Background: an optimization exercise with open tools, aiming at small area. Do not read the settings as production practice.
In this exercise RTL edits were held to simulation tests only and were not proved equivalent to the original.
The series may have gaps, and a smaller design here may also do less where the tests do not look.
No activity file was given, so power comes from the tool's default toggle rates.

## flow/design.v

```verilog
 module edge_detector
(
  input clock, reset, din,
  output reg rising
);
  reg [16:0] contador;
  reg [1:0] EA;
  always @(posedge clock or posedge reset)
  begin
    if (reset == 1'b1) begin
	  EA <= 2'd0;
      rising <= 1'b0;
	  contador <= 17'd0;
    end
    else begin
      case (EA)
        2'd0 : begin
          if (din == 1'b1) begin
            contador <= 17'd0;
			EA <= 2'd1;
			rising <= 1'b1;
          end
        end
        2'd1 : begin
	      EA <= 2'd2;
	      rising <= 1'b0;
        end	
        default : begin
          if (din == 1'b0 && contador > 130) begin  
            EA <= 2'd0;
		  end
		  else begin
		    contador <= contador + 1;
          end
        end
      endcase
    end
  end
endmodule
module edge_detector_no_count
(
  input clock, reset, din,
  output rising
);
  reg din_reg;
  assign rising = (din_reg == 1'b0 && din == 1'b1) ? 1'b1 : 1'b0;
  always @(posedge clock or posedge reset)
  begin
    if (reset == 1'b1) begin
      din_reg <= 1'b0;
    end
    else begin
      din_reg <= din;
    end
  end
endmodule
module dspl_drv_NexysA7 
#(parameter HALF_MS_COUNT = 50)  
(
  input clock, reset,
  input [5:0] d1, d2, d3, d4, d5, d6, d7, d8,
  output reg [7:0] an, dec_cat
);
  reg ck_1KHz;
  reg [2:0] dig_selection;
  reg [4:0] selected_dig;
  reg [31:0] count_50K;
  wire ck_1KHz_rise = (count_50K == HALF_MS_COUNT-1) && !ck_1KHz;  
  always @(posedge clock or posedge reset)
  begin
    if (reset == 1'b1) begin
      ck_1KHz   <= 1'b0;
      count_50K <= 32'd0;
    end
    else begin
      if (count_50K == HALF_MS_COUNT-1) begin
        ck_1KHz   <= ~ck_1KHz;
        count_50K <= 32'd0;
      end
      else begin
        count_50K <= count_50K + 1;
      end
    end
  end
  always @(posedge clock or posedge reset)
  begin
    if (reset == 1'b1) begin
      dig_selection <= 3'd0;
      selected_dig  <= 5'd0;
      an            <= 8'b11111111;  
    end
    else if (ck_1KHz_rise) begin
      if (dig_selection == 3'b111) begin
        dig_selection <= 3'd0;
      end
      else begin
        dig_selection <= dig_selection + 1;
      end
      case (dig_selection)
        3'd0 : begin
          selected_dig <= d1[4:0];
          an <= {7'b1111111, ~d1[5]};
        end
        3'd1 : begin
          selected_dig <= d2[4:0];
          an <= {6'b111111, ~d2[5], 1'b1};
        end
        3'd2 : begin
          selected_dig <= d3[4:0];
          an <= {5'b11111, ~d3[5], 2'b11};
        end
        3'd3 : begin
          selected_dig <= d4[4:0];
          an <= {4'b1111, ~d4[5], 3'b111};
        end
        3'd4 : begin
          selected_dig <= d5[4:0];
          an <= {3'b111, ~d5[5], 4'b1111};
        end
        3'd5 : begin
          selected_dig <= d6[4:0];
          an <= {2'b11, ~d6[5], 5'b11111};
        end
        3'd6 : begin
          selected_dig <= d7[4:0];
          an <= {1'b1, ~d7[5], 6'b111111};
        end
        default : begin
          selected_dig <= d8[4:0];
          an <= {~d8[5], 7'b1111111};
        end
      endcase
    end
  end
  always @*
  begin
    case (selected_dig[4:1])
      4'h0 : dec_cat[7:1] = 7'b0000001;
      4'h1 : dec_cat[7:1] = 7'b1001111;
      4'h2 : dec_cat[7:1] = 7'b0010010;
      4'h3 : dec_cat[7:1] = 7'b0000110;
      4'h4 : dec_cat[7:1] = 7'b1001100;
      4'h5 : dec_cat[7:1] = 7'b0100100;
      4'h6 : dec_cat[7:1] = 7'b0100000;
      4'h7 : dec_cat[7:1] = 7'b0001111;
      4'h8 : dec_cat[7:1] = 7'b0000000;
      4'h9 : dec_cat[7:1] = 7'b0000100;
      4'hA : dec_cat[7:1] = 7'b0001000;
      4'hB : dec_cat[7:1] = 7'b1100000;
      4'hC : dec_cat[7:1] = 7'b0110001;
      4'hD : dec_cat[7:1] = 7'b1000010;
      4'hE : dec_cat[7:1] = 7'b0110000;
      default : dec_cat[7:1] = 7'b0111000;
    endcase
    dec_cat[0] = ~selected_dig[0];
  end
endmodule
module timer
(
    input start, stop, pause, clock, reset,
    input [6:0] min, sec,
    output done,
    output [7:0] an, dec_cat
);
    parameter HALF_MS_COUNT = 50_000;  
    parameter LIMITESEC = 7'd60;
    parameter LIMITEMIN = 7'd100;
    reg [1:0] EA, PE;
    wire [3:0] sec_u, sec_d, min_u, min_d;
    reg [6:0] count_sec;
    reg [6:0] count_min;
    reg [26:0] clock_count;
    reg ck1seg, done_int;
    wire ck1seg_rise = (clock_count == HALF_MS_COUNT) && !ck1seg;  
    wire  stop_int, pause_int, start_int;
    edge_detector stop_left     (.clock(clock), .reset(reset), .din(stop), .rising(stop_int));
    edge_detector pause_center  (.clock(clock), .reset(reset), .din(pause), .rising(pause_int));
    edge_detector start_right   (.clock(clock), .reset(reset), .din(start), .rising(start_int));                        
    always @(posedge clock or posedge reset)
    begin
        if(reset) begin
            ck1seg <= 0;
            clock_count <= 0;
        end
        else begin
            if (clock_count == HALF_MS_COUNT) begin
                clock_count <= 'd0;
                ck1seg <= ~ck1seg;
            end else begin
                clock_count <= clock_count + 'd1;
            end
        end
    end
    always @(posedge clock or posedge reset)
    begin
        if(reset) begin
            EA <= 'd0;
            done_int<= 'd0;
        end else begin
            case (EA)
                'd0: begin  
                    if(start_int == 'b1) begin
                        EA <= 'd1;
                    end
                end
                'd1: begin  
                    done_int <= 'd0;
                    if(pause_int == 'b1) begin
                        EA <= 'd2;
                    end
                    else if(stop_int == 'b1 || (count_sec == 'd0 && count_min == 'd0)) begin
                        EA <= 'd0;
                        done_int<= 'd1;
                    end 
                end
                'd2: begin  
                    if(pause_int == 'b1 || start_int == 'b1) begin
                        EA <= 'd1;
                    end
                    else if (stop_int == 'b1) begin
                        EA <= 'd0;
                        done_int<= 'd1;
                    end
                end
            endcase
        end
    end
    always @(posedge clock or posedge reset)
    begin
        if(reset) begin
            count_sec <= 'd0;
            count_min <= 'd0;    
        end else if (ck1seg_rise) begin
            if(EA == 'd0) begin
                count_sec <= sec;
                count_min <= min;
                if(min >= LIMITEMIN) begin
                    count_min <= 'd99;
                end else begin
                    count_min <= min;
                end
                if(sec >= LIMITESEC) begin
                    count_sec <= LIMITESEC;
                end 
            end
            if (EA == 'd1) begin
                if(count_sec == 'd0 && count_min >= 'd1) begin
                    count_sec <= 'd59;
                    count_min <= count_min - 'd1;
                end else  begin
                    count_sec <= count_sec - 'd1;
                end
            end
        end
    end
    assign  done = done_int;
    dspl_drv_NexysA7 display(.clock(clock), .reset(reset), .an(an), .dec_cat(dec_cat),  
                             .d1({1'b1, sec_u[3:0], 1'b0}), 
                             .d2({1'b1, sec_d[3:0], 1'b0}), 
                             .d3({1'b1, min_u[3:0], 1'b0}), 
                             .d4({1'b1, min_d[3:0], 1'b0}), 
                             .d5(6'b0), 
                             .d6({1'b1, 5'b0}), 
                             .d7(6'b0), 
                             .d8(6'b0));
    assign sec_u = count_sec % 10;
    assign sec_d = count_sec / 10;
    assign min_u = count_min % 10;
    assign min_d = count_min / 10;
endmodule
module ctrl_microondas
( 
  input clock, reset,
  input start, stop, pause, porta, mais, menos, potencia, sec_mod,
  input [1:0] min_mod,
  input [2:0] presets,
  output [2:0] potencia_rgb,
  output[7:0] an, dec_cat
);
  reg [1:0] EA, potencia_int;
  reg [6:0] min_int, sec_int,potencia_out;
  reg [2:0] potencia_rgb_int;
  integer incremento;
  wire [7:0] dec_cat_timer, pot_cat;
  wire start_int, stop_int, pause_int, mais_int, menos_int, done_int, done_timer, pause_timer, preset_neg, preset_edge;
  assign done = done_int;
  assign potencia_rgb = potencia_rgb_int;
  assign preset_neg = (presets == 'd0) ? 'b1 : 'b0;
  assign dec_cat = (an[5] =='b0)? pot_cat:
                    dec_cat_timer;
  assign pot_cat = (potencia_int == 'd1) ? 8'b11101111 :
                   (potencia_int == 'd2) ? 8'b11111101 :
                   (potencia_int == 'd3) ? 8'b01111111 :
                   'b11111111;
  assign pause_timer = (pause_int && EA == 'd1) || (porta == 'd1 && (EA  == 'd1))||(pause_int && porta =='d0 && EA == 'd2);
  always@(posedge clock or posedge reset) begin 
    if(reset)begin 
        potencia_rgb_int<= 'b000;
    end else begin
        if(potencia_int == 'd1 && EA == 'd1)begin 
          potencia_rgb_int <= 'b001;
        end
        if(potencia_int == 'd2 && EA == 'd1)begin 
          potencia_rgb_int <= 'b010;
        end
        if(potencia_int == 'd3 && EA == 'd1)begin 
          potencia_rgb_int <= 'b100;
        end
        if(EA == 'd0 || EA == 'd2)begin 
          potencia_rgb_int <= 'b000;
        end
    end
  end
  edge_detector stop_left     (.clock(clock), .reset(reset), .din(stop),  .rising(stop_int));
  edge_detector pause_center  (.clock(clock), .reset(reset), .din(pause), .rising(pause_int));
  edge_detector start_right   (.clock(clock), .reset(reset), .din(start), .rising(start_int));                        
  edge_detector mais_up       (.clock(clock), .reset(reset), .din(mais),  .rising(mais_int));                        
  edge_detector menos_down    (.clock(clock), .reset(reset), .din(menos), .rising(menos_int));
  edge_detector_no_count timer_done    (.clock(clock), .reset(reset), .din(done_timer), .rising(done_int));
  edge_detector_no_count preset_detect    (.clock(clock), .reset(reset), .din(preset_neg), .rising(preset_edge));
  timer timer_int (.clock(clock), .reset(reset), .start(start_int && porta == 'd0), .stop(stop_int), .pause(pause_timer ),
                   .min(min_int), .sec(sec_int), .done(done_timer), .an(an), .dec_cat(dec_cat_timer));
  always@(posedge clock or posedge reset) begin
      if(reset) begin
          EA <= 'd0;
      end else begin
          case(EA)
            'd0: begin   
                if(start_int == 'd1 && porta == 'd0) begin
                  EA <= 'd1;
                end
                if(preset_edge == 'd1) begin
                  EA <= 'd3;
                end
            end
            'd1: begin   
                if(pause_int == 'd1 || porta== 'd1) begin
                  EA <= 'd2;
                end
                if(stop_int ==  'd1) begin
                  EA <= 'd3;
                end
                if(done_int == 'd1) begin 
                  EA <= 'd3;
                end
                if(sec_int == 'd0 && min_int == 'd0) begin
                  EA <= 'd0;
                end
            end
            'd2: begin   
                if((pause_int == 'd1 || start_int == 'd1) && porta == 'd0) begin
                  EA <= 'd1;
                end
                if(stop_int == 'd1)begin 
                EA <= 'd3;
                end
            end
            'd3: begin
                EA <= 'd0;
            end
          endcase
      end
  end
    always@(posedge clock or posedge reset) begin
      if(reset)begin
          incremento <= 0;
        end else begin
          if((sec_mod == 'd0 && min_mod == 'd0)||(min_mod == 'd1)) begin
            incremento <= 1;
          end else if((sec_mod == 'd1 && min_mod == 'd0)||(min_mod >='d2)) begin
            incremento <= 10;
          end
        end
    end
    always@(posedge clock or posedge reset) begin
        if(reset)begin
          min_int <= 0;
          sec_int <= 0;
          potencia_int <= 2;
        end else begin
          if(EA == 'd0)begin  
            case(presets)
                'd0:begin  
                  if(potencia == 'd0)begin  
                   if(min_int > 99) begin 
                        min_int <= 'd99;
                      end 
                    if(min_mod == 'd0) begin  
                       if(mais_int == 'd1) begin
                         sec_int <= sec_int + incremento;
                         if(sec_int == 'd59 && incremento == 'd1)begin
                            sec_int <= 'd0;
                            min_int <= min_int + 'd1;
                         end
                         if(sec_int >= 'd50 && incremento == 'd10)begin
                            sec_int <= sec_int % 50;
                            min_int <= min_int + 'd1;
                         end
                       end
                       if(menos_int == 'd1)begin 
                         sec_int <= sec_int - incremento;
                          if(sec_int =='d0 && incremento == 'd1 && min_int == 'd0) begin
                              sec_int <= 'd0;
                          end
                          if(sec_int == 'd0 && incremento == 'd1 && min_int >= 'd1) begin 
                              sec_int <= 'd59;
                              min_int <= min_int - 1;
                          end
                          if(sec_int <= 9 && incremento == 'd10 && min_int >= 'd1 )begin 
                            min_int <= min_int - 1;
                            sec_int <= 'd50 + sec_int;
                          end else if(sec_int <= 10 && incremento == 'd10 && min_int == 0)begin 
                            sec_int <= 'd0;
                          end
                        end
                    end
                    if(min_mod == 'd1 || min_mod == 'd2 || min_mod == 'd3)begin
                      if(mais_int == 'd1) begin
                          min_int <= min_int + incremento;
                      end
                      if(menos_int == 'd1)begin 
                          min_int <= min_int - incremento;
                            if(min_int <= 'd10 && incremento == 'd10)begin 
                              min_int <= 'd0;
                            end else if( min_int <= 'd1 && incremento == 'd1)begin 
                              min_int <= 'd0;
                            end
                      end
                    end    
                  end else if(potencia == 'd1) begin  
                    if(mais_int == 'd1 && potencia_int <= 2)begin
                      potencia_int <= potencia_int + 'd1;
                    end
                    if (menos_int == 'd1 && potencia_int >= 2) begin
                      potencia_int <= potencia_int - 'd1;
                    end
                  end
                end  
                'd1: begin  
                  min_int <= 'd99;
                  sec_int <= 'd30;
                  potencia_int <= 'd1;
                end
                'd2: begin  
                  min_int <= 'd3;
                  sec_int <= 'd30;
                  potencia_int <= 'd2;
                end
                'd4: begin  
                  min_int <= 'd1;
                  sec_int <= 'd15;
                  potencia_int <= 'd3;
                end
            endcase
          end
          if(EA == 'd1)begin  
              if(done_int=='d1)begin 
                sec_int <= 0;
                min_int <= 0;
              end
          end
          if(EA == 'd2)begin  
          end
          if(EA == 'd3) begin
                sec_int <= 0;
                min_int <= 0;
          end
        end
    end
endmodule
```

## flow/constraint.sdc

```tcl
create_clock -name core_clock -period 10.0 [get_ports {clock}]
set_input_delay 2.0000 -clock core_clock [delete_from_list [all_inputs] [get_ports {clock}]]
set_output_delay 2.0000 -clock core_clock [all_outputs]
set_load 0.01 [all_outputs]
```

## flow/config.mk

```make
export PLATFORM = sky130hd
export DESIGN_NAME = ctrl_microondas
export DESIGN_NICKNAME = ctrl_microondas
export VERILOG_FILES = /design/flow/design.v
export SDC_FILE = /design/flow/constraint.sdc
export NUM_CORES = 4
export LEC_CHECK = 0
export CAP_MARGIN = 20
export CORE_MARGIN = 2
export CORE_UTILIZATION = 40
export SLEW_MARGIN = 20
```

## flow/run.sh

```bash
#!/bin/bash
# synth_recipe.tcl (not shown) runs the flow's synth.tcl, then flattens the netlist and writes it again
# the make line also repeats each setting of config.mk as NAME=value (left out here)
make -C /OpenROAD-flow-scripts/flow DESIGN_CONFIG=/design/flow/config.mk WORK_HOME=/design/flow/orfs CLKGATE_MAP_FILE= SYNTH_SCRIPT=/design/flow/synth_recipe.tcl finish
```

Figure 1. Full-chip view from the flow's report step (run 1).
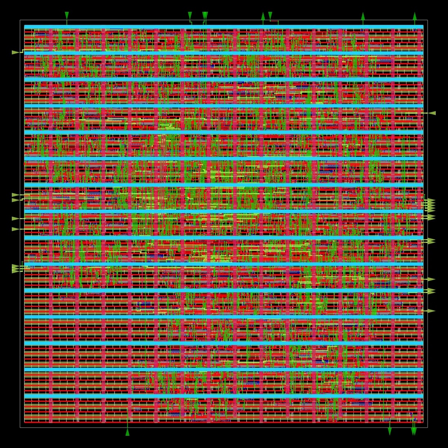
area of the die: 44200 um2
final cell count without fillers: 2504

Figure 2. Signal wires on met4 (run 1).
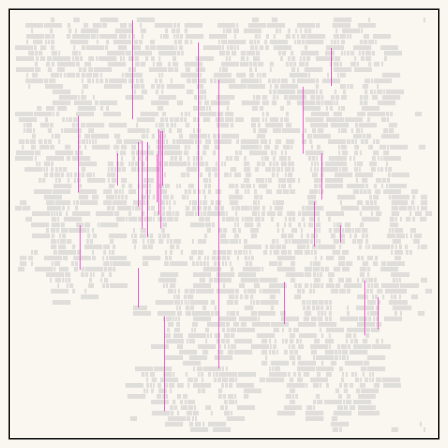
share of all routed wire	2.1%
wire length on this layer	840 um
main direction	vertical
longest straight run	141 um
nets with wire on the layer	18

==> qor.json, run 1 <==
{
  "global_route": {
    "grt_overflow_total": 0,
    "first_global_vias": 13400,
    "grt_most_used_layer": "met2",
    "antenna_found_initial": 0,
    "global_route.usage.met2": 0.282,
    "grt_start_max_net_pins": 144,
    "grt_first_pass_wirelength_mm": 66.8
  },
  "timing": {
    "endpoints_failing_setup": 0,
    "min_period_ns": 4.52,
    "fin_skew_ns": 0.0151,
    "slew_headroom": 0.329,
    "worst-slew-pin-transition_ns": 1.00,
    "final-max-slew-violation-count": 0,
    "finalSetupTns_ns": 0,
    "period_share": 0.452,
    "rsz_0062_raised_after_global_routing": "false",
    "hold_violations": 0,
    "fmax_mhz": 221
  },
  "floorplan": {
    "floorplan.die.height_um": 210,
    "floorplan.initialDensity": 0.405,
    "core_box_area_um2": 41900,
    "pin_count": 34,
    "core.rowCount": 75,
    "floorplan.die.width_um": 210
  },
  "setup_path": {
    "critical_path_class": "reg -> out",
    "critical_path.top_delay_family": "buffers and inverters",
    "critical_path.slowest_cell": "sky130_fd_sc_hd__clkdlybuf4s50_1",
    "timing.critical_path.to_type": "output port",
    "timing.critical_path.depth": 7,
    "launch_point_of_the_worst_path": "timer_int.display.selected_dig[1]",
    "r2r_depth": 14,
    "path_buf_inv": 3,
    "cp-endpoint": "dec_cat[4]",
    "worst_path_maximum_fanout": 6,
    "timing.critical_path.slowest_cell_delay_ns": 0.49,
    "crit_chain": "inv_1, ha_1, inv_1, mux4_2, nor2_1, a21oi_1, clkdlybuf4s50_1",
    "cp.required_ns": 8.00,
    "rrSetupSlack_ns": 5.81,
    "worst_r2r_startpoint": "timer_int.display.dig_selection[0]",
    "timing.critical_path.arrival_ns": 2.52
  },
  "drt": {
    "drt-initial-drc-count": 870,
    "route.top_layer_used": "met4",
    "detailedRoute.firstPassIterationCount": 5,
    "wirelength_met1_mm": 19.3,
    "drc_errors": 0,
    "met2_wirelength_mm": 17.2,
    "route.detailed.vias_per_inst": 5.59,
    "final_antenna_net_count": 0,
    "route.detailed.wl_per_inst_um": 15.7
  },
  "flow_run": {
    "maxCapViolations": 0
  },
  "logic_synthesis": {
    "post-synth-top-area-fraction": 0.396,
    "yosys_register_bits": 275,
    "yosys.cell_types.count": 87,
    "post_synth_edffs": 0,
    "ys_seq_area_frac": 0.405,
    "syn_avg_cell_area_um2": 8.83,
    "yosysWarnings": 7,
    "synth_area_leader_cell": "sky130_fd_sc_hd__dfrtp_1",
    "main_synth_ff_type": "sky130_fd_sc_hd__dfrtp_1",
    "ranking_of_synthesized_cells_by_area": "sky130_fd_sc_hd__dfrtp_1 40%, sky130_fd_sc_hd__ha_1 5.8%, sky130_fd_sc_hd__nor2_1 5.2%, sky130_fd_sc_hd__xnor2_1 4.6%, sky130_fd_sc_hd__a21oi_1 4.0%",
    "postSynthCellCount": 1926,
    "ys_async_sr_fraction": 1.00
  },
  "cts": {
    "number_of_post_cts_setup_repair_buffers": 0,
    "clkLatencyLatePin_ns": 0.55,
    "cts-hold-fix-buffers": 0,
    "cts-root-to-sink-buffers": 3,
    "cts_h_tree_depth": 2,
    "num_cts_buffers": 34,
    "cts_tree": "done",
    "numClockSinks": 275,
    "clk_pin_slew_ns": 0.06,
    "clock_tree.root_cell": "sky130_fd_sc_hd__clkbuf_16"
  },
  "power": {
    "ir_worst_vdd_mv": 0.138,
    "static_leak_uw": 0.00822,
    "totalPowerFinal_uw": 4150
  },
  "hold_path": {
    "hp-start": "timer_int.done_int",
    "hold_depth": 0
  },
  "placement": {
    "port_buffers": 29,
    "dp_cells": 2442,
    "place_congestion": 0.946
  },
  "final_layout": {
    "largest_reg_flops": 32,
    "biggestRegsByFlops": "timer_int.display.count_50K: 32 flops, timer_int.clock_count: 27 flops",
    "synthToLayoutAreaGrowth_pct": 11.8,
    "largest-register": "timer_int.display.count_50K",
    "filler_cell_count": 3988,
    "layout.cells.most_common_list": "269 x sky130_fd_sc_hd__dfrtp_1, 234 x sky130_fd_sc_hd__nor2_1, 136 x sky130_fd_sc_hd__a21oi_1",
    "insertedDiodeCount": 0,
    "num-nets-final": 2037,
    "layout-drive-gt1-share": 0.0601
  },
  "run_status": {
    "run_status": "complete, no violations"
  }
}
Figure 3. M3 wires (run 1).
The bar under the picture is 50 um long.
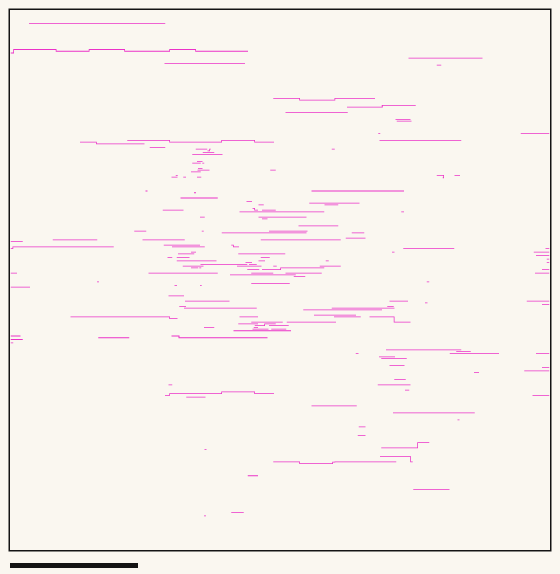
nets with wire on the layer	112
main direction	horizontal
share of all routed wire	4.7%
longest straight run	52.7 um
wire length on this layer	1840 um
global routing usage on met3: 0.0352
final routed wirelength across all metal layers: 39.2 mm
count of vias placed by the detailed router: 14000

[run 1: power breakdown]
| group | switching, uW | internal [uW] |
|---|---|---|
| sequential | 304 | 1300 |
| clock | 507 | 792 |
| combinational | 734 | 508 |
[run 1: kinds of logic after synthesis]
family,after synthesis,share of synthesized area
adder cells (fa/ha/maj),84,0.0634
XOR/XNOR,165,0.0850
AO/OA/AOI/OAI,430,0.160
other,1,0.000221
flip-flops,275,0.405
buffers and inverters,166,0.0381
AND/OR/NAND/NOR,771,0.226
multiplexers,34,0.0218
[run 1: metrics by stage]
step,worst slack [ns],util,instance area (um2)
6_report,5.48,0.453,19000
5_1_grt,5.31,0.453,19000
4_1_cts,5.42,0.453,19000
3_5_place_dp,5.73,0.425,17800
3_3_place_gp,5.80,0.425,17800
2_1_floorplan,0.430,-,17000
[run 1: layout make-up]
class,instances,area (um2),share of cell area
clock inverter,16,186,0.00981
tap,539,674,0.0355
inverter,102,390,0.0205
timing repair buffer,38,370,0.0195
sequential,275,6890,0.362
clock buffer,46,1010,0.0530
multi-input combinational,1488,9500,0.499
--- run 2 (changed files replaced; the others as in run 1) ---
==> flow/design.v <==
module edge_detector
(
  input clock, reset, din,
  output reg rising
);
  reg        waiting;
  reg        ready;
  reg [16:0] lfsr;
  wire at_start = lfsr == 17'd0;
  wire wrap     = ready && at_start;
  wire clear    = rising || wrap;
  wire at_130   = !lfsr[0] && lfsr[4] && lfsr[9] && !lfsr[15];
  always @(posedge clock or posedge reset)
  begin
    if (reset == 1'b1) begin
      rising  <= 1'b0;
      waiting <= 1'b0;
    end
    else begin
      rising <= !rising && !waiting && din;
      if (rising)
        waiting <= 1'b1;
      else if (!din && ready)
        waiting <= 1'b0;
    end
  end
  always @(posedge clock)
  begin
    lfsr  <= ~({17{clear}} | {lfsr[15:0], lfsr[16] ^ lfsr[13]});
    ready <= !clear && (ready || at_130);
  end
endmodule
module edge_detector_no_count
(
  input clock, reset, din,
  output rising
);
  reg din_reg;
  assign rising = !din_reg && din;
  always @(posedge clock or posedge reset)
  begin
    if (reset == 1'b1)
      din_reg <= 1'b0;
    else
      din_reg <= din;
  end
endmodule
module dspl_drv_NexysA7
(
  input clock, reset,
  input [3:0] sec_u, sec_d,
  input [6:0] count_min,
  input [1:0] potencia,
  output [7:0] an, dec_cat
);
  reg [6:0] prescaler;
  reg [2:0] dig_selection;
  reg [3:0] selected_dig;
  wire tick = prescaler == 7'h71;
  always @(posedge clock or posedge reset)
  begin
    if (reset == 1'b1) begin
      prescaler     <= 7'h30;
      dig_selection <= 3'd0;
    end
    else begin
      prescaler <= {prescaler[5:0], prescaler[6] ^ prescaler[5] ^ tick};
      if (tick)
        dig_selection <= dig_selection + 3'd1;
    end
  end
  wire [3:0] min_d = count_min / 7'd10;
  wire [3:0] min_u = count_min % 7'd10;
  reg  [3:0] digit;
  always @*
  begin
    case (dig_selection[1:0])
      2'd0: digit = sec_u;
      2'd1: digit = sec_d;
      2'd2: digit = min_u;
      default: digit = min_d;
    endcase
  end
  always @(posedge clock)
    if (tick)
      selected_dig <= digit;
  wire show_timer = dig_selection != 3'd0 && dig_selection[2:1] != 2'b11 && dig_selection != 3'd5;
  wire show_power = dig_selection == 3'd6;
  wire [3:0] d = show_timer ? selected_dig : 4'd0;
  assign an = {2'b11, !show_power, 1'b1,
               !(dig_selection == 3'd4), !(dig_selection == 3'd3),
               !(dig_selection == 3'd2), !(dig_selection == 3'd1)};
  reg [6:0] seg;
  always @*
  begin
    case (d)
      4'h0 : seg = 7'b0000001;
      4'h1 : seg = 7'b1001111;
      4'h2 : seg = 7'b0010010;
      4'h3 : seg = 7'b0000110;
      4'h4 : seg = 7'b1001100;
      4'h5 : seg = 7'b0100100;
      4'h6 : seg = 7'b0100000;
      4'h7 : seg = 7'b0001111;
      4'h8 : seg = 7'b0000000;
      4'h9 : seg = 7'b0000100;
      4'hA : seg = 7'b0001000;
      4'hB : seg = 7'b1100000;
      4'hC : seg = 7'b0110001;
      4'hD : seg = 7'b1000010;
      4'hE : seg = 7'b0110000;
      default : seg = 7'b0111000;
    endcase
  end
  wire [7:0] pot_cat = (potencia == 2'd1) ? 8'b11101111 :
                       (potencia == 2'd2) ? 8'b11111101 :
                       (potencia == 2'd3) ? 8'b01111111 :
                       8'b11111111;
  assign dec_cat = show_power ? pot_cat : {seg, 1'b1};
endmodule
module timer
(
    input start, stop, pause, clock, reset,
    input [6:0] min,
    input [2:0] sec_t,
    input [3:0] sec_u,
    input [1:0] potencia,
    output reg done,
    output [7:0] an, dec_cat
);
    reg [1:0] EA;
    reg [3:0] count_st, count_su;
    reg [6:0] count_min;
    reg [16:0] clock_count;
    reg start_int, stop_int;
    reg pause_int, pause_wait, pause_ready;
    reg [7:0] pause_cnt;
    wire ck1seg_rise = clock_count == 17'h19201;
    wire sec_zero = count_st == 4'd0 && count_su == 4'd0;
    wire pause_130 = !pause_cnt[0] && pause_cnt[2] && pause_cnt[3] && pause_cnt[4] && pause_cnt[5] && pause_cnt[6];
    always @(posedge clock or posedge reset)
    begin
        if (reset) begin
            start_int  <= 1'b0;
            stop_int   <= 1'b0;
            pause_int  <= 1'b0;
            pause_wait <= 1'b0;
        end
        else begin
            start_int <= start;
            stop_int  <= stop;
            pause_int <= !pause_int && !pause_wait && pause;
            if (pause_int)
                pause_wait <= 1'b1;
            else if (!pause && pause_ready)
                pause_wait <= 1'b0;
        end
    end
    always @(posedge clock)
    begin
        pause_cnt   <= ~({8{pause_int}} | {pause_cnt[6:0], pause_cnt[7] ^ pause_cnt[2]});
        pause_ready <= !pause_int && (pause_ready || pause_130);
    end
    always @(posedge clock or posedge reset)
    begin
        if (reset)
            clock_count <= 17'h1a626;
        else
            clock_count <= {clock_count[15:0], clock_count[16] ^ clock_count[13] ^ ck1seg_rise};
    end
    always @(posedge clock or posedge reset)
    begin
        if (reset) begin
            EA <= 2'd0;
            done <= 1'b0;
        end else begin
            case (EA)
                2'd0: begin
                    if (start_int)
                        EA <= 2'd1;
                end
                2'd1: begin
                    done <= 1'b0;
                    if (pause_int)
                        EA <= 2'd2;
                    else if (stop_int || (sec_zero && count_min == 7'd0)) begin
                        EA <= 2'd0;
                        done <= 1'b1;
                    end
                end
                2'd2: begin
                    if (pause_int || start_int)
                        EA <= 2'd1;
                    else if (stop_int) begin
                        EA <= 2'd0;
                        done <= 1'b1;
                    end
                end
                default: ;
            endcase
        end
    end
    always @(posedge clock or posedge reset)
    begin
        if (reset) begin
            count_st  <= 4'd0;
            count_su  <= 4'd0;
            count_min <= 7'd0;
        end else if (ck1seg_rise) begin
            if (EA == 2'd0) begin
                count_st  <= {1'b0, sec_t};
                count_su  <= sec_u;
                count_min <= (min >= 7'd100) ? 7'd99 : min;
            end
            if (EA == 2'd1) begin
                if (sec_zero && count_min != 7'd0) begin
                    count_st  <= 4'd5;
                    count_su  <= 4'd9;
                    count_min <= count_min - 7'd1;
                end else if (count_su == 4'd0) begin
                    count_su <= (count_st == 4'd0) ? 4'd7 : 4'd9;
                    count_st <= (count_st == 4'd0) ? 4'd12 : count_st - 4'd1;
                end else begin
                    count_su <= count_su - 4'd1;
                end
            end
        end
    end
    dspl_drv_NexysA7 display(.clock(clock), .reset(reset), .sec_u(count_su), .sec_d(count_st),
                             .count_min(count_min), .potencia(potencia), .an(an), .dec_cat(dec_cat));
endmodule
module ctrl_microondas
(
  input clock, reset,
  input start, stop, pause, porta, mais, menos, potencia, sec_mod,
  input [1:0] min_mod,
  input [2:0] presets,
  output [2:0] potencia_rgb,
  output [7:0] an, dec_cat
);
  reg [1:0] EA, potencia_int;
  reg [6:0] min_int;
  reg [2:0] sec_t;          
  reg [3:0] sec_u;          
  reg [2:0] potencia_rgb_int;
  reg inc10;                
  wire start_int, stop_int, pause_int, mais_int, menos_int, done_int, done_timer, pause_timer, preset_neg, preset_edge;
  assign potencia_rgb = potencia_rgb_int;
  assign preset_neg = presets == 3'd0;
  assign pause_timer = (EA == 2'd1 && (pause_int || porta)) || (EA == 2'd2 && pause_int && !porta);
  wire sec_zero = sec_t == 3'd0 && sec_u == 4'd0;
  wire min_zero = min_int == 7'd0;
  always @(posedge clock or posedge reset) begin
    if (reset)
      potencia_rgb_int <= 3'b000;
    else if (EA == 2'd1)
      potencia_rgb_int <= {potencia_int == 2'd3, potencia_int == 2'd2, potencia_int == 2'd1};
    else if (EA != 2'd3)
      potencia_rgb_int <= 3'b000;
  end
  edge_detector stop_left     (.clock(clock), .reset(reset), .din(stop),  .rising(stop_int));
  edge_detector pause_center  (.clock(clock), .reset(reset), .din(pause), .rising(pause_int));
  edge_detector start_right   (.clock(clock), .reset(reset), .din(start), .rising(start_int));
  edge_detector mais_up       (.clock(clock), .reset(reset), .din(mais),  .rising(mais_int));
  edge_detector menos_down    (.clock(clock), .reset(reset), .din(menos), .rising(menos_int));
  edge_detector_no_count timer_done    (.clock(clock), .reset(reset), .din(done_timer), .rising(done_int));
  edge_detector_no_count preset_detect (.clock(clock), .reset(reset), .din(preset_neg), .rising(preset_edge));
  timer timer_int (.clock(clock), .reset(reset), .start(start_int && !porta), .stop(stop_int), .pause(pause_timer),
                   .min(min_int), .sec_t(sec_t), .sec_u(sec_u), .potencia(potencia_int),
                   .done(done_timer), .an(an), .dec_cat(dec_cat));
  always @(posedge clock or posedge reset) begin
    if (reset) begin
      EA <= 2'd0;
    end else begin
      case (EA)
        2'd0: begin
          if (start_int && !porta) EA <= 2'd1;
          if (preset_edge) EA <= 2'd3;
        end
        2'd1: begin
          if (pause_int || porta) EA <= 2'd2;
          if (stop_int) EA <= 2'd3;
          if (done_int) EA <= 2'd3;
          if (sec_zero && min_zero) EA <= 2'd0;
        end
        2'd2: begin
          if ((pause_int || start_int) && !porta) EA <= 2'd1;
          if (stop_int) EA <= 2'd3;
        end
        default: EA <= 2'd0;
      endcase
    end
  end
  always @(posedge clock or posedge reset) begin
    if (reset)
      inc10 <= 1'b0;
    else
      inc10 <= min_mod[1] || (!min_mod[0] && sec_mod);
  end
  wire sec_mode = min_mod == 2'd0;
  wire carry  = mais_int && sec_t == 3'd5 && (inc10 || sec_u == 4'd9);
  wire borrow = menos_int && !min_zero && (inc10 ? sec_t == 3'd0 : sec_zero);
  wire min_step = sec_mode ? (carry || borrow) : (mais_int || menos_int);
  wire min_down = sec_mode ? borrow : menos_int;
  wire min_big  = !sec_mode && inc10;
  wire [6:0] min_delta = min_down ? (min_big ? -7'd10 : -7'd1) : (min_big ? 7'd10 : 7'd1);
  wire [6:0] min_sum = min_int + min_delta;
  wire min_sat = !sec_mode && menos_int && (inc10 ? min_int <= 7'd10 : min_int <= 7'd1);
  always @(posedge clock or posedge reset) begin
    if (reset) begin
      min_int <= 7'd0;
      sec_t <= 3'd0;
      sec_u <= 4'd0;
      potencia_int <= 2'd2;
    end else begin
      if (EA == 2'd0) begin
        case (presets)
          3'd0: begin
            if (!potencia) begin
              if (min_sat)
                min_int <= 7'd0;
              else if (min_step)
                min_int <= min_sum;
              else if (min_int > 7'd99)
                min_int <= 7'd99;
              if (sec_mode) begin
                if (menos_int) begin
                  if (!inc10) begin
                    if (sec_zero) begin
                      if (!min_zero) begin
                        sec_t <= 3'd5;
                        sec_u <= 4'd9;
                      end
                    end else if (sec_u == 4'd0) begin
                      sec_u <= 4'd9;
                      sec_t <= sec_t - 3'd1;
                    end else
                      sec_u <= sec_u - 4'd1;
                  end else begin
                    if (sec_t == 3'd0) begin
                      if (!min_zero)
                        sec_t <= 3'd5;
                      else
                        sec_u <= 4'd0;
                    end else
                      sec_t <= sec_t - 3'd1;
                  end
                end else if (mais_int) begin
                  if (!inc10) begin
                    if (sec_u == 4'd9) begin
                      sec_u <= 4'd0;
                      sec_t <= (sec_t == 3'd5) ? 3'd0 : sec_t + 3'd1;
                    end else
                      sec_u <= sec_u + 4'd1;
                  end else
                    sec_t <= (sec_t == 3'd5) ? 3'd0 : sec_t + 3'd1;
                end
              end
            end else begin
              if (mais_int && potencia_int != 2'd3)
                potencia_int <= potencia_int + 2'd1;
              if (menos_int && potencia_int != 2'd1)
                potencia_int <= potencia_int - 2'd1;
            end
          end
          3'd1: begin
            min_int <= 7'd99;
            sec_t <= 3'd3;
            sec_u <= 4'd0;
            potencia_int <= 2'd1;
          end
          3'd2: begin
            min_int <= 7'd3;
            sec_t <= 3'd3;
            sec_u <= 4'd0;
            potencia_int <= 2'd2;
          end
          3'd4: begin
            min_int <= 7'd1;
            sec_t <= 3'd1;
            sec_u <= 4'd5;
            potencia_int <= 2'd3;
          end
          default: ;
        endcase
      end
      if ((EA == 2'd1 && done_int) || EA == 2'd3) begin
        sec_t <= 3'd0;
        sec_u <= 4'd0;
        min_int <= 7'd0;
      end
    end
  end
endmodule
==> flow/config.mk <==
export PLATFORM = sky130hd
export DESIGN_NAME = ctrl_microondas
export DESIGN_NICKNAME = ctrl_microondas
export VERILOG_FILES = /design/flow/design.v
export SDC_FILE = /design/flow/constraint.sdc
export NUM_CORES = 4
export LEC_CHECK = 0
export ABC_AREA = 1
export CAP_MARGIN = 0
export CORE_MARGIN = 2
export CORE_UTILIZATION = 60
export CTS_BUF_LIST = sky130_fd_sc_hd__clkbuf_2 sky130_fd_sc_hd__clkbuf_4 sky130_fd_sc_hd__clkbuf_8
export CTS_CLUSTER_SIZE = 20
export SLEW_MARGIN = 0
==> qor.json, run 2 <==
{
  "run_status": {
    "run_status": "complete, no violations"
  },
  "logic_synthesis": {
    "synth_area_leader_cell": "sky130_fd_sc_hd__dfxtp_1",
    "synth_mux_area_frac": 0.00120,
    "postSynthCellCount": 978,
    "synth_top_family_by_area": "simple AND/OR/NAND/NOR gates",
    "post_synth_edffs": 4,
    "yosysWarnings": 5,
    "synth_fa_ha_area_frac": 0.0610,
    "post_synth_and_or_nand_nor_area_fraction": 0.225,
    "yosys.cell_types.count": 58
  },
  "drt": {
    "detailedRoute.firstPassIterationCount": 5,
    "final_antenna_net_count": 0,
    "drc_errors": 0,
    "route.detailed.vias_per_inst": 5.46,
    "route.detailed.wl_per_inst_um": 13.7
  },
  "placement": {
    "port_buffers": 29,
    "dp_cells": 1173
  },
  "cts": {
    "numClockSinks": 186,
    "cts-hold-fix-buffers": 0,
    "clkLatencyLatePin_ns": 0.45,
    "clock_tree.root_cell": "sky130_fd_sc_hd__clkbuf_8"
  },
  "global_route": {
    "grt_first_pass_wirelength_mm": 28.5,
    "grt_overflow_total": 0,
    "first_global_vias": 6371,
    "antenna_found_initial": 0
  },
  "timing": {
    "final-max-slew-violation-count": 0,
    "period_share": 0.517,
    "slew_headroom": 0.264,
    "min_period_ns": 5.17,
    "fmax_mhz": 193,
    "hold_violations": 0
  },
  "setup_path": {
    "worst_r2r_startpoint": "sec_u[0]",
    "critical_path_class": "reg -> out",
    "rrSetupSlack_ns": 6.78
  },
  "flow_run": {
    "maxCapViolations": 0
  },
  "hold_path": {
    "hold_depth": 0
  },
  "final_layout": {
    "insertedDiodeCount": 0,
    "final-instance-count-excl-fill": 1205
  },
  "floorplan": {
    "die_area_um2": 14800,
    "floorplan.die.height_um": 122
  },
  "power": {
    "ir_worst_vdd_mv": 0.224
  }
}
run 2: cell types whose count changed after synthesis, sizes merged, moves of 59 or more:
cell	previous run	this run
xor2	76	17
dfxtp	0	99
nor2	236	164
dfrtp	269	72
xnor2	89	2
a21oi	137	37
run 2: where the power goes:
part           total, uW  leakage, uW  switching (uW)  internal, uW
combinational        690      0.00214             420           270
sequential          1230      0.00192             202          1030
clock                502     0.000211             301           200
total               2420      0.00427             923          1500
run 2: per-layer routing:
| metal | wire, um | vias up | GRT usage |
|---|---|---|---|
| li1 | - | 3314 | - |
| met1 | 7360 | 3108 | 0.299 |
| met2 | 8320 | 133 | 0.416 |
| met3 | 578 | 23 | 0.0435 |
| met4 | 274 | 0 | 0.0826 |
| met5 | 0 | - | 0 |
run 2: worst max-delay path: cells and delay by family, from the launching register on:
kind            cells  cell delay [ns]
buf+inv             3             0.79
fa+ha+maj           2             0.62
simple gates        3             0.52
flops               1             0.42
compound gates      3             0.37
run 2: area by class of cell:
class                   instances  area, um2  area share
inverters                     119        448      0.0487
repair buffers                 31        305      0.0332
clock buffers                  18        248      0.0269
clock inverters                14        168      0.0182
flip-flops and latches        186       4190       0.456
multi-input cells             657       3610       0.393
well taps                     180        225      0.0245
Figure 4. M3 wires (run 2).
The bar under the picture is 20 um long.
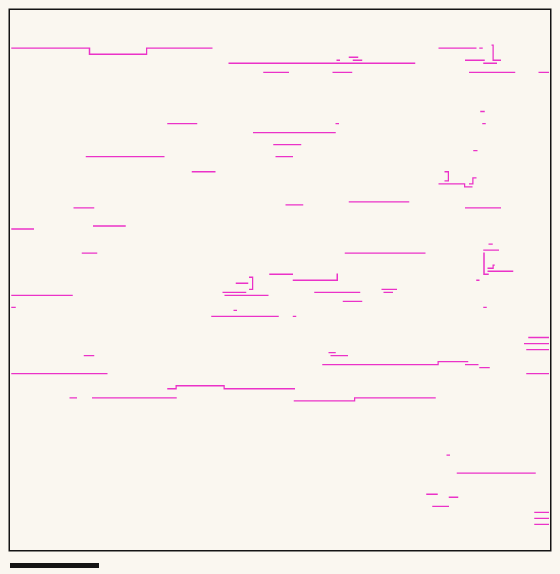
longest straight run	41.9 um
wire length on this layer	579 um
nets with wire on the layer	61
main direction	horizontal
share of all routed wire	3.5%
count of vias placed by the detailed router: 6578
final routed wirelength across all metal layers: 16.5 mm
global routing usage on met3: 0.0435

Figure 5. Cell classes on the final placement (run 2).
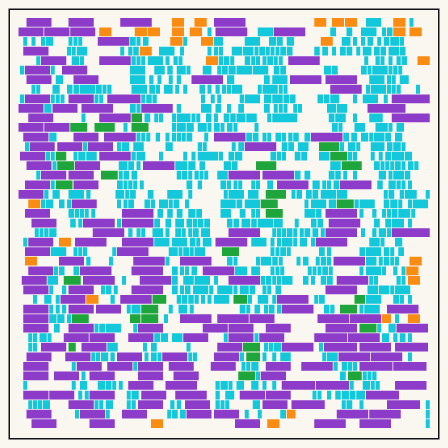
class	color	cells
registers	purple	186
remaining buffers and delay cells	orange	31
remaining logic cells	cyan	776
clock drivers and dummy loads	green	32
Core Box Area: 13700 um2
Final Core Density: 0.671
register share of the cell area: 0.456
post-layout instance area: 9200 um2
FP Rows: 43

==> inputs of run 3 (changes only) <==
--- a/flow/config.mk
+++ b/flow/config.mk
@@ -9,6 +9,6 @@
 export CAP_MARGIN = 0
 export CORE_MARGIN = 2
 export CORE_UTILIZATION = 60
-export CTS_BUF_LIST = sky130_fd_sc_hd__clkbuf_2 sky130_fd_sc_hd__clkbuf_4 sky130_fd_sc_hd__clkbuf_8
-export CTS_CLUSTER_SIZE = 20
+export CTS_BUF_LIST = sky130_fd_sc_hd__clkbuf_8
+export CTS_CLUSTER_SIZE = 30
 export SLEW_MARGIN = 0
==> qor.json, run 3 <==
{
  "floorplan": {
    "floorplan.initialDensity": 0.607,
    "core.rowCount": 43,
    "core_box_area_um2": 13700
  },
  "setup_path": {
    "critical_path.slowest_cell": "sky130_fd_sc_hd__clkdlybuf4s50_1",
    "rrSetupSlack_ns": 6.78,
    "launch_point_of_the_worst_path": "timer_int.display.dig_selection[0]",
    "cp-endpoint": "dec_cat[4]",
    "timing.critical_path.arrival_ns": 3.17,
    "r2r_depth": 21,
    "critical_path_class": "reg -> out",
    "worst_r2r_startpoint": "sec_u[0]",
    "timing.critical_path.depth": 11,
    "timing.critical_path.slowest_cell_delay_ns": 0.56,
    "timing.critical_path.to_type": "output port",
    "cp.required_ns": 8.00
  },
  "global_route": {
    "grt_start_max_net_pins": 84,
    "grt_overflow_total": 0,
    "antenna_found_initial": 0,
    "met1_usage": 0.299,
    "grt_most_used_layer": "met2"
  },
  "logic_synthesis": {
    "yosys.cell_types.count": 58,
    "main_synth_ff_type": "sky130_fd_sc_hd__dfxtp_1",
    "synth_area_leader_cell": "sky130_fd_sc_hd__dfxtp_1",
    "post_synth_edffs": 4,
    "ranking_of_synthesized_cells_by_area": "sky130_fd_sc_hd__dfxtp_1 24%, sky130_fd_sc_hd__dfrtp_1 22%, sky130_fd_sc_hd__nor2_1 7.3%, sky130_fd_sc_hd__nand2_1 6.0%, sky130_fd_sc_hd__ha_1 5.9%",
    "ys_async_sr_fraction": 0.446
  },
  "power": {
    "ir_worst_vdd_mv": 0.224,
    "static_leak_uw": 0.00427,
    "clkPwrFrac": 0.207,
    "power.share.switching": 0.381,
    "switching_power_uw": 923,
    "seqPwrFrac": 0.508,
    "totalPowerFinal_uw": 2420,
    "internal_power_uw": 1500,
    "share_comb_of_total_power": 0.285
  },
  "hold_path": {
    "hp-start": "timer_int.clock_count[1]",
    "hold_depth": 0
  },
  "run_status": {
    "run_status": "complete, no violations"
  },
  "drt": {
    "met3WireLength_um": 578,
    "route.top_layer_used": "met4",
    "detailroute.via_count": 6578,
    "drt-initial-drc-count": 473,
    "final_antenna_net_count": 0,
    "route.detailed.wl_per_inst_um": 13.7,
    "drt_wl_total_mm": 16.5,
    "met2_wirelength_mm": 8.32,
    "route.detailed.vias_per_inst": 5.46,
    "wirelength_met1_mm": 7.36,
    "detailedRoute.firstPassIterationCount": 5
  },
  "timing": {
    "hold_violations": 0,
    "rsz_0062_raised_after_global_routing": "false",
    "worst-slew-pin-transition_ns": 1.10,
    "slew_headroom": 0.264,
    "period_share": 0.517,
    "finalSetupTns_ns": 0,
    "fin_skew_ns": 0.0138
  },
  "cts": {
    "clkLatencyLatePin_ns": 0.45,
    "cts-hold-fix-buffers": 0,
    "cts_h_tree_depth": 4,
    "cts_tree": "done",
    "clock_tree.root_cell": "sky130_fd_sc_hd__clkbuf_8",
    "num_cts_buffers": 17
  },
  "final_layout": {
    "layout.cells.most_common_list": "161 x sky130_fd_sc_hd__nor2_1, 133 x sky130_fd_sc_hd__nand2_1, 104 x sky130_fd_sc_hd__inv_1",
    "finish.utilization": 0.671,
    "num-nets-final": 1067,
    "filler_cell_count": 1153,
    "layout-drive-gt1-share": 0.0898,
    "synthToLayoutAreaGrowth_pct": 10.4
  },
  "placement": {
    "place_congestion": 0.859,
    "preCtsSetupSlack_ns": 5.33,
    "dp_cells": 1173
  },
  "flow_run": {
    "maxCapViolations": 0
  }
}
## run 3: final cells by class
| class | instances | area, um2 | area share |
|---|---|---|---|
| repair buffers | 31 | 305 | 0.0332 |
| flip-flops and latches | 186 | 4190 | 0.456 |
| clock buffers | 18 | 248 | 0.0269 |
| inverters | 119 | 448 | 0.0487 |
| clock inverters | 14 | 168 | 0.0182 |
| well taps | 180 | 225 | 0.0245 |
| multi-input cells | 657 | 3610 | 0.393 |
## run 3: logic make-up (layout without fill, tap and decap cells)
kind of cell / count (synthesis) / after routing / synth area share
AOI/OAI and AO/OA: 170 / 170 / 0.125
other: 1 / 4 / 0.000450
xor gates and xnor gates: 19 / 19 / 0.0200
adders and majority gates: 40 / 40 / 0.0610
buffers and inverters: 138 / 182 / 0.0644
muxes: 1 / 1 / 0.00120
and+or+nand+nor: 423 / 423 / 0.225
DFF: 186 / 186 / 0.503
## run 3: power groups by stage
stage                     Clock (uW)  Sequential [uW]  Combinational, uW
after floorplan                    0             1180                550
after global placement             0             1230                662
after detailed placement           0             1240                692
after CTS                        517             1230                696
after global routing             543             1270                801
final                            502             1230                690
Figure 6. Sequential cells colored by instance or generate block (run 3).
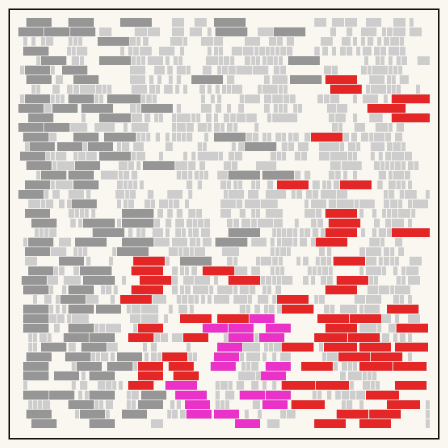
scope	color	flops
pause_center	magenta	20
timer_int	red	62
not colored	104
area of the die: 14800 um2
final cell count without fillers: 1205

Figure 7. Full-chip view from the flow's report step (run 3).
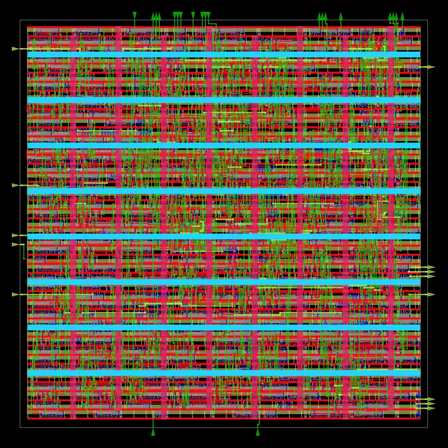
width of the die: 122 um
number of primary I/O pins: 34
die span in y: 122 um

==> inputs of run 4 (changes only) <==
--- a/flow/config.mk
+++ b/flow/config.mk
@@ -10,5 +10,6 @@
 export CORE_MARGIN = 2
 export CORE_UTILIZATION = 60
 export CTS_BUF_LIST = sky130_fd_sc_hd__clkbuf_8
-export CTS_CLUSTER_SIZE = 30
+export CTS_CLUSTER_DIAMETER = 200
+export CTS_CLUSTER_SIZE = 45
 export SLEW_MARGIN = 0
==> qor.json, run 4 <==
{
  "power": {
    "seqPwrFrac": 0.508,
    "maxPowerGroup": "registers",
    "internal_power_uw": 1500,
    "share_comb_of_total_power": 0.285,
    "seq_cell_power_uw": 1230,
    "pwr.group.combinational_uw": 690,
    "power.share.switching": 0.381,
    "clockNetworkPower_uw": 502
  },
  "timing": {
    "hold_violations": 0,
    "layout_setup_ws_ns": 4.83,
    "min_period_ns": 5.17,
    "finalSetupTns_ns": 0,
    "period_share": 0.517,
    "fin_skew_ns": 0.0138,
    "final-max-slew-violation-count": 0
  },
  "logic_synthesis": {
    "ranking_of_synthesized_cells_by_area": "sky130_fd_sc_hd__dfxtp_1 24%, sky130_fd_sc_hd__dfrtp_1 22%, sky130_fd_sc_hd__nor2_1 7.3%, sky130_fd_sc_hd__nand2_1 6.0%, sky130_fd_sc_hd__ha_1 5.9%",
    "synth_area_leader_cell": "sky130_fd_sc_hd__dfxtp_1",
    "ys_seq_area_frac": 0.503,
    "post_synth_xor_area_fraction": 0.0200,
    "synth_compound_area_frac": 0.125
  },
  "final_layout": {
    "multi_input_area_share": 0.393,
    "inverters": 119,
    "finish.utilization": 0.671,
    "num-nonclk-buffers": 31,
    "num-nets-final": 1067,
    "final-instance-count-excl-fill": 1205,
    "insertedDiodeCount": 0,
    "multi_input_comb_area_um2": 3610,
    "filler_cell_count": 1153,
    "seq_share": 0.456,
    "layout.cells.most_common_list": "161 x sky130_fd_sc_hd__nor2_1, 133 x sky130_fd_sc_hd__nand2_1, 104 x sky130_fd_sc_hd__inv_1",
    "n_multi_input_combinational_cell": 657
  },
  "drt": {
    "detailedRoute.firstPassIterationCount": 5,
    "route.detailed.vias_per_inst": 5.46,
    "detailroute.via_count": 6578,
    "drt-initial-drc-count": 473,
    "final_antenna_net_count": 0
  },
  "cts": {
    "cts_tree": "done",
    "cts_h_tree_depth": 4,
    "clkLatencyLatePin_ns": 0.45,
    "number_of_post_cts_setup_repair_buffers": 0,
    "num_cts_buffers": 17,
    "clock_tree.root_cell": "sky130_fd_sc_hd__clkbuf_8"
  },
  "setup_path": {
    "rrSetupSlack_ns": 6.78,
    "timing.critical_path.arrival_ns": 3.17,
    "cp-endpoint": "dec_cat[4]",
    "launch_point_of_the_worst_path": "timer_int.display.dig_selection[0]",
    "worst_path_maximum_fanout": 6,
    "critical_path_class": "reg -> out"
  },
  "hold_path": {
    "hp-start": "timer_int.clock_count[1]"
  },
  "floorplan": {
    "floorplan.die.height_um": 122,
    "die_area_um2": 14800
  },
  "global_route": {
    "grt_start_max_net_pins": 84,
    "grt_first_pass_wirelength_mm": 28.5,
    "grt_overflow_total": 0
  },
  "run_status": {
    "run_status": "complete, no violations"
  },
  "placement": {
    "preCtsSetupSlack_ns": 5.33
  }
}
-- run 4: critical path, cell delays in order, from the launching register on --
cell                              delay, ns
sky130_fd_sc_hd__dfrtp_1               0.42
sky130_fd_sc_hd__inv_1                 0.08
sky130_fd_sc_hd__ha_1                  0.27
sky130_fd_sc_hd__nand2_1               0.09
sky130_fd_sc_hd__nand3_1               0.16
sky130_fd_sc_hd__nor2_1                0.27
sky130_fd_sc_hd__inv_1                 0.15
sky130_fd_sc_hd__ha_1                  0.35
sky130_fd_sc_hd__o21ai_0               0.17
sky130_fd_sc_hd__o211ai_1              0.10
sky130_fd_sc_hd__o21ai_0               0.10
sky130_fd_sc_hd__clkdlybuf4s50_1       0.56
-- run 4: per-layer routing --
metal | GRT usage | wire length [um] | vias to the layer above
met5 | 0 | 0 | -
met4 | 0.0826 | 274 | 0
met3 | 0.0435 | 578 | 23
met2 | 0.416 | 8320 | 133
met1 | 0.299 | 7360 | 3108
li1 | - | - | 3314
Figure 8. Signal wires on met4 (run 4).
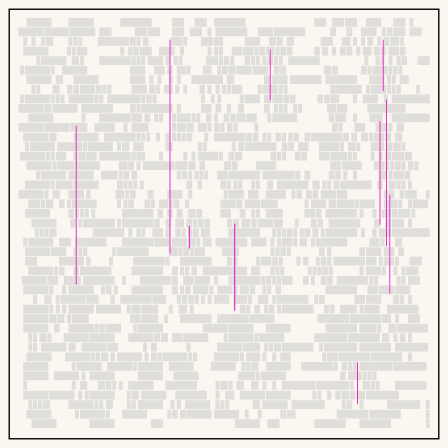
wire length on this layer	275 um
share of all routed wire	1.7%

==> inputs of run 5 (changes only) <==
==> flow/config.mk (replaced) <==
export PLATFORM = sky130hd
export DESIGN_NAME = ctrl_microondas
export DESIGN_NICKNAME = ctrl_microondas
export VERILOG_FILES = /design/flow/design.v
export SDC_FILE = /design/flow/constraint.sdc
export NUM_CORES = 4
export LEC_CHECK = 0
export ABC_AREA = 1
export CAP_MARGIN = 20
export CORE_MARGIN = 2
export CORE_UTILIZATION = 60
export SLEW_MARGIN = 20
==> qor.json, run 5 <==
{
  "global_route": {
    "grt_overflow_total": 0,
    "grt_most_used_layer": "met2",
    "met1_usage": 0.299,
    "first_global_vias": 6489,
    "global_route.usage.met2": 0.431,
    "antenna_found_initial": 0,
    "grt_start_max_net_pins": 84
  },
  "flow_run": {
    "maxCapViolations": 0
  },
  "final_layout": {
    "seq_cell_count": 186,
    "n_multi_input_combinational_cell": 657,
    "seqCellArea_um2": 4190,
    "num-clock-buffers": 18,
    "multi_input_comb_area_um2": 3640,
    "proportion_of_cell_area_spent_on_the_clock_network": 0.0644,
    "inverters": 119,
    "insertedDiodeCount": 0,
    "multi_input_area_share": 0.386,
    "layout-drive-gt1-share": 0.0906,
    "layout.cells.most_common_list": "161 x sky130_fd_sc_hd__nor2_1, 133 x sky130_fd_sc_hd__nand2_1, 104 x sky130_fd_sc_hd__inv_1",
    "num-nets-final": 1068,
    "synthToLayoutAreaGrowth_pct": 13.2,
    "filler_cell_count": 1134,
    "layout.area.top_class": "registers",
    "num-nonclk-buffers": 32
  },
  "timing": {
    "final-max-slew-violation-count": 0,
    "hold_violations": 0,
    "endpoints_failing_setup": 0,
    "layout_setup_ws_ns": 4.85,
    "slew_headroom": 0.503,
    "fin_skew_ns": 0.0137,
    "min_period_ns": 5.15,
    "rsz_0062_raised_after_global_routing": "false",
    "fmax_mhz": 194,
    "period_share": 0.515,
    "worst-slew-pin-transition_ns": 0.745,
    "finalSetupTns_ns": 0
  },
  "placement": {
    "place_congestion": 0.859,
    "port_buffers": 29,
    "preCtsSetupSlack_ns": 5.33
  },
  "drt": {
    "wirelength_met1_mm": 7.52,
    "route.top_layer_used": "met4",
    "route.detailed.wl_per_inst_um": 14.1,
    "met3WireLength_um": 452,
    "met2_wirelength_mm": 8.72,
    "detailroute.via_count": 6607,
    "drt_wl_total_mm": 17.0,
    "detailedRoute.firstPassIterationCount": 4,
    "final_antenna_net_count": 0,
    "drc_errors": 0,
    "route.detailed.vias_per_inst": 5.48,
    "drt-initial-drc-count": 479
  },
  "logic_synthesis": {
    "yosys.cell_types.count": 58,
    "synth_area_leader_cell": "sky130_fd_sc_hd__dfxtp_1",
    "syn_avg_cell_area_um2": 8.52,
    "ys_async_sr_fraction": 0.446,
    "post-synth-top-area-fraction": 0.238,
    "postSynthCellCount": 978,
    "yosysWarnings": 5,
    "ranking_of_synthesized_cells_by_area": "sky130_fd_sc_hd__dfxtp_1 24%, sky130_fd_sc_hd__dfrtp_1 22%, sky130_fd_sc_hd__nor2_1 7.3%, sky130_fd_sc_hd__nand2_1 6.0%, sky130_fd_sc_hd__ha_1 5.9%",
    "ys_seq_area_frac": 0.503,
    "main_synth_ff_type": "sky130_fd_sc_hd__dfxtp_1"
  },
  "setup_path": {
    "timing.critical_path.arrival_ns": 3.15,
    "critical_path_class": "reg -> out",
    "path_buf_inv": 3,
    "timing.critical_path.depth": 11,
    "launch_point_of_the_worst_path": "timer_int.display.dig_selection[0]",
    "critical_path.slowest_cell": "sky130_fd_sc_hd__clkdlybuf4s50_1",
    "worst_path_maximum_fanout": 6,
    "r2r_depth": 21,
    "worst_r2r_startpoint": "sec_u[0]",
    "timing.critical_path.to_type": "output port",
    "cp.required_ns": 8.00,
    "timing.critical_path.slowest_cell_delay_ns": 0.56,
    "critical_path.top_delay_family": "buffers and inverters",
    "rrSetupSlack_ns": 6.77
  },
  "cts": {
    "cts_h_tree_depth": 4,
    "clkLatencyLatePin_ns": 0.43,
    "cts_tree": "done",
    "number_of_post_cts_setup_repair_buffers": 0,
    "cts-root-to-sink-buffers": 2,
    "numClockSinks": 186,
    "clock_tree.root_cell": "sky130_fd_sc_hd__clkbuf_16",
    "cts-hold-fix-buffers": 0,
    "num_cts_buffers": 17
  },
  "power": {
    "static_leak_uw": 0.00437,
    "totalPowerFinal_uw": 2610,
    "ir_worst_vdd_mv": 0.220
  },
  "floorplan": {
    "die_area_um2": 14800,
    "core_box_area_um2": 13700,
    "pin_count": 34,
    "tap-cell-count": 180,
    "floorplan.initialDensity": 0.607,
    "core.rowCount": 43,
    "floorplan.die.height_um": 122
  },
  "run_status": {
    "run_status": "complete, no violations"
  },
  "hold_path": {
    "timing.hold.worst.class": "reg -> reg"
  }
}
run 5: logic make-up after synthesis:
logic type	count (synthesis)	synth area share
compound gates	170	0.125
xor+xnor	19	0.0200
fa+ha+maj	40	0.0610
buf+inv	138	0.0644
flops	186	0.503
mux	1	0.00120
other cells	1	0.000450
simple gates	423	0.225
run 5: metrics by stage:
stage               hold slack (ns)  instances  utilization
floorplan                     0.346        981            -
global placement              0.351       1173        0.640
detailed placement            0.357       1173        0.640
CTS                           0.371       1205        0.685
global route                  0.377       1206        0.687
finish                        0.369       1206        0.687
run 5: worst min path at each step:
stage,from,endpoint,cells past startpoint
after floorplan,timer_int.display.prescaler[2],timer_int.display.prescaler[3],0
after global placement,timer_int.display.prescaler[2],timer_int.display.prescaler[3],0
after detailed placement,timer_int.clock_count[1],timer_int.clock_count[2],0
after CTS,timer_int.clock_count[1],timer_int.clock_count[2],0
after global routing,timer_int.clock_count[1],timer_int.clock_count[2],0
final,timer_int.clock_count[1],timer_int.clock_count[2],0
run 5: power breakdown:
| group | internal, uW | switching [uW] |
|---|---|---|
| Combinational | 272 | 427 |
| Clock | 347 | 325 |
| Sequential | 1030 | 205 |
Figure 9. M3 wires (run 5).
The bar under the picture is 20 um long.
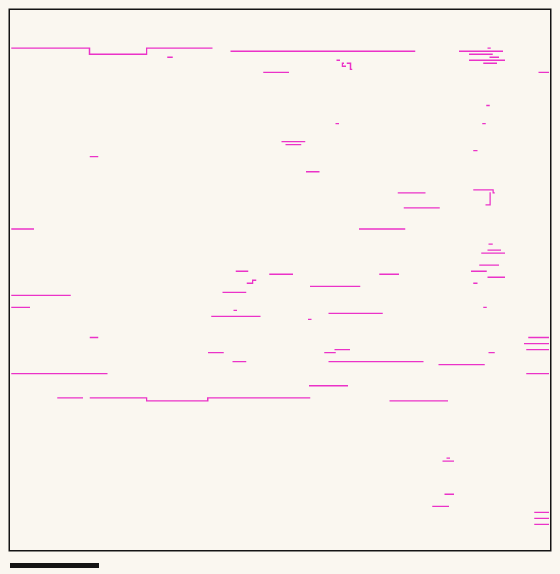
nets with wire on the layer	55
wire length on this layer	453 um
main direction	horizontal

Figure 10. Cell classes on the final placement (run 5).
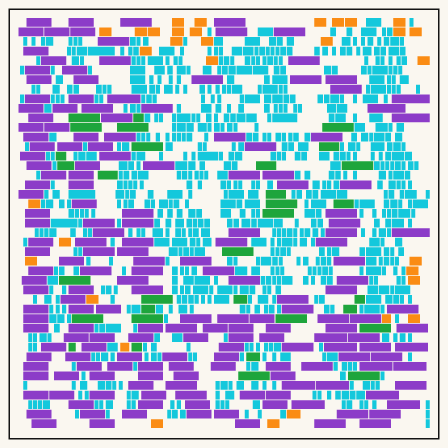
class	color	cells
registers	purple	186
remaining buffers and delay cells	orange	32
remaining logic cells	cyan	776
clock drivers and dummy loads	green	32
Final Core Density: 0.687
post-layout instance area: 9430 um2
register share of the cell area: 0.445

==> inputs of run 6 (changes only) <==
--- a/flow/design.v
+++ b/flow/design.v
@@ -242,21 +242,19 @@
   reg [6:0] min_int;
   reg [2:0] sec_t;          
   reg [3:0] sec_u;          
-  reg [2:0] potencia_rgb_int;
+  reg cook_led;
   reg inc10;                
   wire start_int, stop_int, pause_int, mais_int, menos_int, done_int, done_timer, pause_timer, preset_neg, preset_edge;
-  assign potencia_rgb = potencia_rgb_int;
+  assign potencia_rgb = cook_led ? {potencia_int == 2'd3, potencia_int == 2'd2, potencia_int == 2'd1} : 3'b000;
   assign preset_neg = presets == 3'd0;
   assign pause_timer = (EA == 2'd1 && (pause_int || porta)) || (EA == 2'd2 && pause_int && !porta);
   wire sec_zero = sec_t == 3'd0 && sec_u == 4'd0;
   wire min_zero = min_int == 7'd0;
   always @(posedge clock or posedge reset) begin
     if (reset)
-      potencia_rgb_int <= 3'b000;
-    else if (EA == 2'd1)
-      potencia_rgb_int <= {potencia_int == 2'd3, potencia_int == 2'd2, potencia_int == 2'd1};
-    else if (EA != 2'd3)
-      potencia_rgb_int <= 3'b000;
+      cook_led <= 1'b0;
+    else
+      cook_led <= EA == 2'd1 || (EA == 2'd3 && cook_led);
   end
   edge_detector stop_left     (.clock(clock), .reset(reset), .din(stop),  .rising(stop_int));
   edge_detector pause_center  (.clock(clock), .reset(reset), .din(pause), .rising(pause_int));
==> flow/flow/run.sh (new file) <==
#!/bin/bash
export BUFFER_PORTS_ARGS="-buffer_cell sky130_fd_sc_hd__buf_1"
export CTS_ARGS="-sink_clustering_enable -repair_clock_nets -buf_list sky130_fd_sc_hd__clkbuf_8 -dont_use_dummy_load"
bash standard.sh > standard_run.log 2>&1
==> flow/standard.sh (new file) <==
#!/bin/bash
# synth_recipe.tcl (not shown) runs the flow's synth.tcl, then flattens the netlist and writes it again
# the make line also repeats each setting of config.mk as NAME=value (left out here)
make -C /OpenROAD-flow-scripts/flow DESIGN_CONFIG=/design/flow/config.mk WORK_HOME=/design/flow/orfs CLKGATE_MAP_FILE= SYNTH_SCRIPT=/design/flow/synth_recipe.tcl "${@:-finish}"
removed: flow/run.sh
==> qor.json, run 6 <==
{
  "floorplan": {
    "floorplan.die.width_um": 123,
    "pin_count": 34,
    "core_box_area_um2": 13800,
    "core.rowCount": 43,
    "floorplan.die.height_um": 123,
    "floorplan.initialDensity": 0.611
  },
  "final_layout": {
    "layout-drive-gt1-share": 0.0787,
    "layout.cells.most_common_list": "163 x sky130_fd_sc_hd__nor2_1, 140 x sky130_fd_sc_hd__nand2_1, 118 x sky130_fd_sc_hd__inv_1",
    "synthToLayoutAreaGrowth_pct": 6.44,
    "seqCellArea_um2": 4140,
    "filler_cell_count": 1229,
    "num-nets-final": 1088,
    "multi_input_comb_area_um2": 3770,
    "final-instance-count-excl-fill": 1209,
    "insertedDiodeCount": 0,
    "finalInstanceArea_um2": 8990
  },
  "logic_synthesis": {
    "ys_async_sr_fraction": 0.440,
    "post_synth_and_or_nand_nor_area_fraction": 0.226,
    "post-synth-top-area-fraction": 0.235,
    "main_synth_ff_type": "sky130_fd_sc_hd__dfxtp_1",
    "synthTopCellsByCount": "163 x sky130_fd_sc_hd__nor2_1, 140 x sky130_fd_sc_hd__nand2_1, 119 x sky130_fd_sc_hd__inv_1",
    "syn_avg_cell_area_um2": 8.49,
    "synth_mux_area_frac": 0.00119,
    "synth_compound_area_frac": 0.133,
    "yosysWarnings": 5,
    "ranking_of_synthesized_cells_by_area": "sky130_fd_sc_hd__dfxtp_1 23%, sky130_fd_sc_hd__dfrtp_1 21%, sky130_fd_sc_hd__nor2_1 7.2%, sky130_fd_sc_hd__nand2_1 6.2%, sky130_fd_sc_hd__ha_1 6.1%",
    "synth_top_family_by_area": "simple AND/OR/NAND/NOR gates",
    "yosys.cell_types.count": 58,
    "ys_seq_area_frac": 0.490,
    "synth_area_leader_cell": "sky130_fd_sc_hd__dfxtp_1",
    "synth_fa_ha_area_frac": 0.0631,
    "postSynthCellCount": 995,
    "mappedNetlistArea_um2": 8450,
    "post_synth_edffs": 4,
    "yosys_register_bits": 184,
    "post_synth_xor_area_fraction": 0.0176
  },
  "drt": {
    "route.detailed.vias_per_inst": 5.40,
    "drc_errors": 0,
    "final_antenna_net_count": 0,
    "detailedRoute.firstPassIterationCount": 5,
    "route.detailed.wl_per_inst_um": 13.6,
    "drt-initial-drc-count": 304
  },
  "cts": {
    "clk_pin_slew_ns": 0.08,
    "cts_tree": "done",
    "cts-hold-fix-buffers": 0,
    "clkLatencyLatePin_ns": 0.46,
    "number_of_post_cts_setup_repair_buffers": 0,
    "cts_h_tree_depth": 4,
    "numClockSinks": 184,
    "cts.repair.resized": 0,
    "clock_tree.root_cell": "sky130_fd_sc_hd__clkbuf_8",
    "num_cts_buffers": 17,
    "cts-root-to-sink-buffers": 2
  },
  "timing": {
    "min_period_ns": 4.62,
    "finalSetupTns_ns": 0,
    "endpoints_failing_setup": 0,
    "worst-slew-pin-transition_ns": 0.735,
    "final-max-slew-violation-count": 0,
    "fin_skew_ns": 0.0319,
    "fmax_mhz": 217,
    "slew_headroom": 0.510,
    "holdWs_ns": 0.352,
    "layout_setup_ws_ns": 5.38,
    "hold_violations": 0,
    "period_share": 0.462,
    "rsz_0062_raised_after_global_routing": "false"
  },
  "setup_path": {
    "cp.required_ns": 8.00,
    "timing.critical_path.slowest_cell_delay_ns": 0.39,
    "critical_path_class": "reg -> out",
    "timing.critical_path.arrival_ns": 2.62,
    "worst_path_maximum_fanout": 6,
    "startpoint_type": "flop",
    "timing.critical_path.to_type": "output port",
    "crit_chain": "inv_1, ha_1, nand2_1, nand3_1, nor2_1, inv_1, ha_1, nor2_1, o21ai_0, o22ai_1, buf_1",
    "critical_path.top_delay_family": "adder cells",
    "path_buf_inv": 3,
    "critical_path.slowest_cell": "sky130_fd_sc_hd__dfrtp_1"
  },
  "global_route": {
    "grt_util_all_layers": 0.233,
    "grt_overflow_total": 0,
    "grt_first_pass_wirelength_mm": 27.8,
    "first_global_vias": 6097,
    "antenna_found_initial": 0,
    "grt_start_max_net_pins": 82
  },
  "power": {
    "static_leak_uw": 0.00414,
    "cellPowerDensity_nw_per_um2": 258,
    "totalPowerFinal_uw": 2320,
    "ir_worst_vdd_mv": 0.201
  },
  "placement": {
    "preCtsSetupSlack_ns": 5.42,
    "port_buffers": 29,
    "dp_cells": 1192,
    "place_area_um2": 8730,
    "place_congestion": 0.849,
    "post-dp-hpwl_mm": 11.9
  },
  "run_status": {
    "run_status": "complete, no violations"
  },
  "flow_run": {
    "maxCapViolations": 0
  },
  "hold_path": {
    "timing.hold.worst.class": "reg -> reg"
  }
}
==> run 6: layout make-up <==
cell class	instances	share of cell area
Sequential cell	184	0.461
Inverter	130	0.0544
Tap cell	180	0.0250
Timing Repair Buffer	31	0.0142
Clock buffer	17	0.0260
Multi-Input combinational cell	667	0.420
==> run 6: power breakdown <==
part	internal, uW	total, uW	switching, uW	leakage [uW]
combinational	277	733	456	0.00212
sequential	1020	1220	196	0.00190
clock	150	368	218	0.000122
==> run 6: layer usage <==
metal | part of all wire | up-vias | track usage
met5 | 0 | - | 0
met4 | 0.019 | 0 | 0.0970
met3 | 0.037 | 24 | 0.0460
met2 | 0.46 | 115 | 0.372
met1 | 0.49 | 3041 | 0.312
li1 | - | 3352 | -
==> run 6: final timing paths <==
path	cells after the start	end	start	slack (ns)
max in group asynchronous	3	timer_int.count_min[5]	reset	7.75
setup reg to reg	21	min_int[6]	sec_u[0]	6.69
hold / removal	0	timer_int.clock_count[15]	timer_int.clock_count[14]	0.35
min in group asynchronous	3	timer_int.clock_count[0]	reset	1.71
hold reg to reg	0	timer_int.clock_count[15]	timer_int.clock_count[14]	0.35
setup / recovery	11	dec_cat[4]	timer_int.display.dig_selection[1]	5.38
Figure 11. Sequential cells colored by instance or generate block (run 6).
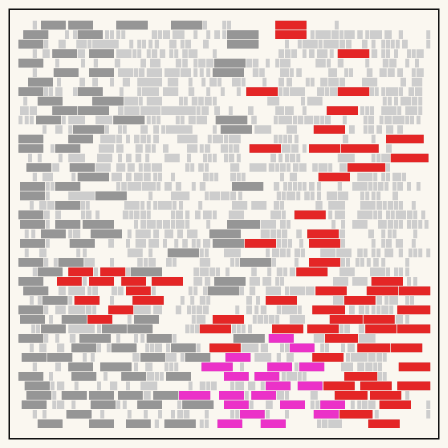
scope	color	flops
timer_int	red	62
pause_center	magenta	20
area of the die: 15000 um2
Final Core Density: 0.650

Figure 12. Signal wires on met4 (run 6).
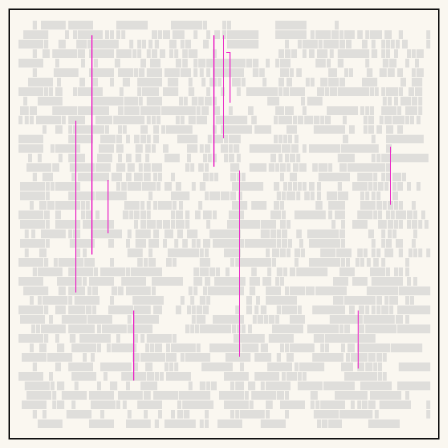
main direction	vertical
nets with wire on the layer	8
longest straight run	62.6 um
share of all routed wire	1.9%
count of vias placed by the detailed router: 6532
final routed wirelength across all metal layers: 16.4 mm

==> inputs of run 7 (changes only) <==
==> flow/flow/run.sh (replaced) <==
#!/bin/bash
set -euo pipefail
here=$(pwd)
sed "s|SYNTH_SCRIPT=[^ ]*|SYNTH_SCRIPT=$here/flow/my_synth.tcl|" standard.sh > my_standard.sh
grep -q "SYNTH_SCRIPT=$here/flow/my_synth.tcl" my_standard.sh
bash my_standard.sh synth > synth_run.log 2>&1
export BUFFER_PORTS_ARGS="-buffer_cell sky130_fd_sc_hd__buf_1"
export CTS_ARGS="-sink_clustering_enable -repair_clock_nets -buf_list sky130_fd_sc_hd__clkbuf_8 -dont_use_dummy_load"
bash standard.sh > standard_run.log 2>&1
==> flow/flow/area.abc (new file) <==
strash
ifraig
&get -n
&deepsyn -T 60
&put
dch -f
amap
==> flow/flow/my_synth.tcl (new file) <==
# synth_recipe.tcl (ORFS synthesis without Yosys's fsm and share passes, then
# flattened and renamed), except that the ABC step runs flow/area.abc, an
# area-oriented script, in place of ORFS's own. The registers are mapped
# before ABC runs, so they are the standard synthesis's.
proc synth {args} { yosys synth -nofsm -noshare {*}$args }
set my_abc_script [file normalize [file join [file dirname [info script]] area.abc]]
proc my_abc_args {args_in} {
  set out {}
  set skip ""
  foreach a $args_in {
    if {$skip eq "-script"} { lappend out -script $::my_abc_script; set skip ""; continue }
    if {$skip eq "-D"} { set skip ""; continue }
    if {$a eq "-script" || $a eq "-D"} { set skip $a; continue }
    lappend out $a
  }
  return $out
}
set fh [open $::env(SCRIPTS_DIR)/synth.tcl]
set src [read $fh]
close $fh
set src [string map [list {log_cmd abc {*}$abc_args} {log_cmd abc {*}[my_abc_args $abc_args]}] $src]
if {[string first {my_abc_args $abc_args} $src] < 0} { error "abc call not found in synth.tcl" }
uplevel #0 $src
# left out here: clear keep_hierarchy, flatten, clean up, hide names made inside functions, write 1_2_yosys.v
==> qor.json, run 7 <==
{
  "final_layout": {
    "num-nets-final": 930,
    "insertedDiodeCount": 0,
    "inverters": 106,
    "proportion_of_cell_area_spent_on_the_clock_network": 0.0283,
    "multi_input_area_share": 0.378,
    "seq_cell_count": 184,
    "nonclk_buf_share": 0.0182,
    "filler_cell_count": 1115,
    "num-clock-buffers": 17,
    "layout.cells.most_common_list": "180 x sky130_fd_sc_hd__nor2_1, 105 x sky130_fd_sc_hd__clkinv_1, 99 x sky130_fd_sc_hd__dfxtp_1",
    "finalInstanceArea_um2": 8260
  },
  "power": {
    "power.share.switching": 0.342,
    "ir_worst_vdd_mv": 0.203,
    "clockNetworkPower_uw": 362,
    "maxPowerGroup": "registers",
    "share_comb_of_total_power": 0.256
  },
  "drt": {
    "drc_errors": 0,
    "route.top_layer_used": "met4",
    "drt-initial-drc-count": 346,
    "route.detailed.vias_per_inst": 5.63,
    "route.detailed.wl_per_inst_um": 15.0
  },
  "hold_path": {
    "hp-start": "timer_int.display.prescaler[4]",
    "timing.hold.worst.class": "reg -> reg",
    "hold-path-endpoint": "timer_int.display.prescaler[5]",
    "hold_depth": 0
  },
  "setup_path": {
    "path_buf_inv": 2,
    "crit_chain": "clkinv_1, ha_1, o32ai_1, nand2_1, ha_1, nand2_1, o221ai_1, a221oi_1, buf_1",
    "timing.critical_path.depth": 9,
    "rr_endpoint": "min_int[6]",
    "r2r_depth": 21,
    "cp.required_ns": 8.00,
    "critical_path.slowest_cell": "sky130_fd_sc_hd__dfrtp_1"
  },
  "global_route": {
    "grt_util_all_layers": 0.247,
    "global_route.usage.met2": 0.412
  },
  "logic_synthesis": {
    "ys_async_sr_fraction": 0.440,
    "synth_top_family_by_area": "simple AND/OR/NAND/NOR gates",
    "synth_mux_area_frac": 0,
    "post_synth_xor_area_fraction": 0,
    "postSynthCellCount": 821,
    "synthTopCellsByCount": "180 x sky130_fd_sc_hd__nor2_1, 106 x sky130_fd_sc_hd__clkinv_1, 99 x sky130_fd_sc_hd__dfxtp_1",
    "post_synth_and_or_nand_nor_area_fraction": 0.175,
    "synth_compound_area_frac": 0.158,
    "syn_avg_cell_area_um2": 9.34,
    "yosys.cell_types.count": 54
  },
  "cts": {
    "cts-root-to-sink-buffers": 2,
    "clk_pin_slew_ns": 0.07,
    "cts_h_tree_depth": 4,
    "cts-hold-fix-buffers": 0,
    "clock_tree.root_cell": "sky130_fd_sc_hd__clkbuf_8"
  },
  "timing": {
    "fmax_mhz": 197,
    "rsz_0062_raised_after_global_routing": "false",
    "finalSetupTns_ns": 0,
    "period_share": 0.507,
    "layout_setup_ws_ns": 4.93,
    "hold_violations": 0,
    "worst-slew-pin-transition_ns": 0.804
  },
  "placement": {
    "port_buffers": 29,
    "place_area_um2": 8030,
    "post-dp-hpwl_mm": 11.8
  },
  "floorplan": {
    "pin_count": 34,
    "core.rowCount": 41,
    "floorplan.die.width_um": 117,
    "core_box_area_um2": 12600
  },
  "run_status": {
    "run_status": "complete, no violations"
  }
}
[run 7: cell count changes after synthesis, moves of 12 or more]
cell	previous run	this run
sky130_fd_sc_hd__xor2_1	14	0
sky130_fd_sc_hd__nand3_1	44	13
sky130_fd_sc_hd__nand2_1	140	35
sky130_fd_sc_hd__nor3_1	7	19
sky130_fd_sc_hd__nor2_1	163	180
sky130_fd_sc_hd__nor4_1	25	7
sky130_fd_sc_hd__clkinv_1	1	106
sky130_fd_sc_hd__inv_1	119	0
sky130_fd_sc_hd__o21ai_0	64	50
sky130_fd_sc_hd__or4_1	0	13
sky130_fd_sc_hd__o211ai_1	16	2
[run 7: worst max-delay path by stage]
| stage | startpoint | end | slack [ns] |
|---|---|---|---|
| finish | timer_int.display.dig_selection[1] | dec_cat[4] | 4.93 |
| global route | timer_int.display.dig_selection[1] | dec_cat[1] | 4.63 |
| CTS | timer_int.display.dig_selection[1] | dec_cat[4] | 4.91 |
| detailed placement | presets[1] | sec_u[2] | 5.12 |
| global placement | min_mod[1] | min_int[6] | 5.32 |
| floorplan | min_mod[1] | min_int[6] | 5.79 |
Figure 13. Signal wires on met4 (run 7).
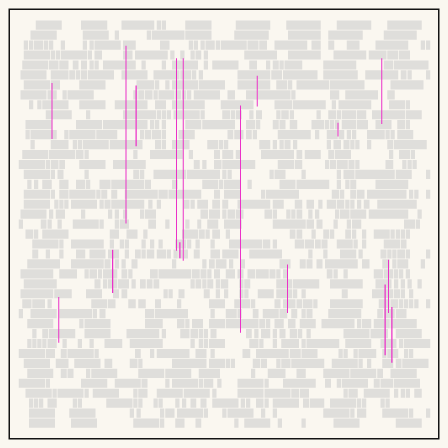
longest straight run	61.9 um
nets with wire on the layer	11
wire length on this layer	367 um
main direction	vertical
share of all routed wire	2.4%
final routed wirelength across all metal layers: 15.6 mm
count of vias placed by the detailed router: 5870

Figure 14. Sequential cells colored by instance or generate block (run 7).
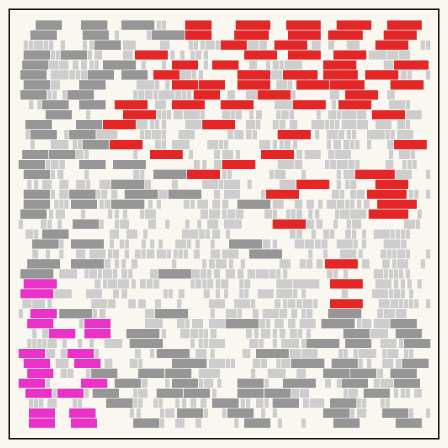
scope	color	flops
timer_int	red	62
pause_center	magenta	20
Final Core Density: 0.657
final cell count without fillers: 1043

==> inputs of run 8 (changes only) <==
--- a/flow/design.v
+++ b/flow/design.v
@@ -48,8 +48,7 @@
 module dspl_drv_NexysA7
 (
   input clock, reset,
-  input [3:0] sec_u, sec_d,
-  input [6:0] count_min,
+  input [6:0] count_sec, count_min,
   input [1:0] potencia,
   output [7:0] an, dec_cat
 );
@@ -69,18 +68,8 @@
         dig_selection <= dig_selection + 3'd1;
     end
   end
-  wire [3:0] min_d = count_min / 7'd10;
-  wire [3:0] min_u = count_min % 7'd10;
-  reg  [3:0] digit;
-  always @*
-  begin
-    case (dig_selection[1:0])
-      2'd0: digit = sec_u;
-      2'd1: digit = sec_d;
-      2'd2: digit = min_u;
-      default: digit = min_d;
-    endcase
-  end
+  wire [6:0] value = dig_selection[1] ? count_min : count_sec;
+  wire [3:0] digit = dig_selection[0] ? value / 7'd10 : value % 7'd10;
   always @(posedge clock)
     if (tick)
       selected_dig <= digit;
@@ -122,21 +111,20 @@
 (
     input start, stop, pause, clock, reset,
     input [6:0] min,
-    input [2:0] sec_t,
-    input [3:0] sec_u,
+    input [5:0] sec,
     input [1:0] potencia,
     output reg done,
     output [7:0] an, dec_cat
 );
     reg [1:0] EA;
-    reg [3:0] count_st, count_su;
+    reg [6:0] count_sec;
     reg [6:0] count_min;
     reg [16:0] clock_count;
     reg start_int, stop_int;
     reg pause_int, pause_wait, pause_ready;
     reg [7:0] pause_cnt;
     wire ck1seg_rise = clock_count == 17'h19201;
-    wire sec_zero = count_st == 4'd0 && count_su == 4'd0;
+    wire sec_zero = count_sec == 7'd0;
     wire pause_130 = !pause_cnt[0] && pause_cnt[2] && pause_cnt[3] && pause_cnt[4] && pause_cnt[5] && pause_cnt[6];
     always @(posedge clock or posedge reset)
     begin
@@ -203,30 +191,23 @@
     always @(posedge clock or posedge reset)
     begin
         if (reset) begin
-            count_st  <= 4'd0;
-            count_su  <= 4'd0;
+            count_sec <= 7'd0;
             count_min <= 7'd0;
         end else if (ck1seg_rise) begin
             if (EA == 2'd0) begin
-                count_st  <= {1'b0, sec_t};
-                count_su  <= sec_u;
+                count_sec <= {1'b0, sec};
                 count_min <= (min >= 7'd100) ? 7'd99 : min;
             end
             if (EA == 2'd1) begin
                 if (sec_zero && count_min != 7'd0) begin
-                    count_st  <= 4'd5;
-                    count_su  <= 4'd9;
+                    count_sec <= 7'd59;
                     count_min <= count_min - 7'd1;
-                end else if (count_su == 4'd0) begin
-                    count_su <= (count_st == 4'd0) ? 4'd7 : 4'd9;
-                    count_st <= (count_st == 4'd0) ? 4'd12 : count_st - 4'd1;
-                end else begin
-                    count_su <= count_su - 4'd1;
-                end
+                end else
+                    count_sec <= count_sec - 7'd1;
             end
         end
     end
-    dspl_drv_NexysA7 display(.clock(clock), .reset(reset), .sec_u(count_su), .sec_d(count_st),
+    dspl_drv_NexysA7 display(.clock(clock), .reset(reset), .count_sec(count_sec),
                              .count_min(count_min), .potencia(potencia), .an(an), .dec_cat(dec_cat));
 endmodule
 module ctrl_microondas
@@ -240,15 +221,14 @@
 );
   reg [1:0] EA, potencia_int;
   reg [6:0] min_int;
-  reg [2:0] sec_t;          
-  reg [3:0] sec_u;          
+  reg [5:0] sec_int;        
   reg cook_led;
   reg inc10;                
   wire start_int, stop_int, pause_int, mais_int, menos_int, done_int, done_timer, pause_timer, preset_neg, preset_edge;
   assign potencia_rgb = cook_led ? {potencia_int == 2'd3, potencia_int == 2'd2, potencia_int == 2'd1} : 3'b000;
   assign preset_neg = presets == 3'd0;
   assign pause_timer = (EA == 2'd1 && (pause_int || porta)) || (EA == 2'd2 && pause_int && !porta);
-  wire sec_zero = sec_t == 3'd0 && sec_u == 4'd0;
+  wire sec_zero = sec_int == 6'd0;
   wire min_zero = min_int == 7'd0;
   always @(posedge clock or posedge reset) begin
     if (reset)
@@ -264,7 +244,7 @@
   edge_detector_no_count timer_done    (.clock(clock), .reset(reset), .din(done_timer), .rising(done_int));
   edge_detector_no_count preset_detect (.clock(clock), .reset(reset), .din(preset_neg), .rising(preset_edge));
   timer timer_int (.clock(clock), .reset(reset), .start(start_int && !porta), .stop(stop_int), .pause(pause_timer),
-                   .min(min_int), .sec_t(sec_t), .sec_u(sec_u), .potencia(potencia_int),
+                   .min(min_int), .sec(sec_int), .potencia(potencia_int),
                    .done(done_timer), .an(an), .dec_cat(dec_cat));
   always @(posedge clock or posedge reset) begin
     if (reset) begin
@@ -289,26 +269,41 @@
       endcase
     end
   end
-  always @(posedge clock or posedge reset) begin
-    if (reset)
-      inc10 <= 1'b0;
-    else
-      inc10 <= min_mod[1] || (!min_mod[0] && sec_mod);
-  end
+  always @(posedge clock)
+    inc10 <= min_mod[1] || (!min_mod[0] && sec_mod);
   wire sec_mode = min_mod == 2'd0;
-  wire carry  = mais_int && sec_t == 3'd5 && (inc10 || sec_u == 4'd9);
-  wire borrow = menos_int && !min_zero && (inc10 ? sec_t == 3'd0 : sec_zero);
+  wire carry  = mais_int && (inc10 ? sec_int >= 6'd50 : sec_int == 6'd59);
+  wire borrow = menos_int && !min_zero && (inc10 ? sec_int <= 6'd9 : sec_zero);
   wire min_step = sec_mode ? (carry || borrow) : (mais_int || menos_int);
   wire min_down = sec_mode ? borrow : menos_int;
   wire min_big  = !sec_mode && inc10;
   wire [6:0] min_delta = min_down ? (min_big ? -7'd10 : -7'd1) : (min_big ? 7'd10 : 7'd1);
   wire [6:0] min_sum = min_int + min_delta;
   wire min_sat = !sec_mode && menos_int && (inc10 ? min_int <= 7'd10 : min_int <= 7'd1);
+  reg [5:0] sec_delta;
+  reg       sec_clear;
+  always @* begin
+    sec_clear = 1'b0;
+    if (menos_int) begin
+      if (!inc10)
+        sec_delta = sec_zero ? (min_zero ? 6'd0 : 6'd59) : -6'd1;
+      else if (sec_int <= 6'd9) begin
+        sec_delta = 6'd50;
+        sec_clear = min_zero;
+      end else
+        sec_delta = -6'd10;
+    end else begin
+      if (!inc10)
+        sec_delta = (sec_int == 6'd59) ? 6'd5 : 6'd1;
+      else
+        sec_delta = (sec_int >= 6'd50) ? -6'd50 : 6'd10;
+    end
+  end
+  wire [5:0] sec_sum = sec_clear ? 6'd0 : sec_int + sec_delta;
   always @(posedge clock or posedge reset) begin
     if (reset) begin
       min_int <= 7'd0;
-      sec_t <= 3'd0;
-      sec_u <= 4'd0;
+      sec_int <= 6'd0;
       potencia_int <= 2'd2;
     end else begin
       if (EA == 2'd0) begin
@@ -321,39 +316,8 @@
                 min_int <= min_sum;
               else if (min_int > 7'd99)
                 min_int <= 7'd99;
-              if (sec_mode) begin
-                if (menos_int) begin
-                  if (!inc10) begin
-                    if (sec_zero) begin
-                      if (!min_zero) begin
-                        sec_t <= 3'd5;
-                        sec_u <= 4'd9;
-                      end
-                    end else if (sec_u == 4'd0) begin
-                      sec_u <= 4'd9;
-                      sec_t <= sec_t - 3'd1;
-                    end else
-                      sec_u <= sec_u - 4'd1;
-                  end else begin
-                    if (sec_t == 3'd0) begin
-                      if (!min_zero)
-                        sec_t <= 3'd5;
-                      else
-                        sec_u <= 4'd0;
-                    end else
-                      sec_t <= sec_t - 3'd1;
-                  end
-                end else if (mais_int) begin
-                  if (!inc10) begin
-                    if (sec_u == 4'd9) begin
-                      sec_u <= 4'd0;
-                      sec_t <= (sec_t == 3'd5) ? 3'd0 : sec_t + 3'd1;
-                    end else
-                      sec_u <= sec_u + 4'd1;
-                  end else
-                    sec_t <= (sec_t == 3'd5) ? 3'd0 : sec_t + 3'd1;
-                end
-              end
+              if (sec_mode && (mais_int || menos_int))
+                sec_int <= sec_sum;
             end else begin
               if (mais_int && potencia_int != 2'd3)
                 potencia_int <= potencia_int + 2'd1;
@@ -363,28 +327,24 @@
           end
           3'd1: begin
             min_int <= 7'd99;
-            sec_t <= 3'd3;
-            sec_u <= 4'd0;
+            sec_int <= 6'd30;
             potencia_int <= 2'd1;
           end
           3'd2: begin
             min_int <= 7'd3;
-            sec_t <= 3'd3;
-            sec_u <= 4'd0;
+            sec_int <= 6'd30;
             potencia_int <= 2'd2;
           end
           3'd4: begin
             min_int <= 7'd1;
-            sec_t <= 3'd1;
-            sec_u <= 4'd5;
+            sec_int <= 6'd15;
             potencia_int <= 2'd3;
           end
           default: ;
         endcase
       end
       if ((EA == 2'd1 && done_int) || EA == 2'd3) begin
-        sec_t <= 3'd0;
-        sec_u <= 4'd0;
+        sec_int <= 6'd0;
         min_int <= 7'd0;
       end
     end
==> qor.json, run 8 <==
{
  "logic_synthesis": {
    "mappedNetlistArea_um2": 7490,
    "post_synth_edffs": 4,
    "yosys_register_bits": 182,
    "post-synth-top-area-fraction": 0.267,
    "synth_fa_ha_area_frac": 0.0655,
    "synth_area_leader_cell": "sky130_fd_sc_hd__dfxtp_1",
    "synthTopCellsByCount": "177 x sky130_fd_sc_hd__nor2_1, 100 x sky130_fd_sc_hd__dfxtp_1, 99 x sky130_fd_sc_hd__clkinv_1",
    "post_synth_xor_area_fraction": 0.00351,
    "ranking_of_synthesized_cells_by_area": "sky130_fd_sc_hd__dfxtp_1 27%, sky130_fd_sc_hd__dfrtp_1 22%, sky130_fd_sc_hd__nor2_1 8.9%, sky130_fd_sc_hd__ha_1 6.0%, sky130_fd_sc_hd__clkinv_1 5.0%",
    "syn_avg_cell_area_um2": 9.31,
    "synth_mux_area_frac": 0
  },
  "floorplan": {
    "floorplan.die.width_um": 116,
    "floorplan.initialDensity": 0.618,
    "core_box_area_um2": 12100,
    "core.rowCount": 40,
    "pin_count": 34,
    "floorplan.die.height_um": 116
  },
  "cts": {
    "clk_pin_slew_ns": 0.09,
    "number_of_post_cts_setup_repair_buffers": 0,
    "clock_tree.root_cell": "sky130_fd_sc_hd__clkbuf_8",
    "cts.repair.resized": 0,
    "num_cts_buffers": 17,
    "cts-hold-fix-buffers": 0,
    "cts_h_tree_depth": 4
  },
  "setup_path": {
    "critical_path_class": "reg -> out",
    "worst_path_maximum_fanout": 12,
    "timing.critical_path.arrival_ns": 3.39,
    "cp.required_ns": 8.00,
    "worst_path_most_repeated_cell": "sky130_fd_sc_hd__clkinv_1",
    "startpoint_type": "flop",
    "timing.critical_path.slowest_cell_delay_ns": 0.56,
    "rr_endpoint": "timer_int.count_min[6]",
    "timing.critical_path.depth": 12,
    "critical_path.top_delay_family": "compound AO/OA/AOI/OAI gates"
  },
  "placement": {
    "port_buffers": 29,
    "place_congestion": 0.941,
    "preCtsSetupSlack_ns": 5.08
  },
  "power": {
    "cellPowerDensity_nw_per_um2": 259,
    "power.share.switching": 0.341,
    "share_comb_of_total_power": 0.265,
    "seq_cell_power_uw": 1180,
    "clockNetworkPower_uw": 365,
    "pwr.group.combinational_uw": 556,
    "clkPwrFrac": 0.174,
    "totalPowerFinal_uw": 2100,
    "static_leak_uw": 0.00336
  },
  "drt": {
    "drc_errors": 0,
    "drt_wl_total_mm": 14.7,
    "route.detailed.wl_per_inst_um": 14.4,
    "route.detailed.vias_per_inst": 5.61,
    "final_antenna_net_count": 0,
    "detailroute.via_count": 5747,
    "route.top_layer_used": "met4"
  },
  "hold_path": {
    "hp-start": "timer_int.clock_count[9]",
    "hold_depth": 0
  },
  "global_route": {
    "grt_first_pass_wirelength_mm": 24.9,
    "grt_overflow_total": 0
  },
  "timing": {
    "holdWs_ns": 0.345,
    "rsz_0062_raised_after_global_routing": "false",
    "min_period_ns": 5.39,
    "layout_setup_ws_ns": 4.61,
    "final-max-slew-violation-count": 0,
    "finalSetupTns_ns": 0,
    "worst-slew-pin-transition_ns": 0.938
  },
  "final_layout": {
    "finalInstanceArea_um2": 8100,
    "layout-drive-gt1-share": 0.0444,
    "filler_cell_count": 1010,
    "insertedDiodeCount": 0
  },
  "run_status": {
    "run_status": "complete, no violations"
  }
}
## run 8: changes by cell type after synthesis, moves of 5 or more
cell                       before  now
sky130_fd_sc_hd__clkinv_1     106   99
sky130_fd_sc_hd__o21a_1         8   14
sky130_fd_sc_hd__o221ai_1       9    4
sky130_fd_sc_hd__nand2_1       35   42
sky130_fd_sc_hd__ha_1          41   36
sky130_fd_sc_hd__a21oi_1       27   34
sky130_fd_sc_hd__o21ai_0       50   37
sky130_fd_sc_hd__a31oi_1       11    6
sky130_fd_sc_hd__or2_0          4   12
## run 8: routing by layer
layer / up-vias / global-route usage
met5: - / 0
met3: 26 / 0.0591
met2: 159 / 0.402
met1: 2696 / 0.292
met4: 0 / 0.0881
li1: 2866 / -
## run 8: final cells by class
cell class,instances,area [um2],area share
clock buffers,17,234,0.0289
inverters,99,373,0.0460
multi-input cells,522,3020,0.373
flip-flops and latches,182,4090,0.504
well taps,168,210,0.0259
repair buffers,36,174,0.0215
## run 8: worst reg2reg max path: cells and delay by family, from the launching register on
kind | cells | cell delay (ns)
simple gates | 9 | 2.77
flops | 1 | 0.53
buf+inv | 2 | 0.27
compound gates | 2 | 0.23
Figure 15. M3 wires (run 8).
The bar under the picture is 20 um long.
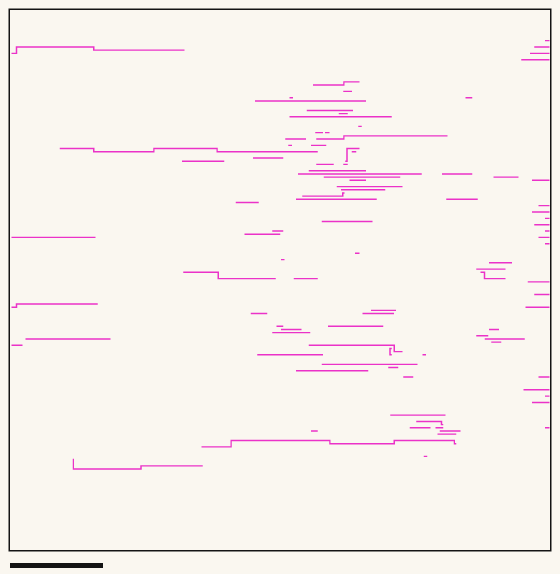
nets with wire on the layer	73
share of all routed wire	5.3%
main direction	horizontal

Figure 16. Sequential cells colored by instance or generate block (run 8).
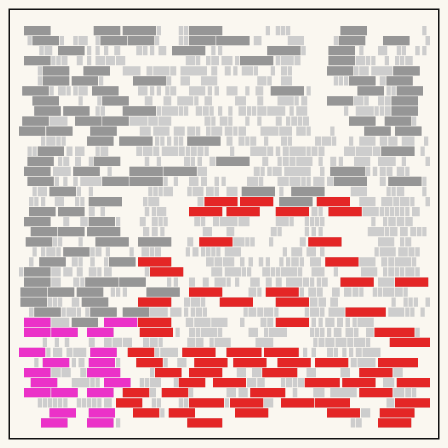
scope	color	flops
pause_center	magenta	20
timer_int	red	61
not colored	101
Final Core Density: 0.669
final cell count without fillers: 1024
area of the die: 13400 um2

==> inputs of run 9 (changes only) <==
--- a/flow/design.v
+++ b/flow/design.v
@@ -70,12 +70,13 @@
   end
   wire [6:0] value = dig_selection[1] ? count_min : count_sec;
   wire [3:0] digit = dig_selection[0] ? value / 7'd10 : value % 7'd10;
-  always @(posedge clock)
-    if (tick)
-      selected_dig <= digit;
-  wire show_timer = dig_selection != 3'd0 && dig_selection[2:1] != 2'b11 && dig_selection != 3'd5;
+  always @(posedge clock or posedge reset)
+    if (reset == 1'b1)
+      selected_dig <= 4'd0;
+    else if (tick)
+      selected_dig <= dig_selection[2] ? 4'd0 : digit;
   wire show_power = dig_selection == 3'd6;
-  wire [3:0] d = show_timer ? selected_dig : 4'd0;
+  wire [3:0] d = selected_dig;
   assign an = {2'b11, !show_power, 1'b1,
                !(dig_selection == 3'd4), !(dig_selection == 3'd3),
                !(dig_selection == 3'd2), !(dig_selection == 3'd1)};
@@ -125,6 +126,7 @@
     reg [7:0] pause_cnt;
     wire ck1seg_rise = clock_count == 17'h19201;
     wire sec_zero = count_sec == 7'd0;
+    wire [6:0] count_dec = (sec_zero && count_min != 7'd0 ? count_min : count_sec) - 7'd1;
     wire pause_130 = !pause_cnt[0] && pause_cnt[2] && pause_cnt[3] && pause_cnt[4] && pause_cnt[5] && pause_cnt[6];
     always @(posedge clock or posedge reset)
     begin
@@ -201,9 +203,9 @@
             if (EA == 2'd1) begin
                 if (sec_zero && count_min != 7'd0) begin
                     count_sec <= 7'd59;
-                    count_min <= count_min - 7'd1;
+                    count_min <= count_dec;
                 end else
-                    count_sec <= count_sec - 7'd1;
+                    count_sec <= count_dec;
             end
         end
     end
--- a/flow/config.mk
+++ b/flow/config.mk
@@ -6,7 +6,7 @@
 export NUM_CORES = 4
 export LEC_CHECK = 0
 export ABC_AREA = 1
-export CAP_MARGIN = 20
+export CAP_MARGIN = 0
 export CORE_MARGIN = 2
 export CORE_UTILIZATION = 60
-export SLEW_MARGIN = 20
+export SLEW_MARGIN = 0
==> qor.json, run 9 <==
{
  "logic_synthesis": {
    "syn_avg_cell_area_um2": 9.38,
    "mappedNetlistArea_um2": 7400,
    "postSynthCellCount": 789,
    "yosys_register_bits": 182,
    "post_synth_xor_area_fraction": 0,
    "yosys.cell_types.count": 49,
    "post_synth_and_or_nand_nor_area_fraction": 0.181,
    "synth_mux_area_frac": 0,
    "ys_seq_area_frac": 0.550
  },
  "drt": {
    "route.detailed.wl_per_inst_um": 15.0,
    "drc_errors": 0,
    "route.detailed.vias_per_inst": 5.79
  },
  "cts": {
    "cts-root-to-sink-buffers": 2,
    "numClockSinks": 182,
    "cts.repair.resized": 0,
    "clk_pin_slew_ns": 0.08,
    "clkLatencyLatePin_ns": 0.45,
    "cts-hold-fix-buffers": 0,
    "cts_h_tree_depth": 4,
    "number_of_post_cts_setup_repair_buffers": 0
  },
  "hold_path": {
    "hold_depth": 0,
    "hp-start": "timer_int.clock_count[9]",
    "timing.hold.worst.class": "reg -> reg"
  },
  "power": {
    "ir_worst_vdd_mv": 0.188,
    "pwr.group.combinational_uw": 532,
    "power.share.switching": 0.340,
    "maxPowerGroup": "registers",
    "cellPowerDensity_nw_per_um2": 260,
    "clockNetworkPower_uw": 362,
    "static_leak_uw": 0.00337,
    "share_comb_of_total_power": 0.256
  },
  "timing": {
    "fin_skew_ns": 0.0262,
    "final-max-slew-violation-count": 0,
    "endpoints_failing_setup": 0,
    "hold_violations": 0,
    "fmax_mhz": 231,
    "min_period_ns": 4.33
  },
  "setup_path": {
    "timing.critical_path.to_type": "output port",
    "timing.critical_path.slowest_cell_delay_ns": 0.43,
    "critical_path.top_delay_family": "simple AND/OR/NAND/NOR gates",
    "critical_path_class": "reg -> out",
    "worst_path_maximum_fanout": 8,
    "rr_endpoint": "min_int[5]",
    "launch_point_of_the_worst_path": "timer_int.display.dig_selection[0]",
    "timing.critical_path.depth": 7,
    "startpoint_type": "flop"
  },
  "floorplan": {
    "die_area_um2": 13200,
    "core.rowCount": 40
  },
  "flow_run": {
    "maxCapViolations": 0
  },
  "global_route": {
    "grt_overflow_total": 0,
    "first_global_vias": 5599
  },
  "final_layout": {
    "num-nets-final": 892,
    "layout-drive-gt1-share": 0.0440,
    "synthToLayoutAreaGrowth_pct": 7.69,
    "layout.cells.most_common_list": "148 x sky130_fd_sc_hd__nor2_1, 105 x sky130_fd_sc_hd__clkinv_1, 100 x sky130_fd_sc_hd__dfxtp_1"
  },
  "placement": {
    "port_buffers": 29,
    "post-dp-hpwl_mm": 11.0,
    "place_congestion": 0.927
  },
  "run_status": {
    "run_status": "complete, no violations"
  }
}
==> run 9: logic make-up after synthesis <==
kind of cell | count (synthesis)
AO/OA/AOI/OAI | 166
other | 1
flip-flops | 182
buffers and inverters | 110
adder cells (fa/ha/maj) | 35
AND/OR/NAND/NOR | 295
==> run 9: through the flow <==
step / hold WS [ns] / std cells / worst slack, ns / instance area (um2) / util
floorplan: 0.345 / 792 / 5.73 / 7410 / -
global placement: 0.354 / 970 / 5.47 / 7730 / 0.644
detailed placement: 0.356 / 970 / 5.32 / 7730 / 0.644
CTS: 0.369 / 987 / 5.65 / 7970 / 0.663
global route: 0.374 / 987 / 5.48 / 7970 / 0.663
finish: 0.367 / 987 / 5.67 / 7970 / 0.663
==> run 9: layout make-up <==
| type | count | area, um2 |
|---|---|---|
| Fill cell | 1010 | 4040 |
| Tap cell | 147 | 184 |
| Clock buffer | 17 | 234 |
| Sequential cell | 182 | 4070 |
| Timing Repair Buffer | 35 | 154 |
| Inverter | 106 | 399 |
| Multi-Input combinational cell | 500 | 2930 |
==> run 9: layer usage <==
metal  GRT usage  routed length (um)
met3      0.0506                 573
met5           0                   0
met1       0.304                6780
met4      0.0972                 318
met2       0.396                7170
Figure 17. Full-chip view from the flow's report step (run 9).
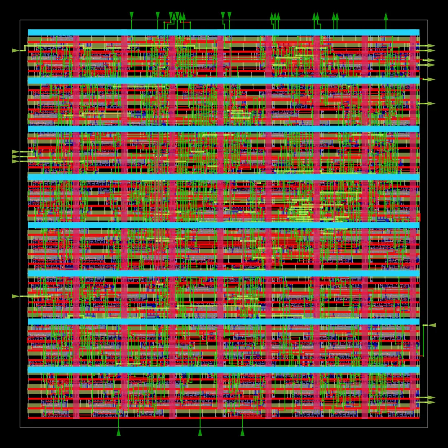
final routed wirelength across all metal layers: 14.8 mm
width of the die: 115 um
post-layout instance area: 7970 um2
Final Core Density: 0.663

Figure 18. Cell classes on the final placement (run 9).
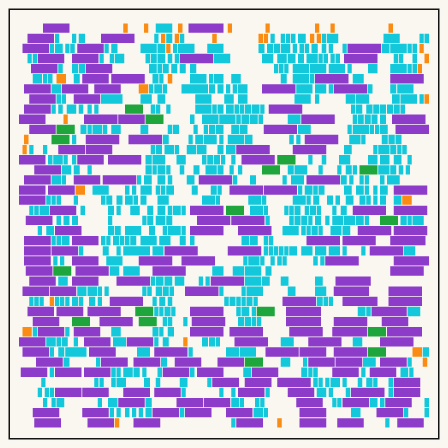
class	color	cells
registers	purple	182
remaining logic cells	cyan	606
clock-net drivers	green	17
remaining buffers and delay cells	orange	35

==> inputs of run 10 (changes only) <==
--- a/flow/config.mk
+++ b/flow/config.mk
@@ -6,7 +6,7 @@
 export NUM_CORES = 4
 export LEC_CHECK = 0
 export ABC_AREA = 1
-export CAP_MARGIN = 0
+export CAP_MARGIN = 20
 export CORE_MARGIN = 2
 export CORE_UTILIZATION = 60
-export SLEW_MARGIN = 0
+export SLEW_MARGIN = 20
==> qor.json, run 10 <==
{
  "run_status": {
    "run_status": "complete, no violations"
  },
  "hold_path": {
    "timing.hold.worst.class": "reg -> reg"
  },
  "timing": {
    "worst-slew-pin-transition_ns": 1.04,
    "hold_violations": 0,
    "rsz_0062_raised_after_global_routing": "false",
    "finalSetupTns_ns": 0,
    "holdWs_ns": 0.367,
    "fin_skew_ns": 0.0262,
    "fmax_mhz": 231,
    "layout_setup_ws_ns": 5.67
  },
  "global_route": {
    "grt_start_max_net_pins": 83,
    "grt_first_pass_wirelength_mm": 25.1,
    "grt_overflow_total": 0,
    "first_global_vias": 5599,
    "antenna_found_initial": 0,
    "grt_util_all_layers": 0.238
  },
  "setup_path": {
    "timing.critical_path.slowest_cell_delay_ns": 0.43,
    "critical_path.slowest_cell": "sky130_fd_sc_hd__dfrtp_1",
    "worst_path_most_repeated_cell": "sky130_fd_sc_hd__o21ai_0",
    "crit_chain": "clkinv_1, ha_1, nand2_1, o21ai_0, or4_1, o21ai_0, buf_1",
    "timing.critical_path.to_type": "output port",
    "cp.required_ns": 8.00,
    "critical_path.top_delay_family": "simple AND/OR/NAND/NOR gates",
    "path_buf_inv": 2,
    "timing.critical_path.arrival_ns": 2.33
  },
  "drt": {
    "met2_wirelength_mm": 7.20,
    "route.detailed.vias_per_inst": 5.79,
    "drt_wl_total_mm": 14.8,
    "wirelength_met1_mm": 6.80,
    "final_antenna_net_count": 0,
    "drc_errors": 0,
    "detailroute.via_count": 5714,
    "route.top_layer_used": "met4",
    "detailedRoute.firstPassIterationCount": 6,
    "drt-initial-drc-count": 305,
    "met3WireLength_um": 542
  },
  "logic_synthesis": {
    "mappedNetlistArea_um2": 7400,
    "post_synth_edffs": 0,
    "ys_seq_area_frac": 0.550,
    "ys_async_sr_fraction": 0.451,
    "synthTopCellsByCount": "148 x sky130_fd_sc_hd__nor2_1, 106 x sky130_fd_sc_hd__clkinv_1, 100 x sky130_fd_sc_hd__dfxtp_1",
    "syn_avg_cell_area_um2": 9.38,
    "synth_area_leader_cell": "sky130_fd_sc_hd__dfxtp_1",
    "synth_mux_area_frac": 0,
    "post_synth_and_or_nand_nor_area_fraction": 0.181,
    "yosys_register_bits": 182,
    "synth_fa_ha_area_frac": 0.0612,
    "main_synth_ff_type": "sky130_fd_sc_hd__dfxtp_1",
    "postSynthCellCount": 789,
    "synth_top_family_by_area": "simple AND/OR/NAND/NOR gates"
  },
  "power": {
    "totalPowerFinal_uw": 2080,
    "cellPowerDensity_nw_per_um2": 260,
    "static_leak_uw": 0.00337
  },
  "cts": {
    "cts.repair.resized": 0,
    "numClockSinks": 182,
    "num_cts_buffers": 17,
    "clock_tree.root_cell": "sky130_fd_sc_hd__clkbuf_8",
    "number_of_post_cts_setup_repair_buffers": 0,
    "cts_h_tree_depth": 4,
    "cts_tree": "done",
    "clkLatencyLatePin_ns": 0.45
  },
  "final_layout": {
    "n_multi_input_combinational_cell": 500,
    "multi_input_comb_area_um2": 2930,
    "filler_cell_count": 1011,
    "layout-drive-gt1-share": 0.0440,
    "layout.cells.most_common_list": "148 x sky130_fd_sc_hd__nor2_1, 105 x sky130_fd_sc_hd__clkinv_1, 100 x sky130_fd_sc_hd__dfxtp_1",
    "synthToLayoutAreaGrowth_pct": 7.75,
    "seqCellArea_um2": 4070,
    "num-clock-buffers": 17,
    "insertedDiodeCount": 0,
    "final-instance-count-excl-fill": 987
  },
  "floorplan": {
    "floorplan.initialDensity": 0.616,
    "pin_count": 34,
    "tap-cell-count": 147,
    "die_area_um2": 13200
  },
  "placement": {
    "post-dp-hpwl_mm": 11.0
  }
}
## run 10: path summary, 6_finish.rpt
kind	startpoint	endpoint	slack, ns	depth (start not counted)
worst min-delay path	timer_int.clock_count[9]	timer_int.clock_count[10]	0.37	0
worst min register to register	timer_int.clock_count[9]	timer_int.clock_count[10]	0.37	0
worst max-delay path	timer_int.display.dig_selection[0]	dec_cat[4]	5.67	7
worst max register to register	sec_int[1]	min_int[5]	6.14	17
max in group asynchronous	reset	potencia_int[0]	7.75	3
min in group asynchronous	reset	timer_int.clock_count[8]	1.72	3
## run 10: layer usage
metal	vias up	track usage
met5	-	0
met4	0	0.0972
met3	21	0.0506
met2	119	0.396
met1	2742	0.304
li1	2832	-
## run 10: logic make-up (layout without fill, tap and decap cells)
| family | after synthesis | count (layout) |
|---|---|---|
| AND/OR/NAND/NOR | 295 | 295 |
| flip-flops | 182 | 182 |
| AO/OA/AOI/OAI | 166 | 166 |
| buffers and inverters | 110 | 158 |
| adder cells (fa/ha/maj) | 35 | 35 |
| other | 1 | 4 |
## run 10: power by group
part	switching [uW]	internal (uW)
registers	178	1000
logic	315	216
clock network	212	150
total	705	1370
Figure 19. Cell classes on the final placement (run 10).
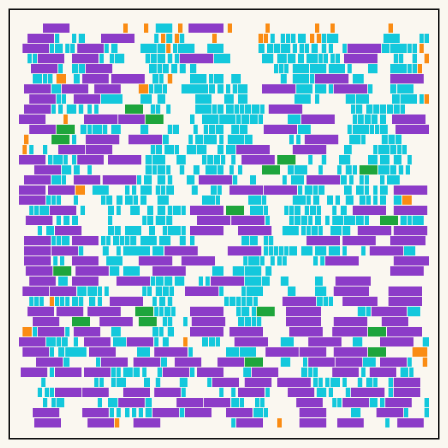
class	color	cells
remaining logic cells	cyan	606
registers	purple	182
clock-net drivers	green	17
remaining buffers and delay cells	orange	35
post-layout instance area: 7970 um2
FP Rows: 40
Final Core Density: 0.664
register share of the cell area: 0.510
Core Box Area: 12000 um2

Figure 20. Sequential cells colored by instance or generate block (run 10).
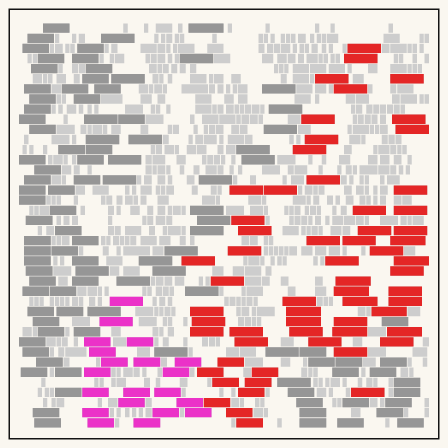
scope	color	flops
pause_center	magenta	20
timer_int	red	61

==> inputs of run 11 (changes only) <==
==> flow/flow/area.abc (replaced) <==
strash
ifraig
&get -n
&deepsyn -T 60
&put
dch -f
amap -F 4 -A 8
--- a/flow/flow/my_synth.tcl
+++ b/flow/flow/my_synth.tcl
@@ -1,7 +1,11 @@
 # synth_recipe.tcl (ORFS synthesis without Yosys's fsm and share passes, then
-# flattened and renamed), except that the ABC step runs flow/area.abc, an
-# area-oriented script, in place of ORFS's own. The registers are mapped
-# before ABC runs, so they are the standard synthesis's.
+# flattened and renamed), except that:
+# - the ABC step runs flow/area.abc, an area-oriented script, in place of
+#   ORFS's own;
+# - adders are not extracted into half/full-adder cells before ABC, so ABC
+#   optimises them with the rest of the logic.
+# The registers are mapped before ABC runs, so they are the standard
+# synthesis's.
 proc synth {args} { yosys synth -nofsm -noshare {*}$args }
 set my_abc_script [file normalize [file join [file dirname [info script]] area.abc]]
 proc my_abc_args {args_in} {
@@ -20,5 +24,7 @@
 close $fh
 set src [string map [list {log_cmd abc {*}$abc_args} {log_cmd abc {*}[my_abc_args $abc_args]}] $src]
 if {[string first {my_abc_args $abc_args} $src] < 0} { error "abc call not found in synth.tcl" }
+set src [string map [list {extract_fa {*}[dont_use_extract_fa_args]} {puts "extract_fa skipped"}] $src]
+if {[string first {extract_fa skipped} $src] < 0} { error "extract_fa call not found in synth.tcl" }
 uplevel #0 $src
 # left out here: clear keep_hierarchy, flatten, clean up, hide names made inside functions, write 1_2_yosys.v
--- a/flow/config.mk
+++ b/flow/config.mk
@@ -6,7 +6,7 @@
 export NUM_CORES = 4
 export LEC_CHECK = 0
 export ABC_AREA = 1
-export CAP_MARGIN = 20
+export CAP_MARGIN = 0
 export CORE_MARGIN = 2
 export CORE_UTILIZATION = 60
-export SLEW_MARGIN = 20
+export SLEW_MARGIN = 0
==> qor.json, run 11 <==
{
  "timing": {
    "fmax_mhz": 208,
    "endpoints_failing_setup": 0,
    "layout_setup_ws_ns": 5.19,
    "hold_violations": 0,
    "period_share": 0.481,
    "final-max-slew-violation-count": 0,
    "rsz_0062_raised_after_global_routing": "false",
    "min_period_ns": 4.81,
    "holdWs_ns": 0.359,
    "finalSetupTns_ns": 0
  },
  "logic_synthesis": {
    "synth_mux_area_frac": 0,
    "syn_avg_cell_area_um2": 9.28,
    "post-synth-top-area-fraction": 0.288,
    "synthTopCellsByCount": "170 x sky130_fd_sc_hd__nor2_1, 100 x sky130_fd_sc_hd__dfxtp_1, 88 x sky130_fd_sc_hd__clkinv_1",
    "ranking_of_synthesized_cells_by_area": "sky130_fd_sc_hd__dfxtp_1 29%, sky130_fd_sc_hd__dfrtp_1 26%, sky130_fd_sc_hd__nor2_1 9.2%, sky130_fd_sc_hd__clkinv_1 4.8%, sky130_fd_sc_hd__dfstp_2 4.2%",
    "post_synth_and_or_nand_nor_area_fraction": 0.199,
    "ys_async_sr_fraction": 0.451,
    "synth_fa_ha_area_frac": 0,
    "mappedNetlistArea_um2": 6940,
    "yosysWarnings": 5,
    "synth_area_leader_cell": "sky130_fd_sc_hd__dfxtp_1",
    "main_synth_ff_type": "sky130_fd_sc_hd__dfxtp_1",
    "yosys.cell_types.count": 45,
    "ys_seq_area_frac": 0.586
  },
  "setup_path": {
    "worst_path_maximum_fanout": 13,
    "r2r_depth": 16,
    "rrSetupSlack_ns": 5.54,
    "critical_path_class": "reg -> out",
    "cp.required_ns": 8.00,
    "worst_r2r_startpoint": "timer_int.clock_count[9]",
    "timing.critical_path.to_type": "output port",
    "rr_endpoint": "timer_int.count_min[5]",
    "timing.critical_path.slowest_cell_delay_ns": 0.70,
    "launch_point_of_the_worst_path": "timer_int.display.dig_selection[1]",
    "timing.critical_path.arrival_ns": 2.81,
    "timing.critical_path.depth": 6
  },
  "hold_path": {
    "timing.hold.worst.class": "reg -> reg",
    "hold_depth": 0,
    "hp-start": "timer_int.clock_count[9]",
    "hold-path-endpoint": "timer_int.clock_count[10]"
  },
  "cts": {
    "cts-root-to-sink-buffers": 2,
    "numClockSinks": 182,
    "cts.repair.resized": 0,
    "cts_tree": "done",
    "clkLatencyLatePin_ns": 0.44,
    "clock_tree.root_cell": "sky130_fd_sc_hd__clkbuf_8",
    "number_of_post_cts_setup_repair_buffers": 0
  },
  "global_route": {
    "met1_usage": 0.325,
    "first_global_vias": 5272,
    "global_route.usage.met2": 0.386,
    "grt_first_pass_wirelength_mm": 24.3,
    "grt_most_used_layer": "met2",
    "grt_util_all_layers": 0.241,
    "grtUsageMet3": 0.0566
  },
  "run_status": {
    "run_status": "complete, no violations"
  },
  "floorplan": {
    "core_box_area_um2": 11400,
    "pin_count": 34
  },
  "final_layout": {
    "finalInstanceArea_um2": 7510,
    "layout-drive-gt1-share": 0.0464,
    "insertedDiodeCount": 0,
    "layout.cells.most_common_list": "170 x sky130_fd_sc_hd__nor2_1, 100 x sky130_fd_sc_hd__dfxtp_1, 87 x sky130_fd_sc_hd__clkinv_1",
    "synthToLayoutAreaGrowth_pct": 8.13,
    "filler_cell_count": 928
  },
  "power": {
    "static_leak_uw": 0.00302,
    "ir_worst_vdd_mv": 0.232
  },
  "placement": {
    "place_congestion": 0.977,
    "port_buffers": 29,
    "post-dp-hpwl_mm": 10.5
  },
  "drt": {
    "drt-initial-drc-count": 451,
    "route.detailed.wl_per_inst_um": 15.1,
    "drc_errors": 0,
    "detailedRoute.firstPassIterationCount": 7
  },
  "flow_run": {
    "maxCapViolations": 0
  }
}
[run 11: cell types whose count changed in the layout (fill, tap and decap cells not counted), sizes merged, moves of 7 or more]
cell / delta
o21ai: -8
nor2: +22
nand2: -20
nor3: +9
clkinv: -18
a222oi: -8
ha: -33
nor2b: -7
[run 11: layout make-up]
cell class	count	area, um2	area share
multi-input cells	477	2550	0.339
well taps	143	179	0.0238
flip-flops and latches	182	4070	0.542
repair buffers	34	146	0.0195
clock buffers	17	234	0.0312
inverters	88	332	0.0442
[run 11: cell families after synthesis]
| family | Yosys count |
|---|---|
| AOI/OAI and AO/OA | 169 |
| DFF | 182 |
| other | 1 |
| buffers and inverters | 92 |
| and+or+nand+nor | 304 |
[run 11: metal layers]
layer | vias up | wire [um]
met1 | 2572 | 6750
met3 | 20 | 527
li1 | 2712 | -
met4 | 0 | 227
met2 | 118 | 6690
met5 | - | 0
[run 11: power breakdown]
group	internal [uW]	switching, uW
clock network	150	209
registers	978	163
logic	173	277
Figure 21. Full-chip view from the flow's report step (run 11).
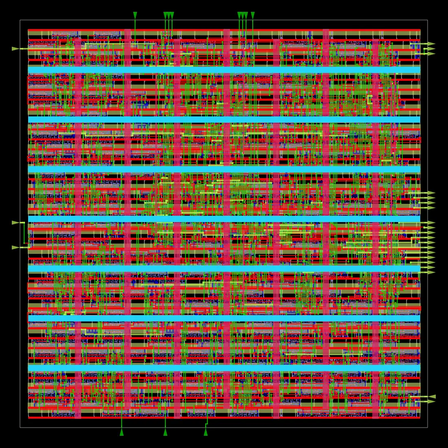
width of the die: 112 um
FP Rows: 39
die span in y: 112 um
final routed wirelength across all metal layers: 14.2 mm
Final Core Density: 0.660

Figure 22. Sequential cells colored by instance or generate block (run 11).
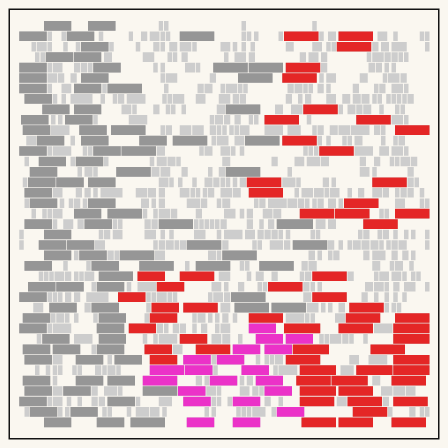
scope	color	flops
timer_int	red	61
pause_center	magenta	20
not colored	101

==> inputs of run 12 (changes only) <==
==> flow/flow/area.abc (replaced) <==
strash
ifraig
&get -n
&deepsyn -T 150
&put
dch -f
amap -F 4 -A 8
==> qor.json, run 12 <==
{
  "run_status": {
    "run_status": "complete, no violations"
  },
  "logic_synthesis": {
    "synth_top_family_by_area": "simple AND/OR/NAND/NOR gates",
    "post_synth_xor_area_fraction": 0,
    "postSynthCellCount": 744,
    "synth_compound_area_frac": 0.165,
    "main_synth_ff_type": "sky130_fd_sc_hd__dfxtp_1",
    "synth_fa_ha_area_frac": 0,
    "yosys_register_bits": 182,
    "ys_async_sr_fraction": 0.451,
    "post_synth_and_or_nand_nor_area_fraction": 0.196,
    "post-synth-top-area-fraction": 0.289,
    "ranking_of_synthesized_cells_by_area": "sky130_fd_sc_hd__dfxtp_1 29%, sky130_fd_sc_hd__dfrtp_1 26%, sky130_fd_sc_hd__nor2_1 8.9%, sky130_fd_sc_hd__clkinv_1 4.7%, sky130_fd_sc_hd__dfstp_2 4.2%",
    "synth_mux_area_frac": 0,
    "mappedNetlistArea_um2": 6920,
    "yosys.cell_types.count": 52,
    "synthTopCellsByCount": "164 x sky130_fd_sc_hd__nor2_1, 100 x sky130_fd_sc_hd__dfxtp_1, 86 x sky130_fd_sc_hd__clkinv_1",
    "yosysWarnings": 5
  },
  "drt": {
    "met3WireLength_um": 590,
    "drc_errors": 0,
    "final_antenna_net_count": 0,
    "detailroute.via_count": 5515,
    "route.top_layer_used": "met4",
    "route.detailed.wl_per_inst_um": 15.2
  },
  "power": {
    "internal_power_uw": 1360,
    "static_leak_uw": 0.00298,
    "clockNetworkPower_uw": 361,
    "switching_power_uw": 709,
    "cellPowerDensity_nw_per_um2": 277,
    "ir_worst_vdd_mv": 0.250,
    "clkPwrFrac": 0.174,
    "seqPwrFrac": 0.573,
    "pwr.group.combinational_uw": 522
  },
  "floorplan": {
    "floorplan.die.width_um": 111,
    "pin_count": 34
  },
  "setup_path": {
    "worst_path_most_repeated_cell": "sky130_fd_sc_hd__nor2_1",
    "rr_endpoint": "min_int[2]",
    "critical_path.slowest_cell": "sky130_fd_sc_hd__o21ai_0",
    "rrSetupSlack_ns": 5.79,
    "cp.required_ns": 10.31,
    "critical_path.top_delay_family": "compound AO/OA/AOI/OAI gates",
    "critical_path_class": "in -> reg",
    "worst_path_maximum_fanout": 7,
    "r2r_depth": 19,
    "worst_r2r_startpoint": "sec_int[2]",
    "timing.critical_path.slowest_cell_delay_ns": 0.63,
    "crit_chain": "buf_1, nor2_1, clkinv_1, o21ai_0, clkinv_1, nor2_1, o22ai_1, nor2_1, a311oi_1, nor3_1, nand3_1, nand3_1, nor2_1, a31oi_1, o21ai_0, o22ai_1, a21oi_1"
  },
  "cts": {
    "cts_h_tree_depth": 4,
    "clkLatencyLatePin_ns": 0.43,
    "cts-hold-fix-buffers": 0,
    "clk_pin_slew_ns": 0.08,
    "num_cts_buffers": 17,
    "cts.repair.resized": 0,
    "cts_tree": "done"
  },
  "hold_path": {
    "hold-path-endpoint": "timer_int.display.prescaler[5]",
    "hold_depth": 0
  },
  "final_layout": {
    "nonclk_buf_share": 0.0196,
    "inverters": 86,
    "seq_cell_count": 182,
    "insertedDiodeCount": 0,
    "multi_input_area_share": 0.338,
    "proportion_of_cell_area_spent_on_the_clock_network": 0.0313,
    "multi_input_comb_area_um2": 2530,
    "layout.area.top_class": "registers",
    "num-clock-buffers": 17,
    "num-nonclk-buffers": 34,
    "filler_cell_count": 896
  },
  "global_route": {
    "grt_most_used_layer": "met2",
    "global_route.usage.met2": 0.383,
    "antenna_found_initial": 0,
    "grt_overflow_total": 0,
    "first_global_vias": 5284,
    "grt_start_max_net_pins": 83,
    "met1_usage": 0.313,
    "grtUsageMet3": 0.0593
  },
  "timing": {
    "hold_violations": 0,
    "final-max-slew-violation-count": 0,
    "period_share": 0.518,
    "worst-slew-pin-transition_ns": 1.01,
    "min_period_ns": 5.18,
    "finalSetupTns_ns": 0,
    "rsz_0062_raised_after_global_routing": "false",
    "fmax_mhz": 193
  },
  "placement": {
    "port_buffers": 29,
    "place_congestion": 0.937,
    "post-dp-hpwl_mm": 10.3
  },
  "flow_run": {
    "maxCapViolations": 0
  }
}
run 12: cell types whose count changed in the layout (fill, tap and decap cells not counted), sizes merged, moves of 3 or more:
cell	change
or4	-8
nor4	+7
nor2	-6
o21a	-6
nor3	-5
a221oi	-4
a21oi	+3
a22oi	+3
nand3	+3
nor2b	+3
o22ai	+3
run 12: worst max path at each step:
stage | startpoint | cells past startpoint | slack (ns) | endpoint
3_3_place_gp | min_mod[1] | 17 | 4.76 | min_int[2]
2_1_floorplan | min_mod[1] | 16 | 5.27 | min_int[2]
5_1_grt | min_mod[1] | 17 | 4.46 | min_int[2]
6_report | min_mod[1] | 17 | 4.82 | min_int[2]
3_5_place_dp | min_mod[1] | 17 | 4.51 | min_int[2]
4_1_cts | min_mod[1] | 17 | 4.97 | min_int[2]
run 12: stage by stage:
stage	total power, uW	hold slack (ns)	cell area [um2]	setup WS (ns)
after floorplan	1550	0.345	6930	5.27
after global placement	1680	0.350	7240	4.76
after detailed placement	1720	0.357	7240	4.51
after CTS	2070	0.366	7480	4.97
after global routing	2220	0.368	7480	4.46
final	2070	0.366	7480	4.82
Figure 23. Full-chip view from the flow's report step (run 12).
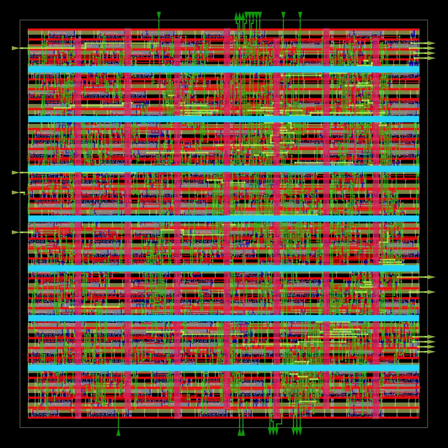
final cell count without fillers: 937
area of the die: 12400 um2
die span in y: 111 um

Figure 24. Sequential cells colored by instance or generate block (run 12).
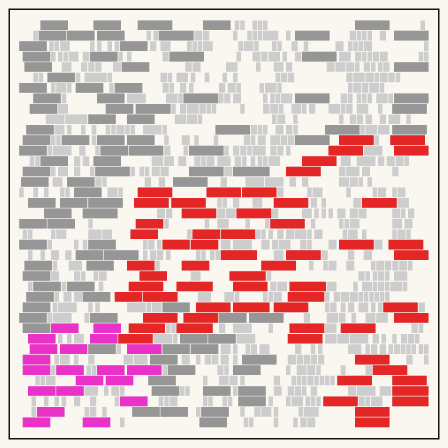
scope	color	flops
pause_center	magenta	20
timer_int	red	61
Final Core Density: 0.661


==> gallery <==
Cell classes on the final placement.
(a)
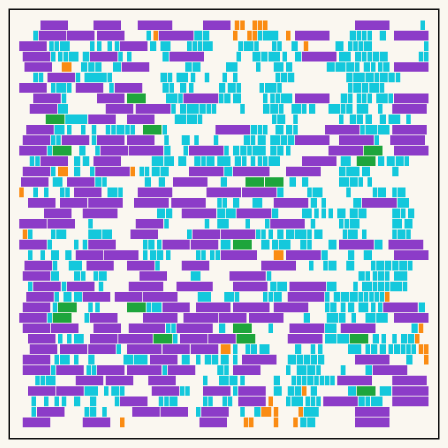
(b)
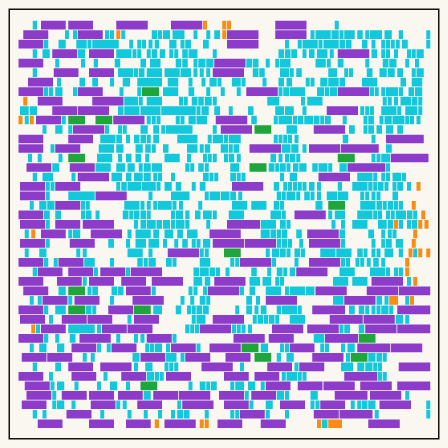
(c)
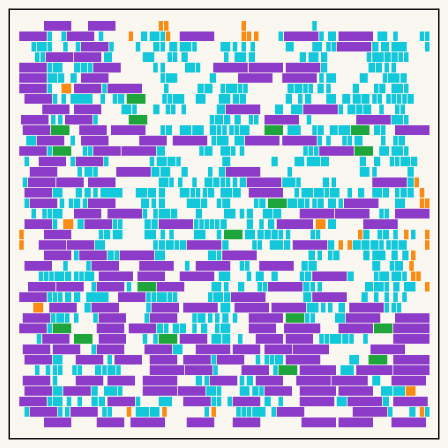
(d)
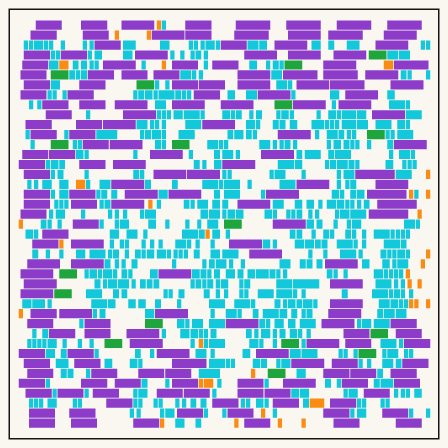
(e)
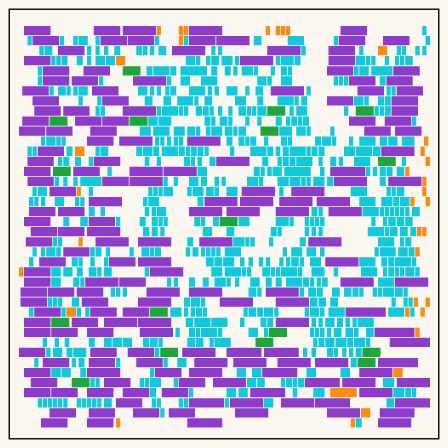
(f)
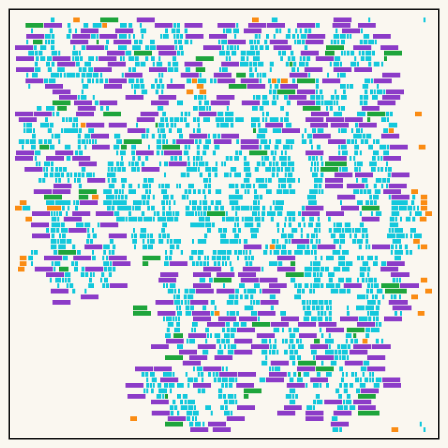
- run 1 = (f)
- run 11 = (c)
- run 7 = (d)
- run 12 = (a)
- run 6 = (b)
- run 8 = (e)

Key to (b):
class	color	cells
clock-net drivers	green	17
remaining logic cells	cyan	797
registers	purple	184
remaining buffers and delay cells	orange	31

==> afterwards: timing with drivers on the ports <==
The flow's constraints put no driver on any port. The routed layouts listed below were extracted and timed again, unchanged, in two steps.
Step 1: set_driving_cell puts a clkbuf_16 on clock and a buf_2 on each other input, an assumption about the parent block.
Step 2 times the ports against the registers' clock, not the clock port: input delays grow and output delays shrink by t, the midpoint of the rising clock arrivals with the driver on.
a / b / c = no drivers / after step 1 / after step 2; a / b = the first two.
| run | t (ns) | slack for setup (ns) | clock arrival spread, ns | worst slew at a driven data input, ns | cell pins on the clock port's net |
|---|---|---|---|---|---|
| run 1 | 0.597 | 5.478 / 5.422 / 5.712 | 0.018 / 0.019 | 0.05 | 1 |
| run 2 | 0.488 | 4.826 / 4.785 / 5.274 | 0.016 / 0.015 | 0.04 | 1 |
| run 3 | 0.488 | 4.826 / 4.785 / 5.274 | 0.016 / 0.015 | 0.04 | 1 |
| run 4 | 0.488 | 4.826 / 4.785 / 5.274 | 0.016 / 0.015 | 0.04 | 1 |
| run 5 | 0.470 | 4.853 / 4.807 / 5.277 | 0.015 / 0.015 | 0.04 | 1 |
| run 6 | 0.474 | 5.383 / 5.345 / 5.403 | 0.044 / 0.044 | 0.03 | 1 |
| run 7 | 0.499 | 4.930 / 4.891 / 4.945 | 0.037 / 0.037 | 0.06 | 1 |
| run 8 | 0.479 | 4.611 / 4.574 / 5.053 | 0.028 / 0.028 | 0.03 | 1 |
| run 9 | 0.468 | 5.671 / 5.635 / 5.277 | 0.039 / 0.038 | 0.04 | 1 |
| run 10 | 0.469 | 5.673 / 5.636 / 5.276 | 0.038 / 0.037 | 0.04 | 1 |
| run 11 | 0.465 | 5.195 / 5.157 / 5.033 | 0.031 / 0.031 | 0.03 | 1 |
| run 12 | 0.456 | 4.823 / 4.837 / 4.382 | 0.029 / 0.029 | 0.04 | 1 |
After both steps every run listed still meets setup and hold. For run 12, which loses most, drivers alone change the setup slack by +0.014 ns; drivers and shift together by -0.441 ns.
